Context: an optimization exercise on an open-source flow, tuned for small area and a short achievable clock period. The choices shown serve that exercise and are no tape-out recipe.
RTL that was checked went through simulation tests only; none was proved equivalent to the original.
The series may have gaps, and a smaller design here may also do less where the tests do not look.
For runs 2 and 3, only the layout was checked, not whether the RTL still works.
Power is estimated from default activity; no workload was simulated.

==> design/flow/design.v <==
module alu(input		    [31:0]	a, 
           input		    [31:0]	b, 
	         input		    [3:0]	 alucontrol,
           output	reg	[31:0]	result,
	         output				        zero,
	         output	reg			     overflow);
	assign zero = (result == 32'b0);
	always @(*)
	begin
		overflow = 1'b0;
		case (alucontrol)
			4'b0000: {overflow,result} = $signed(a) + $signed(b);
			4'b0001: result = a + b;
			4'b0010: {overflow,result} = $signed(a) - $signed(b);
			4'b0011: result = a - b;
			4'b0100: result = a & b;
			4'b0101: result = a | b;
			4'b0110: result = a ^ b;
			4'b0111: result = ~(a | b);
			4'b1100: result = ($signed(a) < $signed(b));
			4'b1101: result = (a < b);
			default: result = 32'd0;
		endcase
	end
endmodule
module EX(input         ALUSrc,
          input  [3:0]  ALUControl,
          input         Branch,
          input         BranchN,
          input  [31:0] RD1,
          input  [31:0] RD2,
          input  [31:0] ExtImm,
          input  [31:0] PCPlus4,
          input  [3:0]  Tag,
          input         Pred,
          output        PCSrc,
          output [31:0] ALUOut,
          output [31:0] WriteData,
          output [31:0] PCBranch,
          output [3:0]  Tago,
          output [4:0]  BTAPTag,
          output [31:0] BTAPAddr);
  wire [31:0] SrcA;
  wire [31:0] SrcB;
  wire Zero;
  wire BranchTaken;
  assign SrcA = RD1; 
  assign SrcB = ALUSrc ? ExtImm : RD2;
  assign WriteData = RD2;
  assign Tago = Tag; 
  alu a1(.a(SrcA), .b(SrcB), .alucontrol(ALUControl), .result(ALUOut), .zero(Zero));
  assign BranchTaken = (Branch & Zero) | (BranchN & (!Zero));
  assign PCSrc = (BranchTaken != Pred);
  assign BTAPTag = PCPlus4[6:2] - 5'd1;
  assign BTAPAddr = (ExtImm << 2) + PCPlus4;
  assign PCBranch = BranchTaken ? (ExtImm << 2) + PCPlus4 : PCPlus4;
endmodule
module ex_cluster(input         CLK,
                  input         reset,
                  input         ALUSrcD1,
                  input  [3:0]  ALUControlD1,
                  input         BranchD1,
                  input         BranchND1,
                  input  [31:0] RDD11,
                  input  [31:0] RDD21,
                  input  [31:0] ExtImmD1,
                  input  [31:0] PCPlus41,
                  input  [3:0]  TagD1,
                  input         PredD1,
                  input         ALUSrcD2,
                  input  [3:0]  ALUControlD2,
                  input         BranchD2,
                  input         BranchND2,
                  input  [31:0] RDD12,
                  input  [31:0] RDD22,
                  input  [31:0] ExtImmD2,
                  input  [31:0] PCPlus42,
                  input  [3:0]  TagD2,
                  input         PredD2,
                  input         ALUSrcD3,
                  input  [3:0]  ALUControlD3,
                  input  [31:0] RDD13,
                  input  [31:0] RDD23,
                  input  [31:0] ExtImmD3,
                  input  [3:0]  TagD3,
                  input         ALUSrcD4,
                  input  [3:0]  ALUControlD4,
                  input  [31:0] RDD14,
                  input  [31:0] RDD24,
                  input  [31:0] ExtImmD4,
                  input  [3:0]  TagD4,
                  output        PCSrc1,
                  output [31:0] ALUOutE1,
                  output [3:0]  TagoE1,
                  output [31:0] PCBranch1,
                  output [4:0]  BTAPTag1,
                  output [31:0] BTAPAddr1,
                  output        PCSrc2,
                  output [31:0] ALUOutE2,
                  output [3:0]  TagoE2,
                  output [31:0] PCBranch2,
                  output [4:0]  BTAPTag2,
                  output [31:0] BTAPAddr2,
                  output [31:0] ALUOutE3,
                  output [31:0] WriteDataE3,
                  output [3:0]  TagoE3,
                  output [31:0] ALUOutE4,
                  output [3:0]  TagoE4);
  reg         ALUSrcE1;
  reg  [3:0]  ALUControlE1;
  reg         BranchE1;
  reg         BranchNE1;
  reg  [31:0] RD1E1;
  reg  [31:0] RD2E1;
  reg  [31:0] ExtImmE1;
  reg  [31:0] PCPlus4E1;
  reg  [3:0]  TagE1;
  reg         PredE1;
  wire [31:0] WriteDataE1;
  reg         ALUSrcE2;
  reg  [3:0]  ALUControlE2;
  reg         BranchE2;
  reg         BranchNE2;
  reg  [31:0] RD1E2;
  reg  [31:0] RD2E2;
  reg  [31:0] ExtImmE2;
  reg  [31:0] PCPlus4E2;
  reg  [3:0]  TagE2;
  reg         PredE2;
  wire [31:0] WriteDataE2;
  reg         ALUSrcE3;
  reg  [3:0]  ALUControlE3;
  reg  [31:0] RD1E3;
  reg  [31:0] RD2E3;
  reg  [31:0] ExtImmE3;
  reg  [3:0]  TagE3;
  reg         ALUSrcE4;
  reg  [3:0]  ALUControlE4;
  reg  [31:0] RD1E4;
  reg  [31:0] RD2E4;
  reg  [31:0] ExtImmE4;
  reg  [3:0]  TagE4;
  wire [31:0] WriteDataE4;
  EX ex1(.ALUSrc(ALUSrcE1), .ALUControl(ALUControlE1), .Branch(BranchE1), .BranchN(BranchNE1),
         .RD1(RD1E1), .RD2(RD2E1), .ExtImm(ExtImmE1), .PCPlus4(PCPlus4E1), .Tag(TagE1), .Pred(PredE1),
         .PCSrc(PCSrc1), .ALUOut(ALUOutE1), .WriteData(WriteDataE1), .PCBranch(PCBranch1), .Tago(TagoE1), .BTAPTag(BTAPTag1), .BTAPAddr(BTAPAddr1));
  EX ex2(.ALUSrc(ALUSrcE2), .ALUControl(ALUControlE2), .Branch(BranchE2), .BranchN(BranchNE2),
         .RD1(RD1E2), .RD2(RD2E2), .ExtImm(ExtImmE2), .PCPlus4(PCPlus4E2), .Tag(TagE2), .Pred(PredE2),
         .PCSrc(PCSrc2), .ALUOut(ALUOutE2), .WriteData(WriteDataE2), .PCBranch(PCBranch2), .Tago(TagoE2), .BTAPTag(BTAPTag2), .BTAPAddr(BTAPAddr2));
  EX ex3(.ALUSrc(ALUSrcE3), .ALUControl(ALUControlE3), .Branch(1'b0), .BranchN(1'b0),
         .RD1(RD1E3), .RD2(RD2E3), .ExtImm(ExtImmE3), .PCPlus4(32'd0), .Tag(TagE3), .Pred(1'b0),
         .PCSrc(), .ALUOut(ALUOutE3), .WriteData(WriteDataE3), .PCBranch(), .Tago(TagoE3), .BTAPTag(), .BTAPAddr());
  EX ex4(.ALUSrc(ALUSrcE4), .ALUControl(ALUControlE4), .Branch(1'b0), .BranchN(1'b0),
         .RD1(RD1E4), .RD2(RD2E4), .ExtImm(ExtImmE4), .PCPlus4(32'd0), .Tag(TagE4), .Pred(1'b0),
         .PCSrc(), .ALUOut(ALUOutE4), .WriteData(WriteDataE4), .PCBranch(), .Tago(TagoE4), .BTAPTag(), .BTAPAddr());
  always @(posedge CLK) begin
    if (reset) begin
      ALUSrcE1 <= 1'd0;
      ALUControlE1 <= 4'd0;
      BranchE1 <= 1'd0;
      BranchNE1 <= 1'd0;
      RD1E1 <= 32'd0;
      RD2E1 <= 32'd0;
      ExtImmE1 <= 32'd0;
      PCPlus4E1 <= 32'd0;
      TagE1 <= 4'd0;
      PredE1 <= 0;
      ALUSrcE2 <= 1'd0;
      ALUControlE2 <= 4'd0;
      BranchE2 <= 1'd0;
      BranchNE2 <= 1'd0;
      RD1E2 <= 32'd0;
      RD2E2 <= 32'd0;
      ExtImmE2 <= 32'd0;
      PCPlus4E2 <= 32'd0;
      TagE2 <= 4'd0;
      PredE2 <= 0;
      ALUSrcE3 <= 1'd0;
      ALUControlE3 <= 4'd0;
      RD1E3 <= 32'd0;
      RD2E3 <= 32'd0;
      ExtImmE3 <= 32'd0;
      TagE3 <= 4'd0;
      ALUSrcE4 <= 1'd0;
      ALUControlE4 <= 4'd0;
      RD1E4 <= 32'd0;
      RD2E4 <= 32'd0;
      ExtImmE4 <= 32'd0;
      TagE4 <= 4'd0;
    end
    else
    begin
      ALUSrcE1 <= ALUSrcD1;
      ALUControlE1 <= ALUControlD1;
      BranchE1 <= BranchD1;
      BranchNE1 <= BranchND1;
      RD1E1 <= RDD11;
      RD2E1 <= RDD21;
      ExtImmE1 <= ExtImmD1;
      PCPlus4E1 <= PCPlus41;
      TagE1 <= TagD1;
      PredE1 <= PredD1;
      ALUSrcE2 <= ALUSrcD2;
      ALUControlE2 <= ALUControlD2;
      BranchE2 <= BranchD2;
      BranchNE2 <= BranchND2;
      RD1E2 <= RDD12;
      RD2E2 <= RDD22;
      ExtImmE2 <= ExtImmD2;
      PCPlus4E2 <= PCPlus42;
      TagE2 <= TagD2;
      PredE2 <= PredD2;
      ALUSrcE3 <= ALUSrcD3;
      ALUControlE3 <= ALUControlD3;
      RD1E3 <= RDD13;
      RD2E3 <= RDD23;
      ExtImmE3 <= ExtImmD3;
      TagE3 <= TagD3;
      ALUSrcE4 <= ALUSrcD4;
      ALUControlE4 <= ALUControlD4;
      RD1E4 <= RDD14;
      RD2E4 <= RDD24;
      ExtImmE4 <= ExtImmD4;
      TagE4 <= TagD4;
    end
  end
endmodule
==> design/flow/run.sh <==
#!/bin/bash
# synth_recipe.tcl (not shown) runs the flow's synth.tcl, then flattens the netlist and writes it again
# the make line also repeats each setting of config.mk as NAME=value (left out here)
make -C /OpenROAD-flow-scripts/flow DESIGN_CONFIG=/design/flow/config.mk WORK_HOME=/design/flow/orfs CLKGATE_MAP_FILE= SYNTH_SCRIPT=/design/flow/synth_recipe.tcl finish
==> design/flow/config.mk <==
export PLATFORM = sky130hd
export DESIGN_NAME = ex_cluster
export DESIGN_NICKNAME = ex_cluster
export VERILOG_FILES = /design/flow/design.v
export SDC_FILE = /design/flow/constraint.sdc
export NUM_CORES = 8
export LEC_CHECK = 0
export CAP_MARGIN = 20
export CORE_MARGIN = 2
export CORE_UTILIZATION = 40
export SLEW_MARGIN = 20
==> design/flow/constraint.sdc <==
create_clock -name core_clock -period 10.0 [get_ports {CLK}]
set_input_delay 2.0000 -clock core_clock [delete_from_list [all_inputs] [get_ports {CLK}]]
set_output_delay 2.0000 -clock core_clock [all_outputs]
set_load 0.01 [all_outputs]
### The clock network, run 1

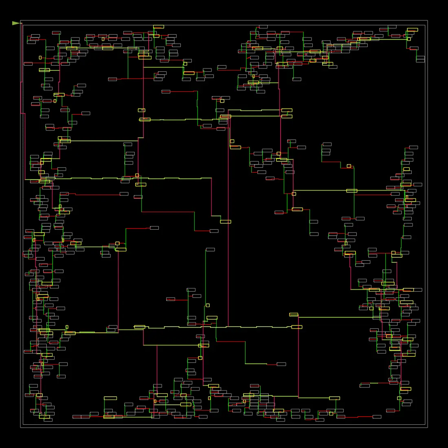
CTS buffer count: 57
clock group total power: 2.28 mW
Seq Cell Count: 490
CTS sink cnt: 490

### The metal 4 layer, run 1

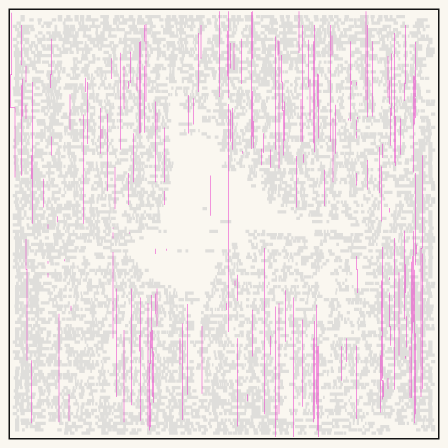
main direction: vertical
share of all routed wire: 4.0%
wire length on this layer: 8,780 um
longest straight run: 190 um
via count: 52,900
Final Routed Wirelength: 218,000 um

==> impl_metrics.env, run 1 <==
export IMPL_gp_congestion=1.00
export IMPL_min_period_ps=9730
export IMPL_grt_pass1_wl_um=314000
export IMPL_synth_edf_count=0
export IMPL_tns_ps=0
export IMPL_route_detailed_drc=0
export IMPL_synthArstFlopShare_pct=0
export IMPL_use_met2_pct=51.9
export IMPL_detail_route_first_pass_iterations=9
export IMPL_clockRootBuffer="clkbuf_16"
export IMPL_dp_slack_ps=109
export IMPL_syn_to_final_growth_pct=24.5
export IMPL_syn_avg_cell_area_sq_um=7.53
export IMPL_dpl_cell_area_sq_um=59800
export IMPL_hold_ws_ps=1730
export IMPL_wl_met3_um=19800
export IMPL_yosys_most_used_dff="dfxtp_1"
export IMPL_ys_warn_count=2
export IMPL_finalPower_mw=7.94
export IMPL_grt_ovfl_total=0
export IMPL_fin_nets=8351
export IMPL_grt_max_degree=147
export IMPL_use_met1_pct=42.1
export IMPL_fmax_mhz=103
export IMPL_slowest_stage="or4_1"
export IMPL_cts_tree="built"
export IMPL_post_cts_buffers=2
export IMPL_die_h_um=358
export IMPL_synth_cell_types=93
export IMPL_crit_path_frequent_cell="or4_1"
export IMPL_synthCells=6645
export IMPL_boundaryPins=808
export IMPL_place_inst=8843
export IMPL_fin_area_sq_um=62300
export IMPL_die_area_sq_um=128000
export IMPL_viasPerCell=5.89
export IMPL_top_usage_layer="met2"
export IMPL_filler_cell_count=12200
export IMPL_top_layer="met5"
export IMPL_grt_pass1_vias=48800
export IMPL_slew_headroom_pct=25.2
export IMPL_die_w_um=358
export IMPL_setup_viol=0
export IMPL_seq_area_frac_synth_pct=19.6
export IMPL_path_clk_slew_ps=60
export IMPL_cp_arrival_ps=7730
export IMPL_fin_cells=8969
export IMPL_synth_common_cells="569 x ha_1, 542 x nor2b_1, 516 x nor2_1, 514 x a21oi_1, 490 x dfxtp_1"
export IMPL_place_hpwl_um=174000
export IMPL_yosys_area_top_type_share_pct=19.6
export IMPL_yosysMostFrequentCell="ha_1"
export IMPL_rows=129
export IMPL_hold_buffers=0
export IMPL_syn_area_sq_um=50100
export IMPL_crit_path_max_incr_delay_ps=610
export IMPL_ys_seq_elements=490
export IMPL_tightest_slew_ps=1110
export IMPL_slew_violations=0
export IMPL_synth_area_leaders="dfxtp_1 20%, ha_1 14%, nor2b_1 6.8%"
export IMPL_core_sq_um=124000
export IMPL_initial_core_util_pct=40.4
export IMPL_p_leak_nw=26.3
export IMPL_dr_wl_met2_um=98100
export IMPL_start_kind="flop"
export IMPL_utilization_pct=50.3
export IMPL_drive_gt1_share_pct=5.64
export IMPL_htree_levels=2
export IMPL_cp_max_fo=15
export IMPL_yosys_area_top_type="dfxtp_1"
export IMPL_cap_violations=0
export IMPL_critPathKind="flop to primary output"
export IMPL_antenna_found_initial=24
export IMPL_cts_resized=15
export IMPL_ant_nets=0
export IMPL_ir_drop_uv=133
export IMPL_port_buffers=807
export IMPL_drtIter0Drc=5072
export IMPL_hold_viol_final=0
export IMPL_crit_required_ps=8000
export IMPL_holdCritPathClass="primary input to flop"
export IMPL_critPathCaptureType="primary output"
export IMPL_grt_util_met3_pct=6.66
export IMPL_path_cells="nor4b_2, o22ai_2, o21ai_0, xnor2_1, ha_1, and4_1, and3_1, a21bo_2, or3_1, a32oi_1, o211ai_1, or4_1, or4_1, or4_1, nor4_1, buf_4, nand2_1, mux2i_4, clkbuf_16, mux2_4, clkdlybuf4s50_1"
export IMPL_status="no timing/DRC/antenna violations"
export IMPL_period_share_pct=97.3
export IMPL_power_density_nw_per_um2=127
export IMPL_wl_met1_um=91200
### Wiring heat map, run 1

Bar = 100 um. 36 x 36 tiles, from black (low) to pale yellow (high), scaled to the fullest tile. Values are wire area over tile area, all layers added.
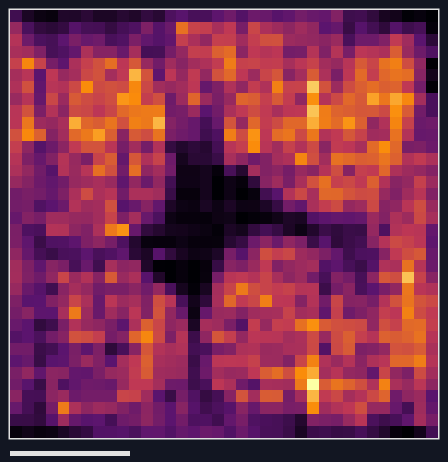
fullest tile: 0.75
mean over tiles: 0.29
nearly empty tiles: 2.7%
tiles over half the peak: 26%
emptiest ninth of the die: centre
Overall Global Routing Usage: 32.1%
post-DR wirelength/cell: 24.3 um

-- run 1: state kept, by name, summed over array words and instances, names as in the netlist, 32 cells and up --
name,cells
RD2E4,32
RD2E2,32
PCPlus4E1,32
ExtImmE2,32
RD1E1,32
RD1E2,32
PCPlus4E2,32
RD1E3,32
ExtImmE1,32
ExtImmE3,32
RD2E1,32
RD1E4,32
ExtImmE4,32
RD2E3,32
-- run 1: worst max-delay path, delay by kind of cell, from the launching register on --
family          cells  cell delay (ps)
flops               1              450
fa+ha+maj           1              380
simple gates        9             3420
mux                 2              610
compound gates      5             1140
buf+inv             3              930
xor+xnor            1              110
-- run 1: path summary, 6_finish.rpt --
path                  slack, ps              endpoint  cells past startpoint                    from
worst min-delay path       1730  RD2E3[16]$_SDFF_PP0_                      2                   reset
worst max-delay path        270         PCBranch1[14]                     21  ExtImmE1[4]$_SDFF_PP0_
-- run 1: layout by cell type (no fill, tap or decap), types with 25 or more instances in the layout --
master and instances:
xnor2_1 297, nand2b_1 63, buf_4 123, a211o_1 25, o21ai_0 408, and3_1 44, a21o_1 129, nand3_1 110
o221ai_1 38, or3_1 44, mux2_4 28, a211oi_1 100, clkdlybuf4s50_1 804, nor3_1 151, a311o_1 26, inv_1 454
nor2b_1 541, o211ai_1 103, a21oi_1 512, and2_1 45, dfxtp_1 476, o22ai_1 44, nor2_1 509, nand4_1 46
mux2i_1 207, nand2_1 436, a31oi_1 88, o21bai_1 69, xor2_1 70, clkbuf_16 59, ha_1 565, o31ai_1 59
nor4_1 49, or4_1 33, o21a_1 60
-- run 1: layout make-up --
type	count	area [sq um]	area share, %
diodes	7	17.5	0.0281
clock buffers	74	1600	2.57
multi-input cells	5327	37500	60.1
inverters	458	1720	2.76
flip-flops and latches	490	9840	15.8
well taps	1637	2050	3.29
clock inverters	34	404	0.648
repair buffers	942	9220	14.8
-- run 1: power breakdown --
part	switching (mW)	internal, mW
sequential	0.147	2.06
combinational	1.97	1.48
clock	0.977	1.30
total	3.09	4.84
-- run 1: logic make-up (layout without fill, tap and decap cells) --
group | after synthesis | after routing | share of synthesized area, %
and+or+nand+nor | 2201 | 2201 | 22.6
xor gates and xnor gates | 367 | 367 | 6.42
other | 0 | 7 | 0
DFF | 490 | 490 | 19.6
AOI/OAI and AO/OA | 1909 | 1909 | 24.6
adders and majority gates | 583 | 583 | 14.8
muxes | 267 | 267 | 5.67
buffers and inverters | 828 | 1508 | 6.36
### Local utilization, run 1

36 x 36 tiles, from black (low) to pale yellow (high), 0 to 100% covered.
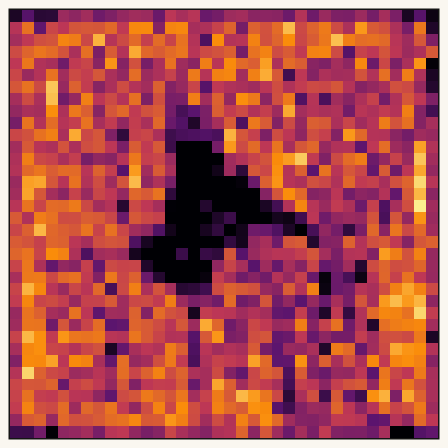

--- run 2 (changed files replaced; the others as in run 1) ---
==> design/flow/design.v <==
module alu(input  [31:0] a,
           input  [31:0] b,
           input  [3:0]  alucontrol,
           input         clr,
           output [31:0] result,
           output        eq);
  wire        sub = alucontrol[3] | (alucontrol[1] & ~alucontrol[2]);
  wire [31:0] bx  = b ^ {32{sub}};
  wire [31:0] p   = a ^ bx;
  wire [31:0] g   = a & bx;
  wire [31:0] G0 = {g[31:1], g[0] | (p[0] & sub)};
  wire [31:0] P0 = p;
  wire [31:0] G1, P1;
  assign G1[0] = G0[0];
  assign P1[0] = P0[0];
  assign G1[1] = G0[1] | (P0[1] & G0[0]);
  assign P1[1] = P0[1] & P0[0];
  assign G1[2] = G0[2];
  assign P1[2] = P0[2];
  assign G1[3] = G0[3] | (P0[3] & G0[2]);
  assign P1[3] = P0[3] & P0[2];
  assign G1[4] = G0[4];
  assign P1[4] = P0[4];
  assign G1[5] = G0[5] | (P0[5] & G0[4]);
  assign P1[5] = P0[5] & P0[4];
  assign G1[6] = G0[6];
  assign P1[6] = P0[6];
  assign G1[7] = G0[7] | (P0[7] & G0[6]);
  assign P1[7] = P0[7] & P0[6];
  assign G1[8] = G0[8];
  assign P1[8] = P0[8];
  assign G1[9] = G0[9] | (P0[9] & G0[8]);
  assign P1[9] = P0[9] & P0[8];
  assign G1[10] = G0[10];
  assign P1[10] = P0[10];
  assign G1[11] = G0[11] | (P0[11] & G0[10]);
  assign P1[11] = P0[11] & P0[10];
  assign G1[12] = G0[12];
  assign P1[12] = P0[12];
  assign G1[13] = G0[13] | (P0[13] & G0[12]);
  assign P1[13] = P0[13] & P0[12];
  assign G1[14] = G0[14];
  assign P1[14] = P0[14];
  assign G1[15] = G0[15] | (P0[15] & G0[14]);
  assign P1[15] = P0[15] & P0[14];
  assign G1[16] = G0[16];
  assign P1[16] = P0[16];
  assign G1[17] = G0[17] | (P0[17] & G0[16]);
  assign P1[17] = P0[17] & P0[16];
  assign G1[18] = G0[18];
  assign P1[18] = P0[18];
  assign G1[19] = G0[19] | (P0[19] & G0[18]);
  assign P1[19] = P0[19] & P0[18];
  assign G1[20] = G0[20];
  assign P1[20] = P0[20];
  assign G1[21] = G0[21] | (P0[21] & G0[20]);
  assign P1[21] = P0[21] & P0[20];
  assign G1[22] = G0[22];
  assign P1[22] = P0[22];
  assign G1[23] = G0[23] | (P0[23] & G0[22]);
  assign P1[23] = P0[23] & P0[22];
  assign G1[24] = G0[24];
  assign P1[24] = P0[24];
  assign G1[25] = G0[25] | (P0[25] & G0[24]);
  assign P1[25] = P0[25] & P0[24];
  assign G1[26] = G0[26];
  assign P1[26] = P0[26];
  assign G1[27] = G0[27] | (P0[27] & G0[26]);
  assign P1[27] = P0[27] & P0[26];
  assign G1[28] = G0[28];
  assign P1[28] = P0[28];
  assign G1[29] = G0[29] | (P0[29] & G0[28]);
  assign P1[29] = P0[29] & P0[28];
  assign G1[30] = G0[30];
  assign P1[30] = P0[30];
  assign G1[31] = G0[31] | (P0[31] & G0[30]);
  assign P1[31] = P0[31] & P0[30];
  wire [31:0] G2, P2;
  assign G2[0] = G1[0];
  assign P2[0] = P1[0];
  assign G2[1] = G1[1];
  assign P2[1] = P1[1];
  assign G2[2] = G1[2] | (P1[2] & G1[1]);
  assign P2[2] = P1[2] & P1[1];
  assign G2[3] = G1[3] | (P1[3] & G1[1]);
  assign P2[3] = P1[3] & P1[1];
  assign G2[4] = G1[4];
  assign P2[4] = P1[4];
  assign G2[5] = G1[5];
  assign P2[5] = P1[5];
  assign G2[6] = G1[6] | (P1[6] & G1[5]);
  assign P2[6] = P1[6] & P1[5];
  assign G2[7] = G1[7] | (P1[7] & G1[5]);
  assign P2[7] = P1[7] & P1[5];
  assign G2[8] = G1[8];
  assign P2[8] = P1[8];
  assign G2[9] = G1[9];
  assign P2[9] = P1[9];
  assign G2[10] = G1[10] | (P1[10] & G1[9]);
  assign P2[10] = P1[10] & P1[9];
  assign G2[11] = G1[11] | (P1[11] & G1[9]);
  assign P2[11] = P1[11] & P1[9];
  assign G2[12] = G1[12];
  assign P2[12] = P1[12];
  assign G2[13] = G1[13];
  assign P2[13] = P1[13];
  assign G2[14] = G1[14] | (P1[14] & G1[13]);
  assign P2[14] = P1[14] & P1[13];
  assign G2[15] = G1[15] | (P1[15] & G1[13]);
  assign P2[15] = P1[15] & P1[13];
  assign G2[16] = G1[16];
  assign P2[16] = P1[16];
  assign G2[17] = G1[17];
  assign P2[17] = P1[17];
  assign G2[18] = G1[18] | (P1[18] & G1[17]);
  assign P2[18] = P1[18] & P1[17];
  assign G2[19] = G1[19] | (P1[19] & G1[17]);
  assign P2[19] = P1[19] & P1[17];
  assign G2[20] = G1[20];
  assign P2[20] = P1[20];
  assign G2[21] = G1[21];
  assign P2[21] = P1[21];
  assign G2[22] = G1[22] | (P1[22] & G1[21]);
  assign P2[22] = P1[22] & P1[21];
  assign G2[23] = G1[23] | (P1[23] & G1[21]);
  assign P2[23] = P1[23] & P1[21];
  assign G2[24] = G1[24];
  assign P2[24] = P1[24];
  assign G2[25] = G1[25];
  assign P2[25] = P1[25];
  assign G2[26] = G1[26] | (P1[26] & G1[25]);
  assign P2[26] = P1[26] & P1[25];
  assign G2[27] = G1[27] | (P1[27] & G1[25]);
  assign P2[27] = P1[27] & P1[25];
  assign G2[28] = G1[28];
  assign P2[28] = P1[28];
  assign G2[29] = G1[29];
  assign P2[29] = P1[29];
  assign G2[30] = G1[30] | (P1[30] & G1[29]);
  assign P2[30] = P1[30] & P1[29];
  assign G2[31] = G1[31] | (P1[31] & G1[29]);
  assign P2[31] = P1[31] & P1[29];
  wire [31:0] G3, P3;
  assign G3[0] = G2[0];
  assign P3[0] = P2[0];
  assign G3[1] = G2[1];
  assign P3[1] = P2[1];
  assign G3[2] = G2[2];
  assign P3[2] = P2[2];
  assign G3[3] = G2[3];
  assign P3[3] = P2[3];
  assign G3[4] = G2[4] | (P2[4] & G2[3]);
  assign P3[4] = P2[4] & P2[3];
  assign G3[5] = G2[5] | (P2[5] & G2[3]);
  assign P3[5] = P2[5] & P2[3];
  assign G3[6] = G2[6] | (P2[6] & G2[3]);
  assign P3[6] = P2[6] & P2[3];
  assign G3[7] = G2[7] | (P2[7] & G2[3]);
  assign P3[7] = P2[7] & P2[3];
  assign G3[8] = G2[8];
  assign P3[8] = P2[8];
  assign G3[9] = G2[9];
  assign P3[9] = P2[9];
  assign G3[10] = G2[10];
  assign P3[10] = P2[10];
  assign G3[11] = G2[11];
  assign P3[11] = P2[11];
  assign G3[12] = G2[12] | (P2[12] & G2[11]);
  assign P3[12] = P2[12] & P2[11];
  assign G3[13] = G2[13] | (P2[13] & G2[11]);
  assign P3[13] = P2[13] & P2[11];
  assign G3[14] = G2[14] | (P2[14] & G2[11]);
  assign P3[14] = P2[14] & P2[11];
  assign G3[15] = G2[15] | (P2[15] & G2[11]);
  assign P3[15] = P2[15] & P2[11];
  assign G3[16] = G2[16];
  assign P3[16] = P2[16];
  assign G3[17] = G2[17];
  assign P3[17] = P2[17];
  assign G3[18] = G2[18];
  assign P3[18] = P2[18];
  assign G3[19] = G2[19];
  assign P3[19] = P2[19];
  assign G3[20] = G2[20] | (P2[20] & G2[19]);
  assign P3[20] = P2[20] & P2[19];
  assign G3[21] = G2[21] | (P2[21] & G2[19]);
  assign P3[21] = P2[21] & P2[19];
  assign G3[22] = G2[22] | (P2[22] & G2[19]);
  assign P3[22] = P2[22] & P2[19];
  assign G3[23] = G2[23] | (P2[23] & G2[19]);
  assign P3[23] = P2[23] & P2[19];
  assign G3[24] = G2[24];
  assign P3[24] = P2[24];
  assign G3[25] = G2[25];
  assign P3[25] = P2[25];
  assign G3[26] = G2[26];
  assign P3[26] = P2[26];
  assign G3[27] = G2[27];
  assign P3[27] = P2[27];
  assign G3[28] = G2[28] | (P2[28] & G2[27]);
  assign P3[28] = P2[28] & P2[27];
  assign G3[29] = G2[29] | (P2[29] & G2[27]);
  assign P3[29] = P2[29] & P2[27];
  assign G3[30] = G2[30] | (P2[30] & G2[27]);
  assign P3[30] = P2[30] & P2[27];
  assign G3[31] = G2[31] | (P2[31] & G2[27]);
  assign P3[31] = P2[31] & P2[27];
  wire [31:0] G4, P4;
  assign G4[0] = G3[0];
  assign P4[0] = P3[0];
  assign G4[1] = G3[1];
  assign P4[1] = P3[1];
  assign G4[2] = G3[2];
  assign P4[2] = P3[2];
  assign G4[3] = G3[3];
  assign P4[3] = P3[3];
  assign G4[4] = G3[4];
  assign P4[4] = P3[4];
  assign G4[5] = G3[5];
  assign P4[5] = P3[5];
  assign G4[6] = G3[6];
  assign P4[6] = P3[6];
  assign G4[7] = G3[7];
  assign P4[7] = P3[7];
  assign G4[8] = G3[8] | (P3[8] & G3[7]);
  assign P4[8] = P3[8] & P3[7];
  assign G4[9] = G3[9] | (P3[9] & G3[7]);
  assign P4[9] = P3[9] & P3[7];
  assign G4[10] = G3[10] | (P3[10] & G3[7]);
  assign P4[10] = P3[10] & P3[7];
  assign G4[11] = G3[11] | (P3[11] & G3[7]);
  assign P4[11] = P3[11] & P3[7];
  assign G4[12] = G3[12] | (P3[12] & G3[7]);
  assign P4[12] = P3[12] & P3[7];
  assign G4[13] = G3[13] | (P3[13] & G3[7]);
  assign P4[13] = P3[13] & P3[7];
  assign G4[14] = G3[14] | (P3[14] & G3[7]);
  assign P4[14] = P3[14] & P3[7];
  assign G4[15] = G3[15] | (P3[15] & G3[7]);
  assign P4[15] = P3[15] & P3[7];
  assign G4[16] = G3[16];
  assign P4[16] = P3[16];
  assign G4[17] = G3[17];
  assign P4[17] = P3[17];
  assign G4[18] = G3[18];
  assign P4[18] = P3[18];
  assign G4[19] = G3[19];
  assign P4[19] = P3[19];
  assign G4[20] = G3[20];
  assign P4[20] = P3[20];
  assign G4[21] = G3[21];
  assign P4[21] = P3[21];
  assign G4[22] = G3[22];
  assign P4[22] = P3[22];
  assign G4[23] = G3[23];
  assign P4[23] = P3[23];
  assign G4[24] = G3[24] | (P3[24] & G3[23]);
  assign P4[24] = P3[24] & P3[23];
  assign G4[25] = G3[25] | (P3[25] & G3[23]);
  assign P4[25] = P3[25] & P3[23];
  assign G4[26] = G3[26] | (P3[26] & G3[23]);
  assign P4[26] = P3[26] & P3[23];
  assign G4[27] = G3[27] | (P3[27] & G3[23]);
  assign P4[27] = P3[27] & P3[23];
  assign G4[28] = G3[28] | (P3[28] & G3[23]);
  assign P4[28] = P3[28] & P3[23];
  assign G4[29] = G3[29] | (P3[29] & G3[23]);
  assign P4[29] = P3[29] & P3[23];
  assign G4[30] = G3[30] | (P3[30] & G3[23]);
  assign P4[30] = P3[30] & P3[23];
  assign G4[31] = G3[31] | (P3[31] & G3[23]);
  assign P4[31] = P3[31] & P3[23];
  wire [31:0] G5, P5;
  assign G5[0] = G4[0];
  assign P5[0] = P4[0];
  assign G5[1] = G4[1];
  assign P5[1] = P4[1];
  assign G5[2] = G4[2];
  assign P5[2] = P4[2];
  assign G5[3] = G4[3];
  assign P5[3] = P4[3];
  assign G5[4] = G4[4];
  assign P5[4] = P4[4];
  assign G5[5] = G4[5];
  assign P5[5] = P4[5];
  assign G5[6] = G4[6];
  assign P5[6] = P4[6];
  assign G5[7] = G4[7];
  assign P5[7] = P4[7];
  assign G5[8] = G4[8];
  assign P5[8] = P4[8];
  assign G5[9] = G4[9];
  assign P5[9] = P4[9];
  assign G5[10] = G4[10];
  assign P5[10] = P4[10];
  assign G5[11] = G4[11];
  assign P5[11] = P4[11];
  assign G5[12] = G4[12];
  assign P5[12] = P4[12];
  assign G5[13] = G4[13];
  assign P5[13] = P4[13];
  assign G5[14] = G4[14];
  assign P5[14] = P4[14];
  assign G5[15] = G4[15];
  assign P5[15] = P4[15];
  assign G5[16] = G4[16] | (P4[16] & G4[15]);
  assign P5[16] = P4[16] & P4[15];
  assign G5[17] = G4[17] | (P4[17] & G4[15]);
  assign P5[17] = P4[17] & P4[15];
  assign G5[18] = G4[18] | (P4[18] & G4[15]);
  assign P5[18] = P4[18] & P4[15];
  assign G5[19] = G4[19] | (P4[19] & G4[15]);
  assign P5[19] = P4[19] & P4[15];
  assign G5[20] = G4[20] | (P4[20] & G4[15]);
  assign P5[20] = P4[20] & P4[15];
  assign G5[21] = G4[21] | (P4[21] & G4[15]);
  assign P5[21] = P4[21] & P4[15];
  assign G5[22] = G4[22] | (P4[22] & G4[15]);
  assign P5[22] = P4[22] & P4[15];
  assign G5[23] = G4[23] | (P4[23] & G4[15]);
  assign P5[23] = P4[23] & P4[15];
  assign G5[24] = G4[24] | (P4[24] & G4[15]);
  assign P5[24] = P4[24] & P4[15];
  assign G5[25] = G4[25] | (P4[25] & G4[15]);
  assign P5[25] = P4[25] & P4[15];
  assign G5[26] = G4[26] | (P4[26] & G4[15]);
  assign P5[26] = P4[26] & P4[15];
  assign G5[27] = G4[27] | (P4[27] & G4[15]);
  assign P5[27] = P4[27] & P4[15];
  assign G5[28] = G4[28] | (P4[28] & G4[15]);
  assign P5[28] = P4[28] & P4[15];
  assign G5[29] = G4[29] | (P4[29] & G4[15]);
  assign P5[29] = P4[29] & P4[15];
  assign G5[30] = G4[30] | (P4[30] & G4[15]);
  assign P5[30] = P4[30] & P4[15];
  assign G5[31] = G4[31] | (P4[31] & G4[15]);
  assign P5[31] = P4[31] & P4[15];
  wire [32:0] c   = {G5, sub};
  wire [31:0] s   = p ^ c[31:0];
  wire        lt  = c[32] ^ (alucontrol[0] | p[31]);
  wire sel_ar  = ~clr & ~alucontrol[3] & ~alucontrol[2];
  wire sel_lt  = ~clr &  alucontrol[3];
  wire lg_ok   = ~clr & ~alucontrol[3] &  alucontrol[2];
  wire k_g     = lg_ok & ~alucontrol[1];                        
  wire k_p     = lg_ok & (alucontrol[1] ^ alucontrol[0]);       
  wire k_n     = lg_ok &  alucontrol[1] & alucontrol[0];        
  assign result = ({32{sel_ar}} & s) | ({32{k_g}} & g) | ({32{k_p}} & p) |
                  ({32{k_n}} & ~(p | g)) | {31'd0, sel_lt & lt};
  assign eq     = &p;
endmodule
module EX #(parameter BR = 0, parameter WD = 0)
         (input         CLK,
          input         reset,
          input         ALUSrc,
          input  [3:0]  ALUControl,
          input         Branch,
          input         BranchN,
          input  [31:0] RD1,
          input  [31:0] RD2,
          input  [31:0] ExtImm,
          input  [31:0] PCPlus4,
          input  [3:0]  Tag,
          input         Pred,
          output        PCSrc,
          output [31:0] ALUOut,
          output [31:0] WriteData,
          output [31:0] PCBranch,
          output [3:0]  Tago,
          output [4:0]  BTAPTag,
          output [31:0] BTAPAddr);
  wire [31:0] SrcB = ALUSrc ? ExtImm : RD2;
  wire [31:0] res;
  alu a1(.a(RD1), .b(SrcB), .alucontrol(ALUControl), .clr(reset), .result(res), .eq(eq));
  wire eq;
  reg [3:0] TagE;
  always @(posedge CLK)
    TagE <= reset ? 4'd0 : Tag;
  assign Tago = TagE;
  generate
    if (WD) begin : g_wd
      reg [31:0] WDE;
      always @(posedge CLK)
        WDE <= reset ? 32'd0 : RD2;
      assign WriteData = WDE;
    end else begin : g_nowd
      assign WriteData = 32'd0;
    end
    if (BR) begin : g_br
      wire        isbr   = Branch | BranchN;
      wire        taken  = (Branch & eq) | (BranchN & ~eq);
      wire [29:0] target = PCPlus4[31:2] + {{14{ExtImm[15]}}, ExtImm[15:0]};
      reg  [31:0] OutE;
      reg  [29:0] PCE;
      reg         TakenE, PCSrcE;
      always @(posedge CLK) begin
        OutE   <= (isbr & ~reset) ? {target, 2'b00} : res;
        PCE    <= PCPlus4[31:2];
        TakenE <= taken;
        PCSrcE <= taken ^ Pred;
      end
      assign ALUOut   = OutE;
      assign BTAPAddr = OutE;
      assign PCBranch = {TakenE ? OutE[31:2] : PCE, 2'b00};
      assign PCSrc    = PCSrcE;
      assign BTAPTag  = PCE[4:0] - 5'd1;
    end else begin : g_nobr
      reg [31:0] OutE;
      always @(posedge CLK)
        OutE <= res;
      assign ALUOut   = OutE;
      assign BTAPAddr = 32'd0;
      assign PCBranch = 32'd0;
      assign PCSrc    = 1'b0;
      assign BTAPTag  = 5'd0;
    end
  endgenerate
endmodule
module ex_cluster(input         CLK,
                  input         reset,
                  input         ALUSrcD1,
                  input  [3:0]  ALUControlD1,
                  input         BranchD1,
                  input         BranchND1,
                  input  [31:0] RDD11,
                  input  [31:0] RDD21,
                  input  [31:0] ExtImmD1,
                  input  [31:0] PCPlus41,
                  input  [3:0]  TagD1,
                  input         PredD1,
                  input         ALUSrcD2,
                  input  [3:0]  ALUControlD2,
                  input         BranchD2,
                  input         BranchND2,
                  input  [31:0] RDD12,
                  input  [31:0] RDD22,
                  input  [31:0] ExtImmD2,
                  input  [31:0] PCPlus42,
                  input  [3:0]  TagD2,
                  input         PredD2,
                  input         ALUSrcD3,
                  input  [3:0]  ALUControlD3,
                  input  [31:0] RDD13,
                  input  [31:0] RDD23,
                  input  [31:0] ExtImmD3,
                  input  [3:0]  TagD3,
                  input         ALUSrcD4,
                  input  [3:0]  ALUControlD4,
                  input  [31:0] RDD14,
                  input  [31:0] RDD24,
                  input  [31:0] ExtImmD4,
                  input  [3:0]  TagD4,
                  output        PCSrc1,
                  output [31:0] ALUOutE1,
                  output [3:0]  TagoE1,
                  output [31:0] PCBranch1,
                  output [4:0]  BTAPTag1,
                  output [31:0] BTAPAddr1,
                  output        PCSrc2,
                  output [31:0] ALUOutE2,
                  output [3:0]  TagoE2,
                  output [31:0] PCBranch2,
                  output [4:0]  BTAPTag2,
                  output [31:0] BTAPAddr2,
                  output [31:0] ALUOutE3,
                  output [31:0] WriteDataE3,
                  output [3:0]  TagoE3,
                  output [31:0] ALUOutE4,
                  output [3:0]  TagoE4);
  wire [31:0] unused_wd1, unused_wd2, unused_wd4;
  wire [31:0] unused_pcb3, unused_pcb4, unused_ba3, unused_ba4;
  wire [4:0]  unused_bt3, unused_bt4;
  wire        unused_ps3, unused_ps4;
  EX #(.BR(1), .WD(0)) ex1(.CLK(CLK), .reset(reset),
         .ALUSrc(ALUSrcD1), .ALUControl(ALUControlD1), .Branch(BranchD1), .BranchN(BranchND1),
         .RD1(RDD11), .RD2(RDD21), .ExtImm(ExtImmD1), .PCPlus4(PCPlus41), .Tag(TagD1), .Pred(PredD1),
         .PCSrc(PCSrc1), .ALUOut(ALUOutE1), .WriteData(unused_wd1), .PCBranch(PCBranch1), .Tago(TagoE1), .BTAPTag(BTAPTag1), .BTAPAddr(BTAPAddr1));
  EX #(.BR(1), .WD(0)) ex2(.CLK(CLK), .reset(reset),
         .ALUSrc(ALUSrcD2), .ALUControl(ALUControlD2), .Branch(BranchD2), .BranchN(BranchND2),
         .RD1(RDD12), .RD2(RDD22), .ExtImm(ExtImmD2), .PCPlus4(PCPlus42), .Tag(TagD2), .Pred(PredD2),
         .PCSrc(PCSrc2), .ALUOut(ALUOutE2), .WriteData(unused_wd2), .PCBranch(PCBranch2), .Tago(TagoE2), .BTAPTag(BTAPTag2), .BTAPAddr(BTAPAddr2));
  EX #(.BR(0), .WD(1)) ex3(.CLK(CLK), .reset(reset),
         .ALUSrc(ALUSrcD3), .ALUControl(ALUControlD3), .Branch(1'b0), .BranchN(1'b0),
         .RD1(RDD13), .RD2(RDD23), .ExtImm(ExtImmD3), .PCPlus4(32'd0), .Tag(TagD3), .Pred(1'b0),
         .PCSrc(unused_ps3), .ALUOut(ALUOutE3), .WriteData(WriteDataE3), .PCBranch(unused_pcb3), .Tago(TagoE3), .BTAPTag(unused_bt3), .BTAPAddr(unused_ba3));
  EX #(.BR(0), .WD(0)) ex4(.CLK(CLK), .reset(reset),
         .ALUSrc(ALUSrcD4), .ALUControl(ALUControlD4), .Branch(1'b0), .BranchN(1'b0),
         .RD1(RDD14), .RD2(RDD24), .ExtImm(ExtImmD4), .PCPlus4(32'd0), .Tag(TagD4), .Pred(1'b0),
         .PCSrc(unused_ps4), .ALUOut(ALUOutE4), .WriteData(unused_wd4), .PCBranch(unused_pcb4), .Tago(TagoE4), .BTAPTag(unused_bt4), .BTAPAddr(unused_ba4));
endmodule
### Local utilization, run 2

25 x 25 tiles, from black (low) to pale yellow (high), 0 to 100% covered.
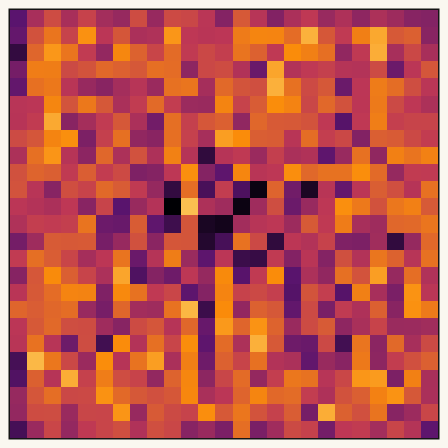
nearly empty tiles: 0.20%
tiles over 75% full: 6.4%
mean over tiles: 52%
emptiest ninth of the die: centre
core box area: 58,900 sq um
final core occ: 56.3%

### Close-up of the layout, run 2

Bar = 10 um. Region (109, 159) to (139, 189) um. Cells in grey, sequential cells in the stronger grey; small squares are vias.
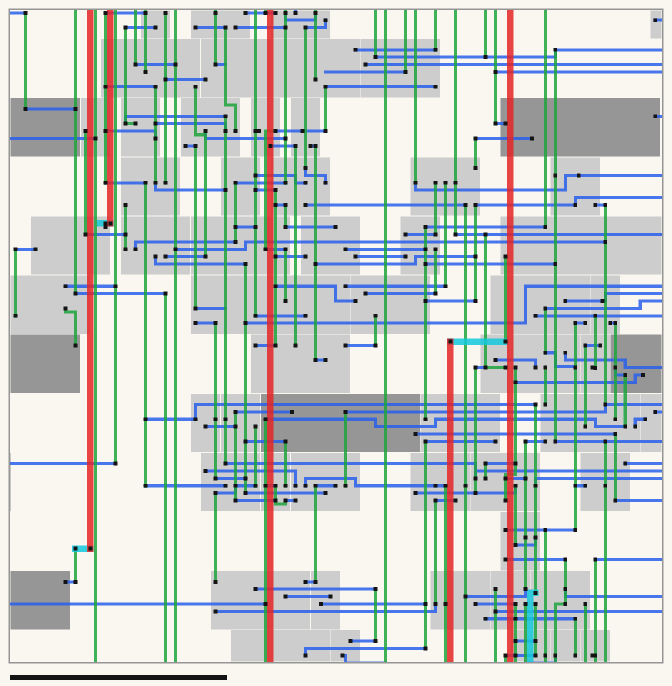
legend:
  cyan:
    layer: metal 3
  red:
    layer: metal 4
  blue:
    layer: metal 1
  green:
    layer: metal 2
most frequent: inv_1 (7), ha_1 (7)
cells with their middle in the window: 52
netlist names of flops here include: ex3.g_nobr.OutE (2)
sequential cells in the window: 2

==> run 2 against run 1 <==
  * Largest power group unchanged
  * Cell area decreased by 47%
  * Final cell count down 52%
  * Critical endpoint is now ex3.g_nobr.OutE[30]$_DFF_P_
  * Count of clock-buffer cells in the layout down 31
  * Critical path type is now primary input to flop
  * Largest cell class unchanged
  * Total power shrank 44%
  * Combinational power decreased by about 40%
  * Synthesized area fell by 52%
  * Clock power down 46%
==> impl_metrics.env, run 2 <==
export IMPL_wl_per_cell_um=22.7
export IMPL_syn_avg_cell_area_sq_um=8.33
export IMPL_power_density_nw_per_um2=134
export IMPL_place_hpwl_um=78600
export IMPL_htree_levels=1
export IMPL_final_cell_mix="791 x clkdlybuf4s50_1, 316 x ha_1, 310 x inv_1"
export IMPL_path_cells="buf_2, mux2i_1, a21oi_1, fa_1, a211oi_1, o21bai_1, o41ai_1, a21oi_1, a311oi_1, or3_1, nand2_1, a21oi_1, xor2_1, o22ai_1"
export IMPL_finalPower_mw=4.46
export IMPL_gp_congestion=0.914
export IMPL_synthArstFlopShare_pct=0
export IMPL_antenna_found_initial=16
export IMPL_syn_to_final_growth_pct=39.2
export IMPL_synth_common_cells="316 x ha_1, 310 x inv_1, 258 x a21oi_1, 240 x dfxtp_1, 189 x xor2_1"
export IMPL_path_clk_slew_ps=60
export IMPL_clockRootBuffer="clkbuf_16"
export IMPL_intPower_mw=2.82
export IMPL_cts_resized=0
export IMPL_port_buffers=799
export IMPL_hold_buffers=0
export IMPL_syn_area_sq_um=23800
export IMPL_synth_edf_count=0
export IMPL_ir_drop_uv=135
export IMPL_crit_required_ps=10470
export IMPL_crit_path_max_incr_delay_ps=820
export IMPL_seqPwrFrac_pct=25.5
export IMPL_sw_frac_of_total_pct=36.8
export IMPL_final_common_cell="clkdlybuf4s50_1"
export IMPL_p_leak_nw=15.1
export IMPL_fin_nets=4355
export IMPL_yosysMostFrequentCell="ha_1"
export IMPL_grt_pass1_wl_um=143000
export IMPL_period_share_pct=64.8
export IMPL_yosys_most_used_dff="dfxtp_1"
export IMPL_dpl_cell_area_sq_um=32100
export IMPL_slowest_stage="a311oi_1"
export IMPL_die_area_sq_um=61500
export IMPL_critPathCaptureType="flop"
export IMPL_fmax_mhz=154
export IMPL_grt_ovfl_total=0
export IMPL_synth_cell_types=77
export IMPL_viasPerCell=5.46
export IMPL_crit_path_frequent_cell="a21oi_1"
export IMPL_holdCritPathClass="primary input to flop"
export IMPL_status="no timing/DRC/antenna violations"
export IMPL_min_period_ps=6480
export IMPL_ant_nets=0
export IMPL_tightest_slew_ps=1090
export IMPL_tns_ps=0
-- run 2: changes by cell type after synthesis, sizes merged, moves of 145 or more --
cell | before | now
nor2b | 542 | 68
nor2 | 516 | 136
nand2 | 437 | 96
o21ai | 418 | 105
a21oi | 514 | 258
ha | 569 | 316
dfxtp | 490 | 240
xnor2 | 297 | 72
clkbuf | 302 | 104
inv | 455 | 310
-- run 2: power by group through the flow --
stage | logic [mW] | clock network [mW] | registers (mW)
after floorplan | 1.22 | 0 | 1.16
after global placement | 2.02 | 0 | 1.15
after detailed placement | 2.06 | 0 | 1.16
after CTS | 2.08 | 1.26 | 1.14
after global routing | 2.27 | 1.30 | 1.14
final | 2.09 | 1.23 | 1.14
-- run 2: worst paths after layout --
check	startpoint	end	slack (ps)	cells after the start
max	ALUSrcD3	ex3.g_nobr.OutE[30]$_DFF_P_	3520	14
min	reset	ex2.TagE[2]$_SDFF_PP0_	1850	2
-- run 2: critical path: cells and delay by family --
kind	cells	cell delay, ps
AO/OA/AOI/OAI	8	2700
buffers and inverters	1	790
adder cells (fa/ha/maj)	1	480
multiplexers	1	450
AND/OR/NAND/NOR	2	350
XOR/XNOR	1	170
-- run 2: layer usage --
layer	vias to the layer above	share of wire (%)	global-route usage, %
met5	-	0.058	0
met3	137	7.0	5.32
met1	11300	42	38.6
li1	11400	-	-
met2	904	48	52.2
met4	10	2.7	8.82
-- run 2: cells by family after synthesis --
logic type | Yosys count | share of synthesized area [%]
flip-flops | 240 | 20.2
XOR/XNOR | 261 | 9.59
AND/OR/NAND/NOR | 467 | 9.87
other | 1 | 0.0157
buffers and inverters | 512 | 9.14
multiplexers | 253 | 11.1
adder cells (fa/ha/maj) | 338 | 18.4
AO/OA/AOI/OAI | 789 | 21.7
-- run 2: layout make-up --
cell class,instances,area [sq um]
diodes,12,30.0
fillers,5410,25700
flip-flops and latches,240,4810
clock buffers,43,881
repair buffers,829,8190
inverters,311,1170
multi-input cells,2112,16900
well taps,773,967
clock inverters,14,216
-- run 2: through the flow --
| stage | instances | hold WS [ps] |
|---|---|---|
| final | 4334 | 1850 |
| after global routing | 4329 | 1840 |
| after CTS | 4322 | 1830 |
| after detailed placement | 4265 | 2490 |
| after global placement | 4265 | 2480 |
| after floorplan | 2864 | 2030 |
### The clock network, run 2

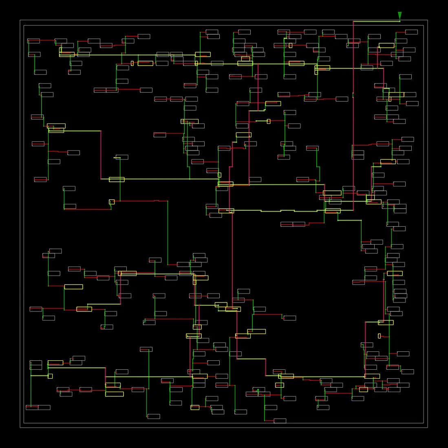

--- run 3 (diff from run 2) ---
--- a/design/flow/config.mk
+++ b/design/flow/config.mk
@@ -9,3 +9,4 @@
 export CORE_MARGIN = 2
 export CORE_UTILIZATION = 40
+export SETUP_SLACK_MARGIN = 5
 export SLEW_MARGIN = 20
### The clock network, run 3

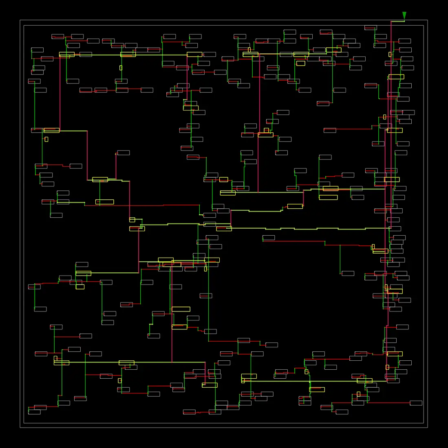
clock group total power: 1.17 mW
CTS sink cnt: 240

### Wiring heat map, run 3

Bar = 50 um. 25 x 25 tiles, from black (low) to pale yellow (high), scaled to the fullest tile. Values are wire area over tile area, all layers added.
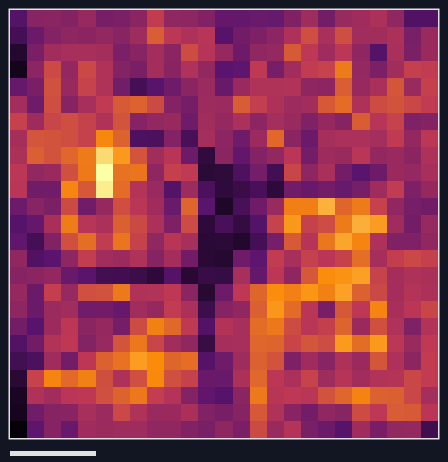
post-DR wirelength/cell: 23.1 um
via count: 24,100
Final Routed Wirelength: 101,000 um
Overall Global Routing Usage: 30.9%

==> run 3 against run 2 <==
  * Still clean on timing, DRC and antenna
  * First-iteration DRC count up 4.6%
  * Worst setup slack better by 1500 ps
  * Clock power fell by 5%
  * Synthesized area unchanged
  * Largest cell class unchanged
==> impl_metrics.env, run 3 <==
export IMPL_yosys_area_top_type_share_pct=20.2
export IMPL_seq_area_frac_synth_pct=20.2
export IMPL_rows=89
export IMPL_min_period_ps=4960
export IMPL_ir_drop_uv=133
export IMPL_syn_area_sq_um=23800
export IMPL_fmax_mhz=202
export IMPL_drtIter0Drc=1731
export IMPL_filler_cell_count=5150
export IMPL_fin_cells=4398
export IMPL_finalPower_mw=4.63
export IMPL_path_clk_slew_ps=60
export IMPL_viasPerCell=5.49
export IMPL_port_buffers=799
export IMPL_detail_route_first_pass_iterations=7
export IMPL_p_leak_nw=15.8
export IMPL_syn_avg_cell_area_sq_um=8.33
export IMPL_grt_pass1_vias=23500
export IMPL_ctsLongestPathBuffers=3
export IMPL_register_area_sq_um=4810
export IMPL_crit_start="RDD24[1]"
export IMPL_ys_warn_count=3
export IMPL_cp_max_fo=3
export IMPL_grt_max_degree=63
export IMPL_status="no timing/DRC/antenna violations"
export IMPL_yosysMostFrequentCell="ha_1"
export IMPL_grt_ovfl_total=0
export IMPL_synthCells=2861
export IMPL_die_w_um=248
export IMPL_synth_common_cells="316 x ha_1, 310 x inv_1, 258 x a21oi_1, 240 x dfxtp_1, 189 x xor2_1"
export IMPL_synth_cell_types=77
export IMPL_synth_edf_count=0
export IMPL_period_share_pct=49.6
export IMPL_clockRootBuffer="clkbuf_16"
export IMPL_start_kind="primary input"
export IMPL_crit_required_ps=10430
export IMPL_hold_ws_ps=1850
export IMPL_synthArstFlopShare_pct=0
export IMPL_boundaryPins=808
export IMPL_initial_core_util_pct=40.5
export IMPL_cp_arrival_ps=5390
export IMPL_htree_levels=1
export IMPL_slew_headroom_pct=24.5
export IMPL_fin_nets=4418
export IMPL_place_hpwl_um=77300
export IMPL_final_cell_mix="775 x clkdlybuf4s50_1, 302 x inv_1, 273 x ha_1"
export IMPL_setup_viol=0
export IMPL_drive_gt1_share_pct=13.3
export IMPL_dpl_cell_area_sq_um=32300
export IMPL_cap_violations=0
export IMPL_ant_nets=0
export IMPL_yosys_area_top_type="dfxtp_1"
export IMPL_die_area_sq_um=61500
export IMPL_slew_violations=0
export IMPL_dp_slack_ps=3180
export IMPL_grt_pass1_wl_um=146000
export IMPL_hold_end="ex4.g_nobr.OutE[0]$_DFF_P_"
export IMPL_utilization_pct=60.8
export IMPL_rsz0062_at_grt="true"
export IMPL_cts_tree="built"
export IMPL_gp_congestion=0.956
export IMPL_min_delay_path_depth=4
export IMPL_synth_area_leaders="dfxtp_1 20%, ha_1 17%, mux2i_1 7.2%"
export IMPL_fin_area_sq_um=35800
export IMPL_syn_to_final_growth_pct=50.3
export IMPL_setup_slack_ps=5040
export IMPL_hold_buffers=0
export IMPL_ys_seq_elements=240
export IMPL_power_density_nw_per_um2=129
export IMPL_tns_ps=0
export IMPL_core_sq_um=58900
export IMPL_multi_input_area_sq_um=18600
export IMPL_hp_start="ALUControlD4[3]"
export IMPL_numCtsBuffers=31
export IMPL_critPathCaptureType="flop"
export IMPL_place_inst=4261
export IMPL_hold_viol_final=0
export IMPL_yosys_most_used_dff="dfxtp_1"
export IMPL_route_detailed_drc=0
export IMPL_die_h_um=248
export IMPL_antenna_found_initial=16
export IMPL_holdCritPathClass="primary input to flop"
export IMPL_tightest_slew_ps=1130
export IMPL_critPathKind="primary input to flop"
export IMPL_final_common_cell="clkdlybuf4s50_1"
run 3: area by class of cell:
class	count	share of cell area (%)
Multi-Input combinational cell	2112	51.9
Timing Repair Buffer	892	25.7
Sequential cell	240	13.4
Inverter	311	3.29
Tap cell	773	2.70
Clock buffer	41	2.35
Clock inverter	13	0.479
Antenna cell	16	0.112
run 3: kinds of logic (layout without fill, tap and decap cells):
kind of cell	after synthesis	in the layout	share of synthesized area, %
buffers and inverters	512	1257	9.14
adders and majority gates	338	338	18.4
xor gates and xnor gates	261	261	9.59
AOI/OAI and AO/OA	789	789	21.7
and+or+nand+nor	467	467	9.87
other	1	20	0.0157
DFF	240	240	20.2
muxes	253	253	11.1
run 3: layer usage:
layer  GRT usage (%)  vias to the layer above  part of all wire [%]
met3            5.74                      144                   7.4
met4            8.67                        4                   2.9
met5               0                        -                 0.033
met1            38.3                    11600                    40
li1                -                    11500                     -
met2            54.6                      905                    49
run 3: worst max-delay path by stage:
stage	slack, ps	endpoint	cells after the start
detailed placement	3180	ex1.g_br.OutE[31]$_DFF_P_	17
finish	5040	ex4.g_nobr.OutE[31]$_DFF_P_	14
CTS	5000	ex4.g_nobr.OutE[31]$_DFF_P_	17
global route	4940	ex4.g_nobr.OutE[31]$_DFF_P_	17
floorplan	4860	ex2.g_br.OutE[28]$_DFF_P_	16
global placement	3250	ex1.g_br.OutE[31]$_DFF_P_	17
run 3: power by group:
group          switching [mW]  internal [mW]  total [mW]
Clock                   0.479          0.689        1.17
Combinational            1.16           1.17        2.33
Sequential             0.0797           1.06        1.13
run 3: what timing repair did:
item / in CTS / in global routing
pin swaps: 31 / 39
gates cloned: 13 / 2
setup buffers: 35 / 16
gates resized for setup: 185 / 139
endpoints found under the setup margin: 107 / 51
run 3: worst max-delay path: stages:
cell and delay [ps]:
clkdlybuf4s50_1 430, mux2i_2 230, xor2_1 160, fa_2 420, a211oi_4 270, o211a_1 220, nor2_1 90, a221o_1 360
a31oi_4 210, o21ai_4 90, or4_4 460, a31oi_4 160, xor2_1 170, o22ai_1 100
### Close-up of the layout, run 3

Bar = 10 um. Region (109, 159) to (139, 189) um. Cells in grey, sequential cells in the stronger grey; small squares are vias.
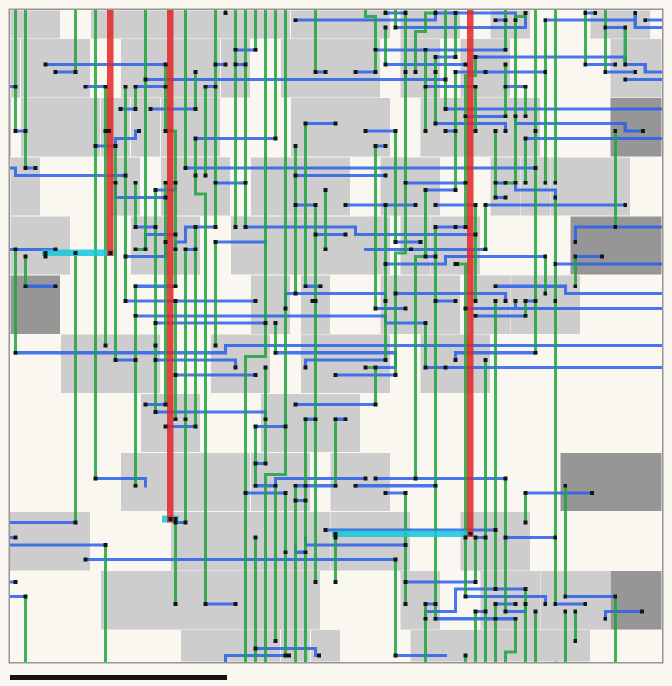

--- run 4 (diff from run 3) ---
--- a/design/flow/design.v
+++ b/design/flow/design.v
@@ -369,8 +369,9 @@
           output [4:0]  BTAPTag,
           output [31:0] BTAPAddr);
-  wire [31:0] SrcB = ALUSrc ? ExtImm : RD2;
+  wire [31:0] Imm  = {{16{ExtImm[16]}}, ExtImm[15:0]};
+  wire [31:0] SrcB = ALUSrc ? Imm : RD2;
   wire [31:0] res;
+  wire        eq;
   alu a1(.a(RD1), .b(SrcB), .alucontrol(ALUControl), .clr(reset), .result(res), .eq(eq));
-  wire eq;
   reg [3:0] TagE;
   always @(posedge CLK)
==> design/flow/flow/run.sh (new file) <==
#!/bin/bash
# The standard layout, with plain buf_1 cells as the port buffers and timing
# repair aiming for extra setup slack. make's output goes to make.log.
set -euo pipefail
bash standard.sh \
  "BUFFER_PORTS_ARGS=-buffer_cell sky130_fd_sc_hd__buf_1" \
  SETUP_SLACK_MARGIN=5 \
  finish > make.log 2>&1
==> design/flow/standard.sh (new file) <==
#!/bin/bash
# synth_recipe.tcl (not shown) runs the flow's synth.tcl, then flattens the netlist and writes it again
# the make line also repeats each setting of config.mk as NAME=value (left out here)
make -C /OpenROAD-flow-scripts/flow DESIGN_CONFIG=/design/flow/config.mk WORK_HOME=/design/flow/orfs CLKGATE_MAP_FILE= SYNTH_SCRIPT=/design/flow/synth_recipe.tcl "${@:-finish}"
--- a/design/flow/config.mk
+++ b/design/flow/config.mk
@@ -9,4 +9,3 @@
 export CORE_MARGIN = 2
 export CORE_UTILIZATION = 40
-export SETUP_SLACK_MARGIN = 5
 export SLEW_MARGIN = 20
removed: design/flow/run.sh
### Close-up of the layout, run 4

Bar = 10 um. Region (109, 158) to (139, 188) um. Cells in grey, sequential cells in the stronger grey; small squares are vias.
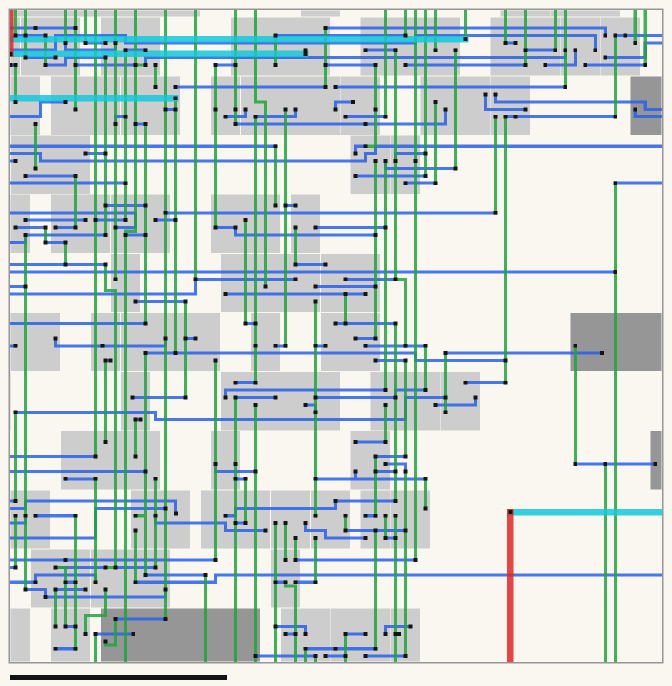

==> run 4 against run 3 <==
  * Still clean
  * Cell area decreased by 18%
  * Via count decreased by 2.8%
  * Sequential share of layout area increased by 3.0 points
  * Routed wire length decreased by 9.9%
  * Critical path type unchanged
  * Largest cell class unchanged
  * Largest power group unchanged
==> impl_metrics.env, run 4 <==
export IMPL_min_period_ps=5010
export IMPL_viasPerCell=5.43
export IMPL_syn_to_final_growth_pct=24.3
export IMPL_p_switching_mw=1.67
export IMPL_cts_sinks=240
export IMPL_yosys_area_top_type="dfxtp_1"
export IMPL_path_cells="clkbuf_2, buf_12, a21oi_4, buf_4, buf_12, xor2_1, inv_1, ha_1, nand4_1, nor2b_2, nand3_2, nand3_4, inv_1, fa_1, a21o_1, a222oi_1, a22oi_2"
export IMPL_hold_buffers=0
export IMPL_critPathCaptureType="flop"
export IMPL_port_buffers=739
export IMPL_numCtsBuffers=35
export IMPL_status="no timing/DRC/antenna violations"
export IMPL_fmax_mhz=200
export IMPL_synth_edf_count=0
export IMPL_die_area_sq_um=61000
export IMPL_p_leak_nw=13.2
export IMPL_cp_num_buf_inv=6
export IMPL_period_share_pct=50.1
export IMPL_crit_start="ALUControlD2[1]"
export IMPL_final_common_cell="buf_1"
export IMPL_utilization_pct=50.0
export IMPL_seq_area_frac_synth_pct=20.3
export IMPL_yosysMostFrequentCell="inv_1"
export IMPL_die_h_um=247
export IMPL_dpl_cell_area_sq_um=26900
export IMPL_syn_area_sq_um=23600
export IMPL_slew_headroom_pct=21.9
export IMPL_drive_gt1_share_pct=10.7
export IMPL_crit_required_ps=10390
export IMPL_clockRootBuffer="clkbuf_16"
export IMPL_synth_cell_types=77
export IMPL_syn_avg_cell_area_sq_um=8.25
export IMPL_hold_ws_ps=1570
export IMPL_grt_pass1_wl_um=130000
export IMPL_synth_common_cells="321 x inv_1, 316 x ha_1, 308 x a21oi_1, 240 x dfxtp_1, 198 x xor2_1"
export IMPL_wl_per_cell_um=21.2
export IMPL_slowest_stage="a222oi_1"
export IMPL_pwr_share_clk_pct=30.7
export IMPL_gp_congestion=0.969
export IMPL_detail_route_first_pass_iterations=6
export IMPL_tightest_slew_ps=1160
export IMPL_hp_start="PCPlus41[14]"
### Wiring heat map, run 4

Bar = 50 um. 25 x 25 tiles, from black (low) to pale yellow (high), scaled to the fullest tile. Values are wire area over tile area, all layers added.
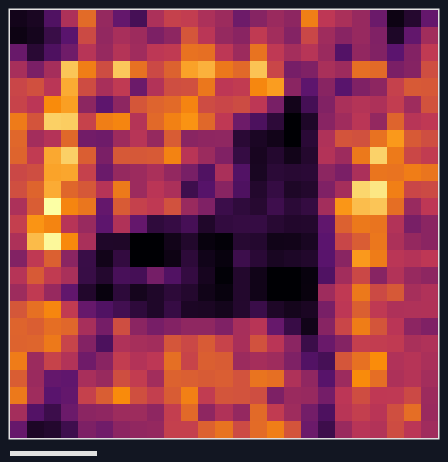
nearly empty tiles: 1.9%
fullest tile: 0.60
emptiest ninth of the die: centre
mean over tiles: 0.25
Overall Global Routing Usage: 28.1%
Final Routed Wirelength: 91,500 um

## run 4: cell count changes in the layout (fill, tap and decap cells not counted), sizes merged, moves of 8 or more
cell	before	now
and2	5	13
a21oi	258	310
inv	311	321
diode	16	5
nor2	136	120
buf	92	800
mux2i	171	116
xor2	189	198
a221oi	27	18
bufbuf	10	0
clkdlybuf4s50	775	0
nand2	96	88
## run 4: repair_timing
action,CTS,global route
pin swaps,7,22
setup buffers,18,25
cloned,1,6
gates resized for setup,63,91
setup endpoints to repair,94,63
## run 4: worst paths after layout
check / endpoint / slack, ps / depth (start not counted)
max: ex2.g_br.OutE[17]$_DFF_P_ / 4990 / 17
min: ex1.g_br.PCE[12]$_DFF_P_ / 1570 / 1
## run 4: cell type report
cell class / instances / area (sq um)
diodes: 5 / 12.5
clock buffers: 44 / 1000
clock inverters: 16 / 194
fillers: 5838 / 29300
inverters: 321 / 1220
multi-input cells: 2103 / 17500
flip-flops and latches: 240 / 4810
well taps: 773 / 967
repair buffers: 816 / 3660
## run 4: metal layers
layer / share of wire, % / GRT usage (%) / vias to the layer above
met3: 8.6 / 6.54 / 181
met5: 0.24 / 0 / -
li1: - / - / 11300
met4: 3.4 / 9.82 / 32
met1: 40 / 34.1 / 11000
met2: 48 / 48.2 / 960
## run 4: kinds of logic after synthesis
logic type	share of synthesized area, %
AOI/OAI and AO/OA	23.2
xor gates and xnor gates	9.82
adders and majority gates	18.6
buffers and inverters	9.44
DFF	20.3
muxes	9.01
other	0.0159
and+or+nand+nor	9.56
## run 4: power by group through the flow
| stage | sequential, mW | combinational (mW) | clock (mW) |
|---|---|---|---|
| detailed placement | 1.15 | 1.72 | 0 |
| global route | 1.13 | 2.04 | 1.37 |
| finish | 1.13 | 1.84 | 1.31 |
| global placement | 1.15 | 1.71 | 0 |
| floorplan | 1.15 | 1.25 | 0 |
| CTS | 1.13 | 1.77 | 1.35 |
## run 4: through the flow
step	power, mW	instances	worst slack [ps]
global placement	2.86	4202	3420
CTS	4.24	4281	5010
finish	4.28	4318	4990
floorplan	2.40	2868	4970
detailed placement	2.87	4202	3320
global route	4.55	4317	4870
### The clock network, run 4

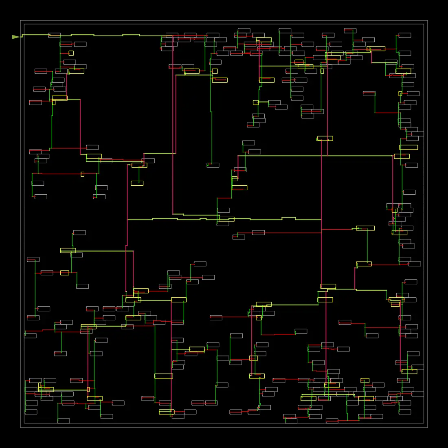

--- run 5 (diff from run 4) ---
--- a/design/flow/flow/run.sh
+++ b/design/flow/flow/run.sh
@@ -5,4 +5,4 @@
 bash standard.sh \
   "BUFFER_PORTS_ARGS=-buffer_cell sky130_fd_sc_hd__buf_1" \
-  SETUP_SLACK_MARGIN=5 \
+  SETUP_SLACK_MARGIN=8 \
   finish > make.log 2>&1
### The clock network, run 5

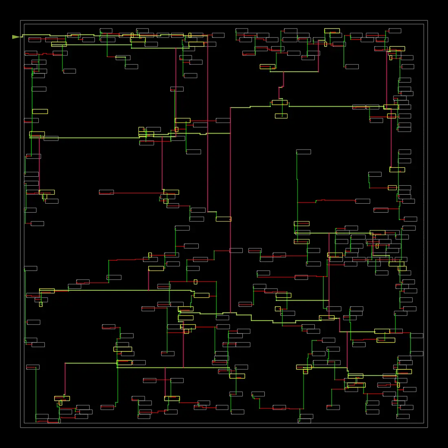
clock group total power: 1.30 mW
Seq Cell Count: 240
CTS buffer count: 34
clkbuf count: 46

==> run 5 against run 4 <==
  * Clock power about the same
  * Critical path type unchanged
  * Largest cell class unchanged
  * Worst hold slack improved by 10 ps
  * Flip-flop and latch count unchanged
  * Critical endpoint is now ex1.g_br.OutE[29]$_DFF_P_
  * Cell area increased by 33%
  * Sequential power rose by 4%
  * Worst setup slack improved by 220 ps
  * Non-clock buffer count up 297
  * Still clean on timing, DRC and antenna
==> impl_metrics.env, run 5 <==
export IMPL_fin_nets=4645
export IMPL_dpl_cell_area_sq_um=28200
export IMPL_detail_route_first_pass_iterations=9
export IMPL_synthArstFlopShare_pct=0
export IMPL_place_inst=4205
export IMPL_rsz0062_at_grt="true"
export IMPL_synth_cell_types=77
export IMPL_die_h_um=247
export IMPL_holdCritPathClass="primary input to flop"
export IMPL_cap_violations=0
export IMPL_die_w_um=247
export IMPL_pwr_share_clk_pct=24.6
export IMPL_ys_seq_elements=240
export IMPL_clockRootBuffer="clkbuf_16"
export IMPL_grt_pass1_wl_um=151000
export IMPL_grt_ovfl_total=0
export IMPL_final_cell_mix="403 x buf_1, 357 x buf_6, 272 x inv_1"
export IMPL_antenna_found_initial=22
export IMPL_boundaryPins=808
export IMPL_setup_viol=0
export IMPL_place_hpwl_um=72700
export IMPL_synth_common_cells="321 x inv_1, 316 x ha_1, 308 x a21oi_1, 240 x dfxtp_1, 198 x xor2_1"
export IMPL_syn_area_sq_um=23600
export IMPL_drtIter0Drc=1927
export IMPL_fmax_mhz=209
export IMPL_die_area_sq_um=61000
export IMPL_grt_max_degree=62
export IMPL_initial_core_util_pct=40.3
export IMPL_rows=89
export IMPL_grt_pass1_vias=24700
export IMPL_port_buffers=739
export IMPL_cp_arrival_ps=5220
export IMPL_final_common_cell="buf_1"
export IMPL_syn_avg_cell_area_sq_um=8.25
export IMPL_hold_buffers=0
export IMPL_p_switching_mw=2.01
export IMPL_gp_congestion=0.939
export IMPL_filler_cell_count=4366
export IMPL_seqPwrFrac_pct=22.2
export IMPL_ys_warn_count=3
export IMPL_htree_levels=2
export IMPL_start_kind="primary input"
export IMPL_crit_path_max_incr_delay_ps=410
export IMPL_period_share_pct=47.9
export IMPL_yosys_area_top_type="dfxtp_1"
export IMPL_slowest_stage="fa_2"
export IMPL_tns_ps=0
export IMPL_cts_sinks=240
export IMPL_crit_required_ps=10440
export IMPL_min_period_ps=4790
export IMPL_viasPerCell=5.62
export IMPL_status="no timing/DRC/antenna violations"
export IMPL_yosys_most_used_dff="dfxtp_1"
export IMPL_intPower_mw=3.26
export IMPL_cts_tree="built"
export IMPL_critPathKind="primary input to flop"
export IMPL_seq_area_frac_synth_pct=20.3
export IMPL_sw_frac_of_total_pct=38.1
export IMPL_tightest_slew_ps=1110
export IMPL_synth_edf_count=0
export IMPL_synthCells=2865
export IMPL_ant_nets=0
export IMPL_yosysMostFrequentCell="inv_1"
export IMPL_critical_path_top_delay_family="compound AO/OA/AOI/OAI gates"
export IMPL_syn_to_final_growth_pct=65.6
export IMPL_ctsLongestPathBuffers=3
export IMPL_path_clk_slew_ps=60
export IMPL_power_density_nw_per_um2=135
export IMPL_slew_headroom_pct=25.8
export IMPL_cp_num_buf_inv=6
export IMPL_fin_area_sq_um=39100
export IMPL_path_cells="buf_8, buf_12, a21oi_4, buf_8, buf_6, xor2_4, fa_2, a21o_1, a21oi_4, o221ai_4, buf_6, a21o_1, a221oi_4, buf_12, o21ai_2, a21oi_2, xnor2_1, a221o_1"
export IMPL_hold_ws_ps=1580
export IMPL_combPwrFrac_pct=53.1
export IMPL_fin_cells=4631
export IMPL_route_detailed_drc=0
export IMPL_slew_violations=0
export IMPL_drive_gt1_share_pct=42.6
export IMPL_core_sq_um=58700
export IMPL_p_leak_nw=17.5
export IMPL_synth_area_leaders="dfxtp_1 20%, ha_1 17%, xor2_1 7.3%"
export IMPL_critPathCaptureType="flop"
export IMPL_hold_viol_final=0
### Wiring heat map, run 5

Bar = 50 um. 25 x 25 tiles, from black (low) to pale yellow (high), scaled to the fullest tile. Values are wire area over tile area, all layers added.
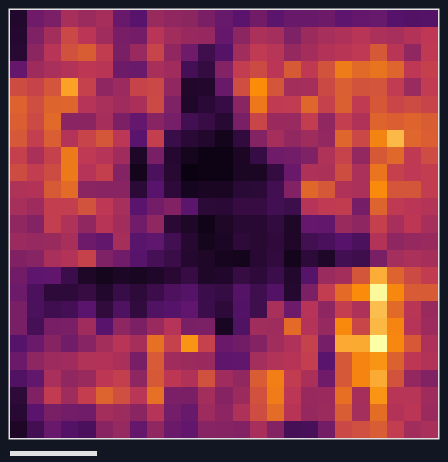
Overall Global Routing Usage: 32.7%
post-DR wirelength/cell: 23.9 um
Final Routed Wirelength: 111,000 um
via count: 26,000

run 5: cell counts after synthesis:
Identical to the previous run, type by type.
run 5: repair_timing:
| action | 4_1_cts | 5_1_grt |
|---|---|---|
| pin swaps | 216 | 147 |
| resized for setup | 1100 | 421 |
| setup buffers | 226 | 91 |
| cloned | 28 | 2 |
| endpoints found under the setup margin | 489 | 492 |
run 5: final timing paths:
path	start	to	slack, ps	depth (start not counted)
worst max-delay path	ALUControlD1[1]	ex1.g_br.OutE[29]$_DFF_P_	5210	18
worst min-delay path	PCPlus41[20]	ex1.g_br.PCE[18]$_DFF_P_	1580	1
run 5: metrics by stage:
step | utilization [%] | setup slack (ps) | power (mW)
after floorplan | - | 4990 | 2.57
after global placement | 48.0 | 3380 | 2.98
after detailed placement | 48.0 | 3370 | 2.99
after CTS | 62.1 | 5320 | 4.91
after global routing | 66.7 | 5090 | 5.53
final | 66.7 | 5210 | 5.27
run 5: cell families (layout without fill, tap and decap cells):
kind of cell / Yosys count / after routing / share of synthesized area, %
buffers and inverters: 526 / 1496 / 9.44
flip-flops: 240 / 240 / 20.3
other: 1 / 22 / 0.0159
XOR/XNOR: 265 / 265 / 9.82
AND/OR/NAND/NOR: 450 / 451 / 9.56
adder cells (fa/ha/maj): 338 / 338 / 18.6
multiplexers: 202 / 202 / 9.01
AO/OA/AOI/OAI: 843 / 844 / 23.2
run 5: area by class of cell:
class / instances / area (sq um) / area share (%)
Sequential cell: 240 / 5150 / 13.2
Clock buffer: 46 / 990 / 2.53
Inverter: 321 / 1250 / 3.19
Timing Repair Buffer: 1113 / 9340 / 23.9
Tap cell: 773 / 967 / 2.47
Clock inverter: 15 / 183 / 0.467
Multi-Input combinational cell: 2104 / 21200 / 54.2
Antenna cell: 18 / 45.0 / 0.115
Timing Repair inverter: 1 / 7.51 / 0.0192
run 5: power groups by stage:
stage / sequential, mW / combinational, mW / clock (mW)
2_1_floorplan: 1.18 / 1.39 / 0
3_3_place_gp: 1.16 / 1.82 / 0
4_1_cts: 1.16 / 2.43 / 1.32
5_1_grt: 1.18 / 3.00 / 1.36
3_5_place_dp: 1.16 / 1.82 / 0
6_report: 1.17 / 2.80 / 1.30
run 5: metal layers:
layer	up-vias	part of all wire [%]	routed length, um	track usage [%]
met2	1223	47	52100	54.2
met1	12500	37	41000	38.6
li1	11900	-	-	-
met3	369	8.0	8840	6.44
met5	-	0.070	77	0
met4	12	7.8	8680	20.8
### Close-up of the layout, run 5

Bar = 10 um. Region (109, 158) to (139, 188) um. Cells in grey, sequential cells in the stronger grey; small squares are vias.
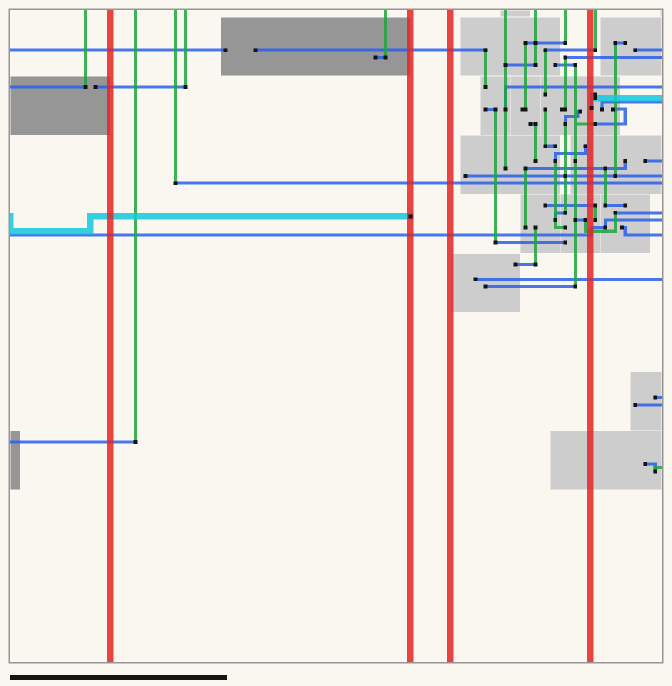

--- run 6 (diff from run 5) ---
--- a/design/flow/flow/run.sh
+++ b/design/flow/flow/run.sh
@@ -5,4 +5,4 @@
 bash standard.sh \
   "BUFFER_PORTS_ARGS=-buffer_cell sky130_fd_sc_hd__buf_1" \
-  SETUP_SLACK_MARGIN=8 \
+  SETUP_SLACK_MARGIN=6.5 \
   finish > make.log 2>&1
### Close-up of the layout, run 6

Bar = 10 um. Region (109, 158) to (139, 188) um. Cells in grey, sequential cells in the stronger grey; small squares are vias.
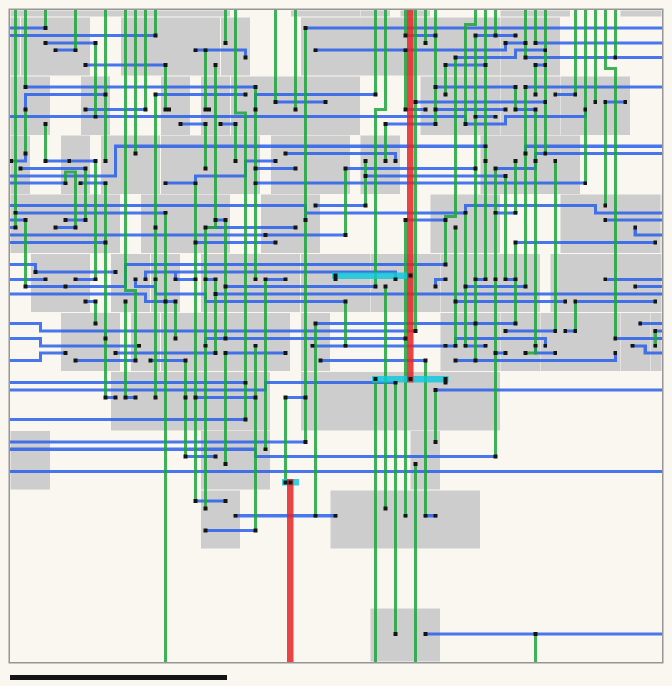

### Flops by top-level scope, run 6

Bar = 50 um. Other sequential cells in the stronger grey, the rest of the logic in the fainter grey.
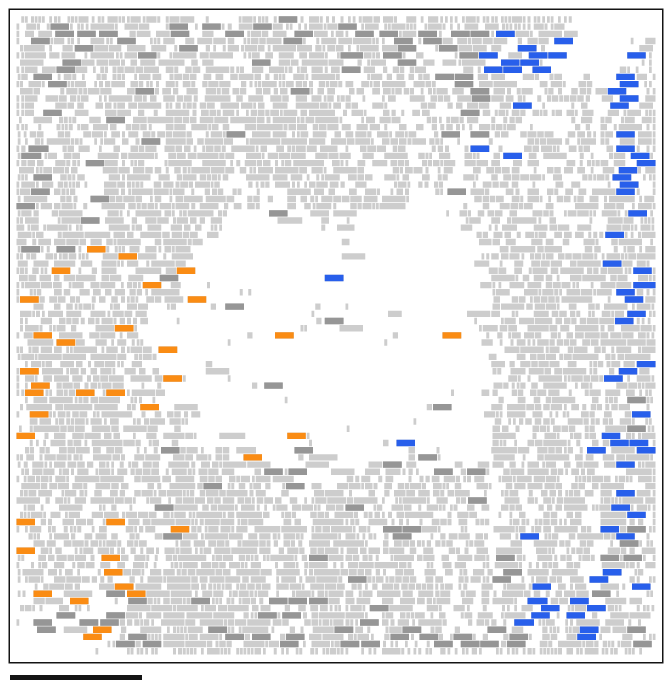
legend:
  orange:
    scope: ex4
    sequential_cells: 36
  blue:
    scope: ex1
    sequential_cells: 68
    where: a vertical strip on the right
final core occ: 60.9%
Final Instance Count excl. Fillers: 4,551
die footprint: 61,000 sq um

==> run 6 against run 5 <==
  * Still clean on timing, DRC and antenna
  * Final cell count down 1.7%
  * Combinational power fell by 9.6%
  * Total power down 6.8%
  * Synthesized area unchanged
  * Worst setup slack worse by 57 ps
  * Critical path depth fell by 2
  * Global-route usage is 2.8 points lower
  * Critical path type unchanged
  * Largest power group unchanged
==> impl_metrics.env, run 6 <==
export IMPL_status="no timing/DRC/antenna violations"
export IMPL_filler_cell_count=4943
export IMPL_grt_max_degree=62
export IMPL_syn_to_final_growth_pct=51.4
export IMPL_tns_ps=0
export IMPL_setup_viol=0
export IMPL_antenna_found_initial=21
export IMPL_drive_gt1_share_pct=29.1
export IMPL_synth_edf_count=0
export IMPL_cts_tree="built"
export IMPL_setup_slack_ps=5160
export IMPL_yosys_most_used_dff="dfxtp_1"
export IMPL_critical_path_top_delay_family="compound AO/OA/AOI/OAI gates"
export IMPL_rsz0062_at_grt="true"
export IMPL_route_detailed_drc=0
export IMPL_grt_pass1_vias=23800
export IMPL_crit_path_frequent_cell="inv_2"
export IMPL_cts_sinks=240
export IMPL_drtIter0Drc=1806
export IMPL_core_sq_um=58700
export IMPL_synth_area_leaders="dfxtp_1 20%, ha_1 17%, xor2_1 7.3%"
export IMPL_hold_end="ex1.g_br.PCE[2]$_DFF_P_"
export IMPL_crit_required_ps=10470
export IMPL_crit_path_max_incr_delay_ps=610
export IMPL_slew_headroom_pct=29.5
export IMPL_min_delay_path_depth=1
export IMPL_combPwrFrac_pct=51.5
export IMPL_grt_usage_pct=29.9
export IMPL_synthArstFlopShare_pct=0
export IMPL_die_h_um=247
export IMPL_dp_slack_ps=3420
export IMPL_numCtsBuffers=31
export IMPL_wl_per_cell_um=21.9
export IMPL_hp_start="PCPlus41[4]"
export IMPL_start_kind="primary input"
export IMPL_htree_levels=1
export IMPL_synthCells=2865
export IMPL_synth_common_cells="321 x inv_1, 316 x ha_1, 308 x a21oi_1, 240 x dfxtp_1, 198 x xor2_1"
export IMPL_cp_arrival_ps=5310
export IMPL_vias=25100
export IMPL_ir_drop_uv=144
export IMPL_wl_um=99700
export IMPL_viasPerCell=5.51
export IMPL_fin_nets=4572
export IMPL_ys_seq_elements=240
export IMPL_ys_warn_count=3
export IMPL_intPower_mw=3.01
export IMPL_cp_num_buf_inv=5
export IMPL_pwr_share_clk_pct=25.7
export IMPL_slew_violations=0
export IMPL_p_leak_nw=15.5
export IMPL_synth_cell_types=77
export IMPL_critPathKind="primary input to flop"
export IMPL_yosys_area_top_type="dfxtp_1"
export IMPL_hold_viol_final=0
## run 6: cell counts after synthesis
No cell type changed its count.
## run 6: power groups by stage
stage / Combinational [mW] / Sequential, mW / Clock [mW]
2_1_floorplan: 1.33 / 1.15 / 0
3_3_place_gp: 1.78 / 1.13 / 0
3_5_place_dp: 1.79 / 1.13 / 0
4_1_cts: 2.25 / 1.11 / 1.29
5_1_grt: 2.72 / 1.13 / 1.32
6_report: 2.53 / 1.12 / 1.26
## run 6: routing by layer
layer  part of all wire (%)  vias up  wire length [um]  global-route usage (%)
met2                     49     1067             48800                    52.4
met3                    8.0      234              7970                    5.78
met4                    4.2       18              4190                    11.5
met5                   0.12        -               119                       0
met1                     39    12000             38600                    36.0
li1                       -    11700                 -                       -
## run 6: cell families after synthesis
group | synth area share (%)
AND/OR/NAND/NOR | 9.56
AO/OA/AOI/OAI | 23.2
multiplexers | 9.01
other | 0.0159
flip-flops | 20.3
buffers and inverters | 9.44
XOR/XNOR | 9.82
adder cells (fa/ha/maj) | 18.6
## run 6: repair_timing
action	in CTS	in global routing
setup endpoints to repair	200	193
gates cloned	22	1
pin swaps	187	162
resized for setup	569	365
setup buffers	194	60
## run 6: final cells by class
cell class	instances	area, sq um	share of cell area (%)
Sequential cell	240	4820	13.5
Clock buffer	40	870	2.43
Clock inverter	16	253	0.707
Timing Repair Buffer	1045	6830	19.1
Inverter	321	1230	3.45
Tap cell	773	967	2.70
Antenna cell	13	32.5	0.0910
Multi-Input combinational cell	2102	20800	58.0
Timing Repair inverter	1	7.51	0.0210
## run 6: worst max-delay path by stage
stage	from	end	slack [ps]	cells after the start
after floorplan	ALUSrcD1	ex1.g_br.OutE[17]$_DFF_P_	4990	18
after global placement	ALUControlD1[1]	ex1.g_br.OutE[16]$_DFF_P_	3480	17
after detailed placement	ALUControlD1[1]	ex1.g_br.OutE[16]$_DFF_P_	3420	16
after CTS	ALUControlD1[1]	ex1.g_br.OutE[17]$_DFF_P_	5400	18
after global routing	ALUSrcD1	ex1.g_br.OutE[16]$_DFF_P_	5140	16
final	ALUSrcD1	ex1.g_br.OutE[16]$_DFF_P_	5160	16
### The clock network, run 6

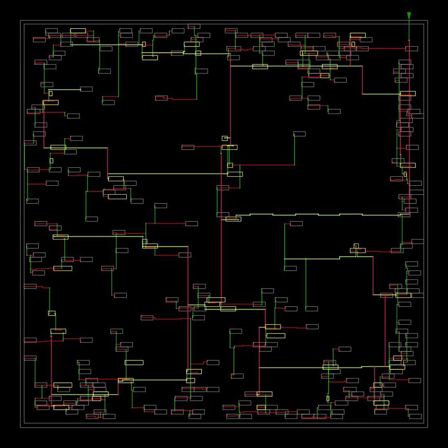

--- run 7 (diff from run 6) ---
==> design/flow/flow/run.sh (replaced) <==
#!/bin/bash
# The standard layout (standard.sh) with these changes:
#  - synthesis maps the logic with a delay-driven ABC script (flow/synth.tcl,
#    flow/abc.script) and without Yosys's full-adder extraction;
#  - port buffers are sky130_fd_sc_hd__buf_1 cells;
#  - timing repair aims for 6 ns of setup slack.
# make's full output goes to make.log in the work folder.
set -euo pipefail
export OWN_WORK="$PWD"
export OWN_ABC_SCRIPT="$PWD/flow/abc.script"
bash standard.sh \
  "SYNTH_SCRIPT=$PWD/flow/synth.tcl" \
  ADDER_MAP_FILE= \
  "BUFFER_PORTS_ARGS=-buffer_cell sky130_fd_sc_hd__buf_1" \
  SETUP_SLACK_MARGIN=6 \
  finish > make.log 2>&1
==> design/flow/flow/abc.script (new file) <==
strash
dch -f
map -D 1600
buffer -p
upsize -D 1600
dnsize -D 1600
stime -p
==> design/flow/flow/synth.tcl (new file) <==
# The standard synthesis (synth_recipe.tcl in the work folder), with one
# change: ABC maps the logic with a delay-driven script (abc.script beside
# this file) instead of ORFS's default script. Registers are mapped before
# ABC runs, exactly as in the standard synthesis.
proc abc {args} {
  set i [lsearch -exact $args -script]
  if {$i >= 0} {
    set args [lreplace $args $i [expr {$i + 1}] -script $::env(OWN_ABC_SCRIPT)]
  }
  set j [lsearch -exact $args -D]
  if {$j >= 0} { set args [lreplace $args $j [expr {$j + 1}]] }
  yosys abc {*}$args
}
source $::env(OWN_WORK)/synth_recipe.tcl
### The clock network, run 7

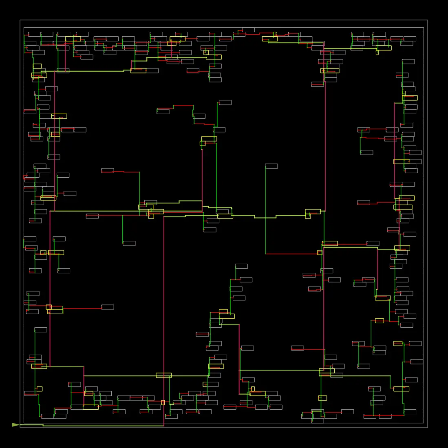
clkbuf count: 40
clock group total power: 1.13 mW
CTS buffer count: 31

==> run 7 against run 6 <==
  * Critical path depth unchanged
  * Cell area down 11%
  * Via count up 16%
  * Clock power down about 10%
  * Synthesized area down 2.6%
  * Count of clock-buffer cells in the layout unchanged
  * Total power down 16%
  * Sequential power about the same
  * Global-route usage up 0.67 points
  * Critical path type unchanged
  * Largest cell class unchanged
  * Largest power group unchanged
  * Highest routed layer unchanged
==> impl_metrics.env, run 7 <==
export IMPL_status="no timing/DRC/antenna violations"
export IMPL_holdCritPathClass="primary input to flop"
export IMPL_rows=87
export IMPL_ys_seq_elements=240
export IMPL_grt_ovfl_total=0
export IMPL_filler_cell_count=5655
export IMPL_gp_congestion=0.931
export IMPL_clockRootBuffer="clkbuf_16"
export IMPL_final_cell_mix="768 x nand2_1, 722 x buf_1, 486 x nor2_1"
export IMPL_start_kind="primary input"
export IMPL_period_share_pct=40.6
export IMPL_grt_max_degree=51
export IMPL_yosys_most_used_dff="dfxtp_1"
export IMPL_die_area_sq_um=59500
export IMPL_wl_per_cell_um=19.1
export IMPL_p_switching_mw=1.72
export IMPL_synth_area_leaders="dfxtp_1 21%, nand2_1 14%, nor2_1 9.5%"
export IMPL_cts_tree="built"
export IMPL_grt_usage_pct=30.6
export IMPL_fmax_mhz=246
export IMPL_cp_arrival_ps=4520
export IMPL_syn_to_final_growth_pct=38.4
export IMPL_final_common_cell="nand2_1"
export IMPL_dp_slack_ps=3860
export IMPL_boundaryPins=808
export IMPL_ant_nets=0
export IMPL_sw_frac_of_total_pct=41.6
export IMPL_seqPwrFrac_pct=26.7
export IMPL_syn_avg_cell_area_sq_um=6.02
export IMPL_yosys_area_top_type="dfxtp_1"
export IMPL_synth_cell_types=82
export IMPL_htree_levels=1
export IMPL_slew_violations=0
export IMPL_detail_route_first_pass_iterations=6
export IMPL_grt_pass1_wl_um=144000
export IMPL_critPathCaptureType="flop"
export IMPL_ctsLongestPathBuffers=3
export IMPL_rsz0062_at_grt="true"
export IMPL_tns_ps=0
export IMPL_antenna_found_initial=24
export IMPL_die_h_um=244
export IMPL_tightest_slew_ps=925
export IMPL_synthArstFlopShare_pct=0
export IMPL_syn_area_sq_um=23000
export IMPL_hold_buffers=0
export IMPL_place_hpwl_um=74400
export IMPL_intPower_mw=2.41
export IMPL_wl_um=104000
export IMPL_yosys_area_top_type_share_pct=20.9
export IMPL_fin_nets=5138
export IMPL_grt_pass1_vias=25200
export IMPL_cts_sinks=240
export IMPL_yosysMostFrequentCell="nand2_1"
export IMPL_drive_gt1_share_pct=20.0
export IMPL_ys_warn_count=3
export IMPL_min_period_ps=4060
export IMPL_p_leak_nw=14.2
export IMPL_critPathKind="primary input to flop"
export IMPL_seq_area_frac_synth_pct=20.9
export IMPL_p_comb_mw=1.90
export IMPL_drtIter0Drc=2503
export IMPL_cp_max_fo=11
export IMPL_power_density_nw_per_um2=130
export IMPL_power_leader="combinational cells"
export IMPL_synth_common_cells="881 x nand2_1, 581 x nor2_1, 466 x inv_1, 240 x dfxtp_1, 223 x a21oi_1"
export IMPL_viasPerCell=5.36
export IMPL_combPwrFrac_pct=45.9
export IMPL_setup_viol=0
export IMPL_port_buffers=739
export IMPL_min_delay_path_depth=1
export IMPL_hold_viol_final=0
export IMPL_slew_headroom_pct=38.3
export IMPL_ir_drop_uv=149
export IMPL_vias=29200
export IMPL_synthCells=3819
export IMPL_synth_edf_count=0
export IMPL_crit_required_ps=10450
export IMPL_power_sequential_mw=1.11
export IMPL_hold_ws_ps=1540
export IMPL_finalPower_mw=4.13
export IMPL_route_detailed_drc=0
export IMPL_die_w_um=244
export IMPL_setup_slack_ps=5940
export IMPL_path_clk_slew_ps=60
export IMPL_cap_violations=0
export IMPL_pwr_share_clk_pct=27.3
### Local utilization, run 7

24 x 24 tiles, from black (low) to pale yellow (high), 0 to 100% covered.
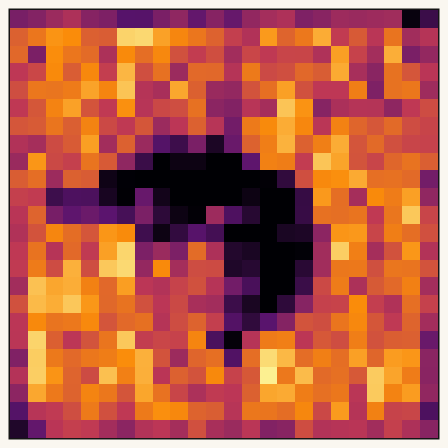
nearly empty tiles: 5.9%
mean over tiles: 52%
fullest tile: 97%
emptiest ninth of the die: centre
tiles over 75% full: 13%
Starting Density: 40.6%
final core occ: 56.3%
core box area: 56,600 sq um

==> run 7: worst paths after layout <==
path | endpoint | from
worst min-delay path | ex2.g_br.PCE[2]$_DFF_P_ | PCPlus42[4]
worst max-delay path | ex1.g_br.OutE[17]$_DFF_P_ | ALUSrcD1
==> run 7: final cells by class <==
cell class / instances / area, sq um / area share, %
Clock buffer: 40 / 890 / 2.79
Timing Repair inverter: 8 / 78.8 / 0.247
Inverter: 481 / 1930 / 6.06
Multi-Input combinational cell: 2920 / 17700 / 55.6
Antenna cell: 19 / 47.5 / 0.149
Clock inverter: 15 / 128 / 0.401
Timing Repair Buffer: 964 / 5320 / 16.7
Tap cell: 756 / 946 / 2.97
Sequential cell: 240 / 4810 / 15.1
==> run 7: cells by family (layout without fill, tap and decap cells) <==
kind of cell / Yosys count / after routing / synth area share [%]
buffers and inverters: 667 / 1508 / 13.0
other: 1 / 23 / 0.0163
AND/OR/NAND/NOR: 1830 / 1832 / 33.3
multiplexers: 66 / 66 / 3.16
XOR/XNOR: 146 / 146 / 5.59
AO/OA/AOI/OAI: 869 / 872 / 24.0
flip-flops: 240 / 240 / 20.9
==> run 7: per-layer routing <==
metal,share of wire [%],track usage (%),wire (um),up-vias
met2,46,50.9,48100,1404
met5,0.077,0,80,-
li1,-,-,-,14300
met4,4.4,10.5,4580,14
met1,40,39.1,41400,13200
met3,9.3,6.37,9630,244
==> run 7: what timing repair did <==
| item | 4_1_cts | 5_1_grt |
|---|---|---|
| gates cloned | 5 | 23 |
| endpoints found under the setup margin | 158 | 112 |
| buffers inserted | 41 | 145 |
| resized for setup | 128 | 550 |
| pin swaps | 28 | 163 |
==> run 7: critical path: stages <==
cell,delay (ps)
buf_12,110
buf_4,130
clkbuf_16,170
nand2_2,80
nand2_4,80
xnor2_4,180
nand2_2,100
a31oi_4,240
o221ai_4,160
a21boi_4,300
nor2_4,100
buf_12,160
o21ai_4,170
a31oi_2,110
a21oi_2,300
o21bai_1,100
==> run 7: per-stage QoR <==
step                      util [%]  instances  instance area (sq um)
after floorplan                  -       3822                  23500
after global placement        46.3       5155                  26200
after detailed placement      46.3       5155                  26200
after CTS                     49.8       5256                  28200
after global routing          56.2       5435                  31800
final                         56.3       5443                  31900
### Flops by top-level scope, run 7

Bar = 50 um. Other sequential cells in the stronger grey, the rest of the logic in the fainter grey.
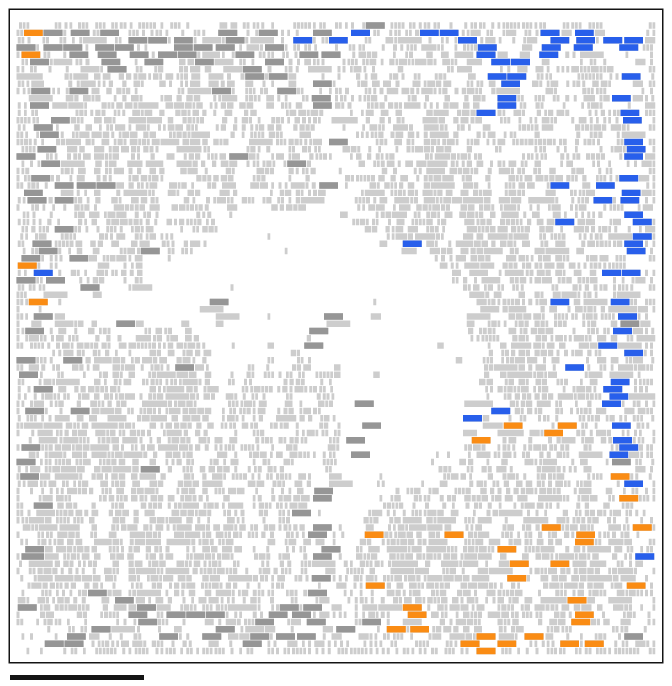

--- run 8 (diff from run 7) ---
==> design/flow/flow/run.sh (replaced) <==
#!/bin/bash
# The standard layout (standard.sh) with these changes:
#  - synthesis maps the logic with a delay-driven ABC script (flow/synth.tcl,
#    flow/abc.script) and without Yosys's full-adder extraction;
#  - port buffers are sky130_fd_sc_hd__buf_1 cells;
#  - timing repair up to clock tree synthesis aims for 6 ns of setup slack,
#    and after global routing only for 4 ns.
# make's full output goes to make_cts.log and make_finish.log in the work folder.
set -euo pipefail
export OWN_WORK="$PWD"
export OWN_ABC_SCRIPT="$PWD/flow/abc.script"
common=("SYNTH_SCRIPT=$PWD/flow/synth.tcl" ADDER_MAP_FILE=
        "BUFFER_PORTS_ARGS=-buffer_cell sky130_fd_sc_hd__buf_1")
bash standard.sh "${common[@]}" SETUP_SLACK_MARGIN=6 cts > make_cts.log 2>&1
bash standard.sh "${common[@]}" SETUP_SLACK_MARGIN=4 finish > make_finish.log 2>&1
### Flops by top-level scope, run 8

Bar = 50 um. Other sequential cells in the stronger grey, the rest of the logic in the fainter grey.
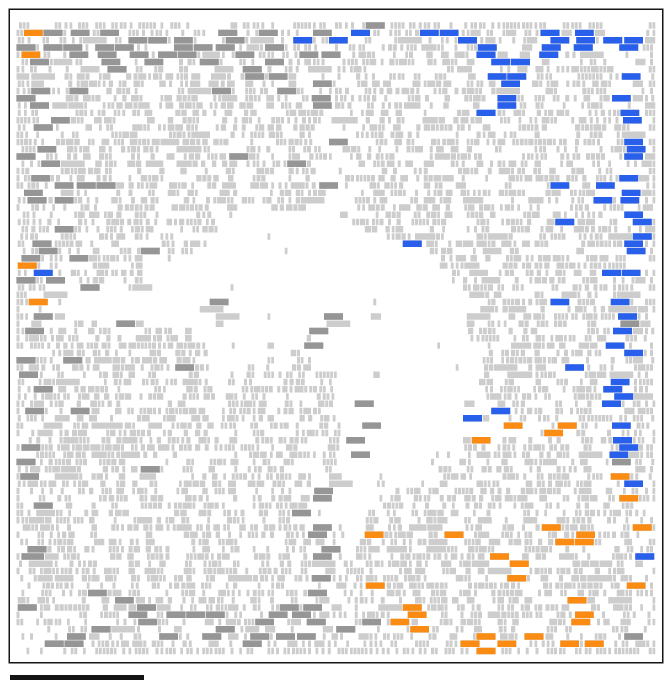
legend:
  orange:
    scope: ex4
    sequential_cells: 36
  blue:
    scope: ex1
    sequential_cells: 68
not coloured: 136
Final Instance Count excl. Fillers: 5,272
die footprint: 59,500 sq um
final core occ: 49.9%

### Local utilization, run 8

24 x 24 tiles, from black (low) to pale yellow (high), 0 to 100% covered.
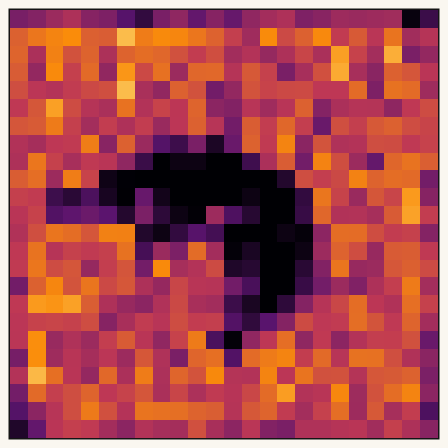
mean over tiles: 46%
fullest tile: 86%
nearly empty tiles: 6.1%
emptiest ninth of the die: centre

==> run 8 against run 7 <==
  * Critical endpoint is now ex1.g_br.OutE[21]$_DFF_P_
  * Count of clock-buffer cells in the layout unchanged
  * Core utilization down 6.4 points
  * Sequential power about the same
  * Synthesized area unchanged
  * Critical path depth down 2
  * Routed wire length down 8.0%
  * Still clean
  * Worst setup slack worse by 110 ps
==> impl_metrics.env, run 8 <==
export IMPL_status="no timing/DRC/antenna violations"
export IMPL_period_share_pct=41.8
export IMPL_tns_ps=0
export IMPL_fin_area_sq_um=28200
export IMPL_synth_fa_ha_area_share_pct=0
export IMPL_fmax_mhz=239
export IMPL_numCtsBuffers=31
export IMPL_grt_ovfl_total=0
export IMPL_filler_cell_count=6047
export IMPL_synth_area_leaders="dfxtp_1 21%, nand2_1 14%, nor2_1 9.5%"
export IMPL_setup_slack_ps=5820
export IMPL_synth_common_cells="881 x nand2_1, 581 x nor2_1, 466 x inv_1, 240 x dfxtp_1, 223 x a21oi_1"
export IMPL_finalPower_mw=3.80
export IMPL_yosysMostFrequentCell="nand2_1"
export IMPL_clockRootBuffer="clkbuf_16"
export IMPL_p_leak_nw=12.8
export IMPL_port_buffers=739
export IMPL_fin_nets=4970
export IMPL_place_hpwl_um=74400
export IMPL_ir_drop_uv=151
export IMPL_die_w_um=244
export IMPL_wl_um=95400
export IMPL_hold_end="ex2.g_br.PCE[2]$_DFF_P_"
export IMPL_cap_violations=0
export IMPL_cts_tree="built"
export IMPL_synth_top_family_by_area="simple AND/OR/NAND/NOR gates"
export IMPL_wl_per_cell_um=18.1
export IMPL_cp_max_fo=22
export IMPL_detail_route_first_pass_iterations=6
export IMPL_grt_pass1_wl_um=144000
export IMPL_tightest_slew_ps=979
export IMPL_yosys_most_used_dff="dfxtp_1"
export IMPL_slew_headroom_pct=34.7
export IMPL_initial_core_util_pct=40.6
export IMPL_drtIter0Drc=2022
export IMPL_synth_simple_area_share_pct=33.3
export IMPL_dp_slack_ps=3860
export IMPL_grt_max_degree=51
export IMPL_syn_area_sq_um=23000
export IMPL_syn_to_final_growth_pct=22.8
export IMPL_gp_congestion=0.931
export IMPL_synthCells=3819
export IMPL_synth_cell_types=82
export IMPL_critPathCaptureType="flop"
export IMPL_die_h_um=244
run 8: cell counts after synthesis:
No cell type changed its count.
run 8: logic make-up (layout without fill, tap and decap cells):
kind of cell,after synthesis,count (layout)
compound gates,869,870
xor+xnor,146,146
buf+inv,667,1344
flops,240,240
mux,66,66
other cells,1,20
simple gates,1830,1830
run 8: how the worst max path moves through the flow:
stage	slack [ps]	cells past startpoint	startpoint	end
global route	5540	14	ExtImmD2[0]	ex2.g_br.OutE[22]$_DFF_P_
finish	5820	14	ALUSrcD1	ex1.g_br.OutE[21]$_DFF_P_
global placement	3910	15	ALUControlD1[1]	ex1.g_br.OutE[17]$_DFF_P_
CTS	5950	17	ALUControlD1[1]	ex1.g_br.OutE[17]$_DFF_P_
detailed placement	3860	15	ALUControlD1[1]	ex1.g_br.OutE[17]$_DFF_P_
floorplan	5870	12	ALUControlD4[3]	ex4.g_nobr.OutE[29]$_DFF_P_
run 8: timing repair:
| action | 4_1_cts | 5_1_grt |
|---|---|---|
| gates resized for setup | 128 | 0 |
| buffers inserted | 41 | 0 |
| hold buffers | 0 | 0 |
| endpoints found under the setup margin | 158 | 0 |
run 8: metal layers:
| layer | track usage [%] | part of all wire [%] | vias up |
|---|---|---|---|
| li1 | - | - | 13900 |
| met1 | 39.1 | 42 | 12300 |
| met2 | 50.9 | 46 | 1066 |
| met3 | 6.37 | 8.1 | 143 |
| met4 | 10.5 | 3.5 | 14 |
| met5 | 0 | 0.089 | - |
run 8: area by class of cell:
cell class	instances	area (sq um)	share of cell area [%]
Sequential cell	240	4810	17.0
Clock buffer	40	890	3.15
Multi-Input combinational cell	2916	16000	56.7
Timing Repair Buffer	805	3530	12.5
Clock inverter	15	128	0.452
Tap cell	756	946	3.35
Inverter	481	1860	6.58
Antenna cell	16	40.0	0.142
Timing Repair inverter	3	21.3	0.0753
run 8: power breakdown:
part	switching (mW)	internal, mW
clock	0.477	0.650
sequential	0.0604	1.04
combinational	1.02	0.546
total	1.56	2.24
run 8: worst max-delay path, stage by stage:
cell and delay, ps:
buf_1 140, buf_12 220, nor2_1 80, a21oi_1 280, xnor2_1 160, nand2_1 150, a21oi_1 240, nand2_1 160
o211ai_4 450, o21bai_1 260, nand3_1 180, o2bb2ai_1 160, nand3_1 70, a22oi_1 60
### Close-up of the layout, run 8

Bar = 10 um. Region (107, 156) to (137, 186) um. Cells in grey, sequential cells in the stronger grey; small squares are vias.
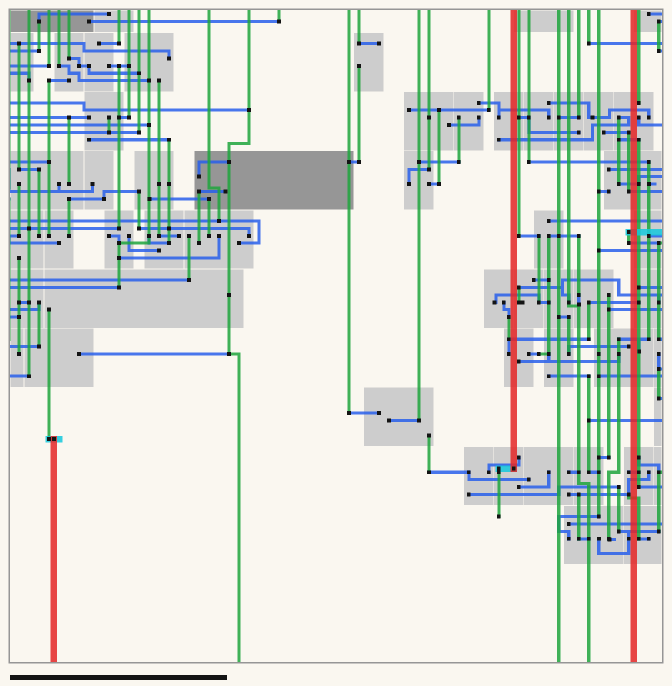

--- run 9 (diff from run 8) ---
--- a/design/flow/design.v
+++ b/design/flow/design.v
@@ -349,4 +349,241 @@
   assign eq     = &p;
 endmodule
+module tgt_add(input  [21:0] pc,
+               input  [21:0] imm,
+               output [21:0] t,
+               output        co);
+  wire [21:0] p = pc[21:0] ^ imm;
+  wire [21:0] g = pc[21:0] & imm;
+  wire [21:0] G0 = g;
+  wire [21:0] P0 = p;
+  wire [21:0] G1, P1;
+  assign G1[0] = G0[0];
+  assign P1[0] = P0[0];
+  assign G1[1] = G0[1] | (P0[1] & G0[0]);
+  assign P1[1] = P0[1] & P0[0];
+  assign G1[2] = G0[2];
+  assign P1[2] = P0[2];
+  assign G1[3] = G0[3] | (P0[3] & G0[2]);
+  assign P1[3] = P0[3] & P0[2];
+  assign G1[4] = G0[4];
+  assign P1[4] = P0[4];
+  assign G1[5] = G0[5] | (P0[5] & G0[4]);
+  assign P1[5] = P0[5] & P0[4];
+  assign G1[6] = G0[6];
+  assign P1[6] = P0[6];
+  assign G1[7] = G0[7] | (P0[7] & G0[6]);
+  assign P1[7] = P0[7] & P0[6];
+  assign G1[8] = G0[8];
+  assign P1[8] = P0[8];
+  assign G1[9] = G0[9] | (P0[9] & G0[8]);
+  assign P1[9] = P0[9] & P0[8];
+  assign G1[10] = G0[10];
+  assign P1[10] = P0[10];
+  assign G1[11] = G0[11] | (P0[11] & G0[10]);
+  assign P1[11] = P0[11] & P0[10];
+  assign G1[12] = G0[12];
+  assign P1[12] = P0[12];
+  assign G1[13] = G0[13] | (P0[13] & G0[12]);
+  assign P1[13] = P0[13] & P0[12];
+  assign G1[14] = G0[14];
+  assign P1[14] = P0[14];
+  assign G1[15] = G0[15] | (P0[15] & G0[14]);
+  assign P1[15] = P0[15] & P0[14];
+  assign G1[16] = G0[16];
+  assign P1[16] = P0[16];
+  assign G1[17] = G0[17] | (P0[17] & G0[16]);
+  assign P1[17] = P0[17] & P0[16];
+  assign G1[18] = G0[18];
+  assign P1[18] = P0[18];
+  assign G1[19] = G0[19] | (P0[19] & G0[18]);
+  assign P1[19] = P0[19] & P0[18];
+  assign G1[20] = G0[20];
+  assign P1[20] = P0[20];
+  assign G1[21] = G0[21] | (P0[21] & G0[20]);
+  assign P1[21] = P0[21] & P0[20];
+  wire [21:0] G2, P2;
+  assign G2[0] = G1[0];
+  assign P2[0] = P1[0];
+  assign G2[1] = G1[1];
+  assign P2[1] = P1[1];
+  assign G2[2] = G1[2] | (P1[2] & G1[1]);
+  assign P2[2] = P1[2] & P1[1];
+  assign G2[3] = G1[3] | (P1[3] & G1[1]);
+  assign P2[3] = P1[3] & P1[1];
+  assign G2[4] = G1[4];
+  assign P2[4] = P1[4];
+  assign G2[5] = G1[5];
+  assign P2[5] = P1[5];
+  assign G2[6] = G1[6] | (P1[6] & G1[5]);
+  assign P2[6] = P1[6] & P1[5];
+  assign G2[7] = G1[7] | (P1[7] & G1[5]);
+  assign P2[7] = P1[7] & P1[5];
+  assign G2[8] = G1[8];
+  assign P2[8] = P1[8];
+  assign G2[9] = G1[9];
+  assign P2[9] = P1[9];
+  assign G2[10] = G1[10] | (P1[10] & G1[9]);
+  assign P2[10] = P1[10] & P1[9];
+  assign G2[11] = G1[11] | (P1[11] & G1[9]);
+  assign P2[11] = P1[11] & P1[9];
+  assign G2[12] = G1[12];
+  assign P2[12] = P1[12];
+  assign G2[13] = G1[13];
+  assign P2[13] = P1[13];
+  assign G2[14] = G1[14] | (P1[14] & G1[13]);
+  assign P2[14] = P1[14] & P1[13];
+  assign G2[15] = G1[15] | (P1[15] & G1[13]);
+  assign P2[15] = P1[15] & P1[13];
+  assign G2[16] = G1[16];
+  assign P2[16] = P1[16];
+  assign G2[17] = G1[17];
+  assign P2[17] = P1[17];
+  assign G2[18] = G1[18] | (P1[18] & G1[17]);
+  assign P2[18] = P1[18] & P1[17];
+  assign G2[19] = G1[19] | (P1[19] & G1[17]);
+  assign P2[19] = P1[19] & P1[17];
+  assign G2[20] = G1[20];
+  assign P2[20] = P1[20];
+  assign G2[21] = G1[21];
+  assign P2[21] = P1[21];
+  wire [21:0] G3, P3;
+  assign G3[0] = G2[0];
+  assign P3[0] = P2[0];
+  assign G3[1] = G2[1];
+  assign P3[1] = P2[1];
+  assign G3[2] = G2[2];
+  assign P3[2] = P2[2];
+  assign G3[3] = G2[3];
+  assign P3[3] = P2[3];
+  assign G3[4] = G2[4] | (P2[4] & G2[3]);
+  assign P3[4] = P2[4] & P2[3];
+  assign G3[5] = G2[5] | (P2[5] & G2[3]);
+  assign P3[5] = P2[5] & P2[3];
+  assign G3[6] = G2[6] | (P2[6] & G2[3]);
+  assign P3[6] = P2[6] & P2[3];
+  assign G3[7] = G2[7] | (P2[7] & G2[3]);
+  assign P3[7] = P2[7] & P2[3];
+  assign G3[8] = G2[8];
+  assign P3[8] = P2[8];
+  assign G3[9] = G2[9];
+  assign P3[9] = P2[9];
+  assign G3[10] = G2[10];
+  assign P3[10] = P2[10];
+  assign G3[11] = G2[11];
+  assign P3[11] = P2[11];
+  assign G3[12] = G2[12] | (P2[12] & G2[11]);
+  assign P3[12] = P2[12] & P2[11];
+  assign G3[13] = G2[13] | (P2[13] & G2[11]);
+  assign P3[13] = P2[13] & P2[11];
+  assign G3[14] = G2[14] | (P2[14] & G2[11]);
+  assign P3[14] = P2[14] & P2[11];
+  assign G3[15] = G2[15] | (P2[15] & G2[11]);
+  assign P3[15] = P2[15] & P2[11];
+  assign G3[16] = G2[16];
+  assign P3[16] = P2[16];
+  assign G3[17] = G2[17];
+  assign P3[17] = P2[17];
+  assign G3[18] = G2[18];
+  assign P3[18] = P2[18];
+  assign G3[19] = G2[19];
+  assign P3[19] = P2[19];
+  assign G3[20] = G2[20] | (P2[20] & G2[19]);
+  assign P3[20] = P2[20] & P2[19];
+  assign G3[21] = G2[21] | (P2[21] & G2[19]);
+  assign P3[21] = P2[21] & P2[19];
+  wire [21:0] G4, P4;
+  assign G4[0] = G3[0];
+  assign P4[0] = P3[0];
+  assign G4[1] = G3[1];
+  assign P4[1] = P3[1];
+  assign G4[2] = G3[2];
+  assign P4[2] = P3[2];
+  assign G4[3] = G3[3];
+  assign P4[3] = P3[3];
+  assign G4[4] = G3[4];
+  assign P4[4] = P3[4];
+  assign G4[5] = G3[5];
+  assign P4[5] = P3[5];
+  assign G4[6] = G3[6];
+  assign P4[6] = P3[6];
+  assign G4[7] = G3[7];
+  assign P4[7] = P3[7];
+  assign G4[8] = G3[8] | (P3[8] & G3[7]);
+  assign P4[8] = P3[8] & P3[7];
+  assign G4[9] = G3[9] | (P3[9] & G3[7]);
+  assign P4[9] = P3[9] & P3[7];
+  assign G4[10] = G3[10] | (P3[10] & G3[7]);
+  assign P4[10] = P3[10] & P3[7];
+  assign G4[11] = G3[11] | (P3[11] & G3[7]);
+  assign P4[11] = P3[11] & P3[7];
+  assign G4[12] = G3[12] | (P3[12] & G3[7]);
+  assign P4[12] = P3[12] & P3[7];
+  assign G4[13] = G3[13] | (P3[13] & G3[7]);
+  assign P4[13] = P3[13] & P3[7];
+  assign G4[14] = G3[14] | (P3[14] & G3[7]);
+  assign P4[14] = P3[14] & P3[7];
+  assign G4[15] = G3[15] | (P3[15] & G3[7]);
+  assign P4[15] = P3[15] & P3[7];
+  assign G4[16] = G3[16];
+  assign P4[16] = P3[16];
+  assign G4[17] = G3[17];
+  assign P4[17] = P3[17];
+  assign G4[18] = G3[18];
+  assign P4[18] = P3[18];
+  assign G4[19] = G3[19];
+  assign P4[19] = P3[19];
+  assign G4[20] = G3[20];
+  assign P4[20] = P3[20];
+  assign G4[21] = G3[21];
+  assign P4[21] = P3[21];
+  wire [21:0] G5, P5;
+  assign G5[0] = G4[0];
+  assign P5[0] = P4[0];
+  assign G5[1] = G4[1];
+  assign P5[1] = P4[1];
+  assign G5[2] = G4[2];
+  assign P5[2] = P4[2];
+  assign G5[3] = G4[3];
+  assign P5[3] = P4[3];
+  assign G5[4] = G4[4];
+  assign P5[4] = P4[4];
+  assign G5[5] = G4[5];
+  assign P5[5] = P4[5];
+  assign G5[6] = G4[6];
+  assign P5[6] = P4[6];
+  assign G5[7] = G4[7];
+  assign P5[7] = P4[7];
+  assign G5[8] = G4[8];
+  assign P5[8] = P4[8];
+  assign G5[9] = G4[9];
+  assign P5[9] = P4[9];
+  assign G5[10] = G4[10];
+  assign P5[10] = P4[10];
+  assign G5[11] = G4[11];
+  assign P5[11] = P4[11];
+  assign G5[12] = G4[12];
+  assign P5[12] = P4[12];
+  assign G5[13] = G4[13];
+  assign P5[13] = P4[13];
+  assign G5[14] = G4[14];
+  assign P5[14] = P4[14];
+  assign G5[15] = G4[15];
+  assign P5[15] = P4[15];
+  assign G5[16] = G4[16] | (P4[16] & G4[15]);
+  assign P5[16] = P4[16] & P4[15];
+  assign G5[17] = G4[17] | (P4[17] & G4[15]);
+  assign P5[17] = P4[17] & P4[15];
+  assign G5[18] = G4[18] | (P4[18] & G4[15]);
+  assign P5[18] = P4[18] & P4[15];
+  assign G5[19] = G4[19] | (P4[19] & G4[15]);
+  assign P5[19] = P4[19] & P4[15];
+  assign G5[20] = G4[20] | (P4[20] & G4[15]);
+  assign P5[20] = P4[20] & P4[15];
+  assign G5[21] = G4[21] | (P4[21] & G4[15]);
+  assign P5[21] = P4[21] & P4[15];
+  wire [22:0] c = {G5, 1'b0};
+  assign t  = p ^ c[21:0];
+  assign co = c[22];
+endmodule
 module EX #(parameter BR = 0, parameter WD = 0)
          (input         CLK,
@@ -388,21 +625,37 @@
     end
     if (BR) begin : g_br
-      wire        isbr   = Branch | BranchN;
-      wire        taken  = (Branch & eq) | (BranchN & ~eq);
-      wire [29:0] target = PCPlus4[31:2] + {{14{ExtImm[15]}}, ExtImm[15:0]};
-      reg  [31:0] OutE;
-      reg  [29:0] PCE;
-      reg         TakenE, PCSrcE;
+      wire        isbr  = Branch | BranchN;
+      wire        taken = (Branch & eq) | (BranchN & ~eq);
+      localparam LO = 22;
+      localparam HI = 30 - LO;
+      wire [LO-1:0] tlo;
+      wire          co;
+      tgt_add ta(.pc(PCPlus4[LO+1:2]), .imm({{(LO-16){ExtImm[15]}}, ExtImm[15:0]}), .t(tlo), .co(co));
+      wire          up   = co & ~ExtImm[15];
+      wire          down = ~co & ExtImm[15];
+      reg  [31:0]   OutE;
+      reg  [LO-1:0] PCLoE;
+      reg           TakenE, PCSrcE;
       always @(posedge CLK) begin
-        OutE   <= (isbr & ~reset) ? {target, 2'b00} : res;
-        PCE    <= PCPlus4[31:2];
+        OutE   <= (isbr & ~reset) ? {PCPlus4[31:LO+2], tlo, up, down} : res;
+        PCLoE  <= PCPlus4[LO+1:2];
         TakenE <= taken;
         PCSrcE <= taken ^ Pred;
       end
+      wire [HI-1:0] hi = OutE[31:LO+2];
+      wire [HI-1:0] flip;
+      genvar i;
+      for (i = 0; i < HI; i = i + 1) begin : g_flip
+        if (i == 0) begin : g0
+          assign flip[i] = OutE[1] | OutE[0];
+        end else begin : gi
+          assign flip[i] = (OutE[1] & (&hi[i-1:0])) | (OutE[0] & ~(|hi[i-1:0]));
+        end
+      end
       assign ALUOut   = OutE;
-      assign BTAPAddr = OutE;
-      assign PCBranch = {TakenE ? OutE[31:2] : PCE, 2'b00};
+      assign BTAPAddr = {hi ^ flip, OutE[LO+1:2], 2'b00};
+      assign PCBranch = {hi ^ (flip & {HI{TakenE}}), TakenE ? OutE[LO+1:2] : PCLoE, 2'b00};
       assign PCSrc    = PCSrcE;
-      assign BTAPTag  = PCE[4:0] - 5'd1;
+      assign BTAPTag  = PCLoE[4:0] - 5'd1;
     end else begin : g_nobr
       reg [31:0] OutE;
==> design/flow/flow/run.sh (replaced) <==
#!/bin/bash
# The standard layout (standard.sh) with these changes:
#  - synthesis maps the logic with ABC scripts of its own (flow/synth.tcl)
#    and without Yosys's full-adder extraction;
#  - port buffers are sky130_fd_sc_hd__buf_1 cells;
#  - timing repair up to clock tree synthesis aims for 6.3 ns of setup
#    slack, and after global routing for 6 ns.
# make's full output goes to make_cts.log and make_finish.log in the work folder.
set -euo pipefail
export OWN_WORK="$PWD"
export OWN_FLOW="$PWD/flow"
common=("SYNTH_SCRIPT=$PWD/flow/synth.tcl" ADDER_MAP_FILE=
        "BUFFER_PORTS_ARGS=-buffer_cell sky130_fd_sc_hd__buf_1")
bash standard.sh "${common[@]}" SETUP_SLACK_MARGIN=6.3 cts > make_cts.log 2>&1
bash standard.sh "${common[@]}" SETUP_SLACK_MARGIN=6 finish > make_finish.log 2>&1
==> design/flow/flow/abc_in.script (new file) <==
strash
dch
map -B 0.9
topo
stime -c
buffer -c
upsize -c
dnsize -c
==> design/flow/flow/abc_out.script (new file) <==
strash
dch -f
map -D 400
topo
buffer -p
upsize -D 400
dnsize -D 400
stime -p
==> design/flow/flow/synth.tcl (replaced) <==
# The standard synthesis (synth_recipe.tcl in the work folder), with one
# change in the technology mapping of the logic: ABC first maps the logic
# between the registers and the output ports with a tight delay target
# (flow/abc_out.script), then all other logic (flow/abc_in.script).
# Registers are mapped before ABC runs, exactly as in the standard synthesis.
proc abc {args} {
  set i [lsearch -exact $args -script]
  if {$i >= 0} { set args [lreplace $args $i [expr {$i + 1}]] }
  set j [lsearch -exact $args -D]
  if {$j >= 0} { set args [lreplace $args $j [expr {$j + 1}]] }
  yosys select -set outcone o:* %cie*
  yosys abc -script $::env(OWN_FLOW)/abc_out.script {*}$args @outcone
  yosys select -clear
  yosys opt_clean
  yosys abc -script $::env(OWN_FLOW)/abc_in.script {*}$args
}
source $::env(OWN_WORK)/synth_recipe.tcl
removed: design/flow/flow/abc.script
### Close-up of the layout, run 9

Bar = 10 um. Region (108, 157) to (138, 187) um. Cells in grey, sequential cells in the stronger grey; small squares are vias.
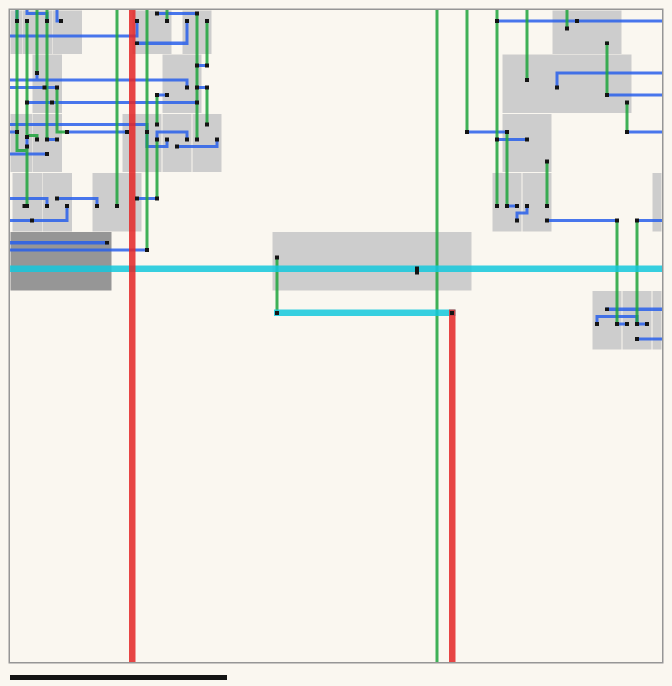

### Local utilization, run 9

25 x 25 tiles, from black (low) to pale yellow (high), 0 to 100% covered.
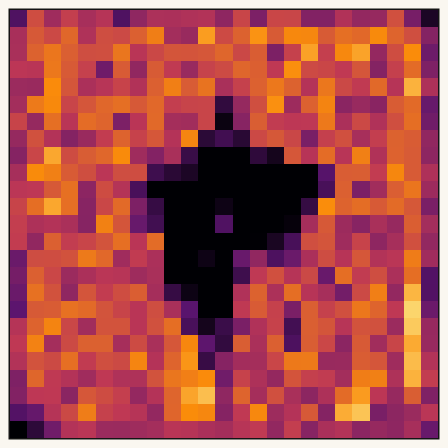
nearly empty tiles: 8.3%
mean over tiles: 46%
tiles over 75% full: 3.7%
fullest tile: 91%
emptiest ninth of the die: centre
final core occ: 50.2%
core box area: 57,600 sq um
Starting Density: 40.4%

==> run 9 against run 8 <==
  * Sequential power decreased by 5%
  * Critical path depth down 8
  * Worst hold slack improved by 7.2 ps
  * Count of clock-buffer cells in the layout is 1 higher
  * Routed wire length fell by 1.0%
  * Critical path type is now flop to primary output
  * Non-clock buffer count up 8
  * Via count grew 5.1%
  * Combinational power hardly changed
  * Sequential share of layout area is 1.4 points lower
  * Total power rose by 1.3%
  * Global-route usage fell by 0.90 points
==> impl_metrics.env, run 9 <==
export IMPL_pwr_share_clk_pct=31.8
export IMPL_synth_edf_count=0
export IMPL_viasPerCell=5.04
export IMPL_port_buffers=735
export IMPL_syn_to_final_growth_pct=24.3
export IMPL_grt_pass1_wl_um=142000
export IMPL_die_area_sq_um=60100
export IMPL_cp_max_fo=7
export IMPL_yosys_area_top_type_share_pct=24.9
export IMPL_setup_viol=0
export IMPL_ir_drop_uv=136
export IMPL_min_period_ps=3910
export IMPL_yosysMostFrequentCell="nand2_1"
export IMPL_antenna_found_initial=23
export IMPL_hold_viol_final=0
export IMPL_synth_area_leaders="nand2_1 25%, dfxtp_1 19%, inv_1 8.6%"
export IMPL_grt_pass1_vias=25800
export IMPL_cts_sinks=224
export IMPL_start_kind="flop"
export IMPL_p_switching_mw=1.59
export IMPL_fin_cells=5724
export IMPL_sw_frac_of_total_pct=41.2
export IMPL_route_detailed_drc=0
export IMPL_numCtsBuffers=30
export IMPL_status="no timing/DRC/antenna violations"
export IMPL_die_h_um=245
export IMPL_place_hpwl_um=69800
export IMPL_min_delay_path_depth=1
export IMPL_dpl_cell_area_sq_um=26400
export IMPL_synth_common_cells="1,544 x nand2_1, 532 x inv_1, 416 x nor2_1, 317 x nand3_1, 224 x dfxtp_1"
export IMPL_yosys_most_used_dff="dfxtp_1"
export IMPL_fin_nets=5407
export IMPL_ys_warn_count=3
export IMPL_cts_tree="built"
export IMPL_wl_per_cell_um=16.5
export IMPL_gp_congestion=0.944
export IMPL_seqPwrFrac_pct=27.2
export IMPL_final_cell_mix="1,492 x nand2_1, 697 x buf_1, 515 x inv_1"
export IMPL_seq_area_frac_synth_pct=19.3
export IMPL_holdCritPathClass="primary input to flop"
export IMPL_ant_nets=0
export IMPL_critPathKind="flop to primary output"
export IMPL_period_share_pct=39.1
export IMPL_fmax_mhz=256
export IMPL_yosys_area_top_type="nand2_1"
export IMPL_cap_violations=0
export IMPL_cp_arrival_ps=1910
export IMPL_crit_required_ps=8000
export IMPL_power_density_nw_per_um2=133
export IMPL_place_inst=5581
export IMPL_vias=28900
export IMPL_detail_route_first_pass_iterations=6
export IMPL_final_common_cell="nand2_1"
export IMPL_drive_gt1_share_pct=11.9
export IMPL_intPower_mw=2.27
export IMPL_ctsLongestPathBuffers=3
export IMPL_combPwrFrac_pct=41.0
export IMPL_grt_usage_pct=29.7
export IMPL_path_clk_slew_ps=60
export IMPL_fin_area_sq_um=28900
export IMPL_synthCells=4231
export IMPL_tns_ps=0
export IMPL_ys_seq_elements=224
export IMPL_p_leak_nw=14.8
export IMPL_syn_area_sq_um=23200
export IMPL_synthArstFlopShare_pct=0
export IMPL_wl_um=94400
export IMPL_grt_max_degree=51
run 9: cell count changes after synthesis, sizes merged, moves of 50 or more:
cell	previous run	this run
nand2	891	1635
nand3	162	340
nor2	598	449
inv	478	574
o21ai	259	183
a22oi	72	3
mux2	54	0
o22ai	26	76
run 9: worst paths after layout:
| kind | start | slack, ps | to |
|---|---|---|---|
| setup / recovery | ex2.g_br.OutE[29]$_DFF_P_ | 6090 | PCBranch2[31] |
| hold / removal | PCPlus41[7] | 1540 | ex1.g_br.PCLoE[5]$_DFF_P_ |
run 9: worst max-delay path: stages, from the launching register on:
cell and delay, ps:
dfxtp_1 380, nor3_1 340, nand3_1 140, nand2_1 140, nand3_1 80, nand2_1 70, buf_1 150
run 9: stage by stage:
step,worst slack (ps),total power [mW],hold slack [ps]
floorplan,6190,2.15,2030
global placement,5050,2.51,2160
detailed placement,5010,2.52,2160
CTS,6090,3.85,1500
global route,5990,4.10,1520
finish,6090,3.85,1540
run 9: repair_timing:
action	CTS	global route
cloned	15	1
pin swaps	25	3
setup endpoints to repair	195	14
resized for setup	172	8
setup buffers	42	9
run 9: metal layers:
metal / wire (um) / track usage [%]
met4: 3210 / 10.3
met2: 44600 / 50.9
met5: 74 / 0
met1: 39000 / 37.7
met3: 7610 / 4.48
run 9: logic make-up (layout without fill, tap and decap cells):
logic type / count (synthesis) / after routing / synth area share (%)
other: 1 / 30 / 0.0161
AOI/OAI and AO/OA: 581 / 583 / 14.6
xor gates and xnor gates: 117 / 117 / 4.63
buffers and inverters: 758 / 1450 / 14.6
muxes: 2 / 2 / 0.0861
and+or+nand+nor: 2548 / 2553 / 46.8
DFF: 224 / 224 / 19.3
run 9: final cells by class:
cell class | count | share of cell area [%]
antenna | 22 | 0.191
clock buffer | 41 | 2.98
clock inverter | 13 | 0.840
inverter | 578 | 7.81
multi-input combinational | 3263 | 56.3
sequential | 224 | 15.7
tap | 765 | 3.31
timing repair buffer | 813 | 12.8
timing repair inverter | 5 | 0.130
run 9: power by group through the flow:
stage | Sequential [mW] | Combinational, mW | Clock [mW]
3_3_place_gp | 1.06 | 1.45 | 0
5_1_grt | 1.05 | 1.76 | 1.29
2_1_floorplan | 1.07 | 1.07 | 0
4_1_cts | 1.05 | 1.55 | 1.25
6_report | 1.05 | 1.58 | 1.22
3_5_place_dp | 1.06 | 1.46 | 0

[port drivers added, routing unchanged]
In the flow no input, the clock included, has a driving cell. The finished layouts below were timed again as built, in two steps. Step 1: set_driving_cell puts a clkbuf_16 on CLK and a buf_2 on each other input, an assumption about the parent block. Step 2 adds t to the input delays and takes it off the output delays; t is the mean of the earliest and latest rising clock arrival at the registers after step 1. Input paths then give back, and output paths get back, about the clock's delay inside the block. Three values: ideal ports, drivers, drivers and shift; two values: the first two.
| run | shift t [ns] | setup slack, ns | hold WS [ns] | worst register clock-pin slew, ns |
|---|---|---|---|---|
| run 1 | 0.766 | 0.274 / 0.194 / 0.960 | 1.733 / 1.691 / 2.457 | 0.08 / 0.08 |
| run 2 | 0.669 | 3.521 / 3.554 / 2.885 | 1.849 / 1.813 / 2.482 | 0.07 / 0.07 |
| run 3 | 0.654 | 5.044 / 5.071 / 4.417 | 1.853 / 1.848 / 2.502 | 0.07 / 0.07 |
| run 4 | 0.609 | 4.994 / 5.015 / 4.406 | 1.567 / 1.536 / 2.146 | 0.06 / 0.06 |
| run 5 | 0.615 | 5.214 / 5.229 / 4.614 | 1.577 / 1.537 / 2.152 | 0.07 / 0.07 |
| run 6 | 0.659 | 5.157 / 5.126 / 4.467 | 1.534 / 1.496 / 2.155 | 0.07 / 0.07 |
| run 7 | 0.659 | 5.938 / 5.888 / 5.228 | 1.538 / 1.501 / 2.160 | 0.07 / 0.07 |
| run 8 | 0.659 | 5.823 / 5.823 / 5.164 | 1.537 / 1.502 / 2.160 | 0.07 / 0.07 |
| run 9 | 0.667 | 6.094 / 6.031 / 5.484 | 1.544 / 1.502 / 2.169 | 0.06 / 0.06 |
After both steps every run listed still meets setup and hold. For run 7, which loses most, drivers alone change the setup slack by -0.050 ns; drivers and shift together by -0.710 ns.
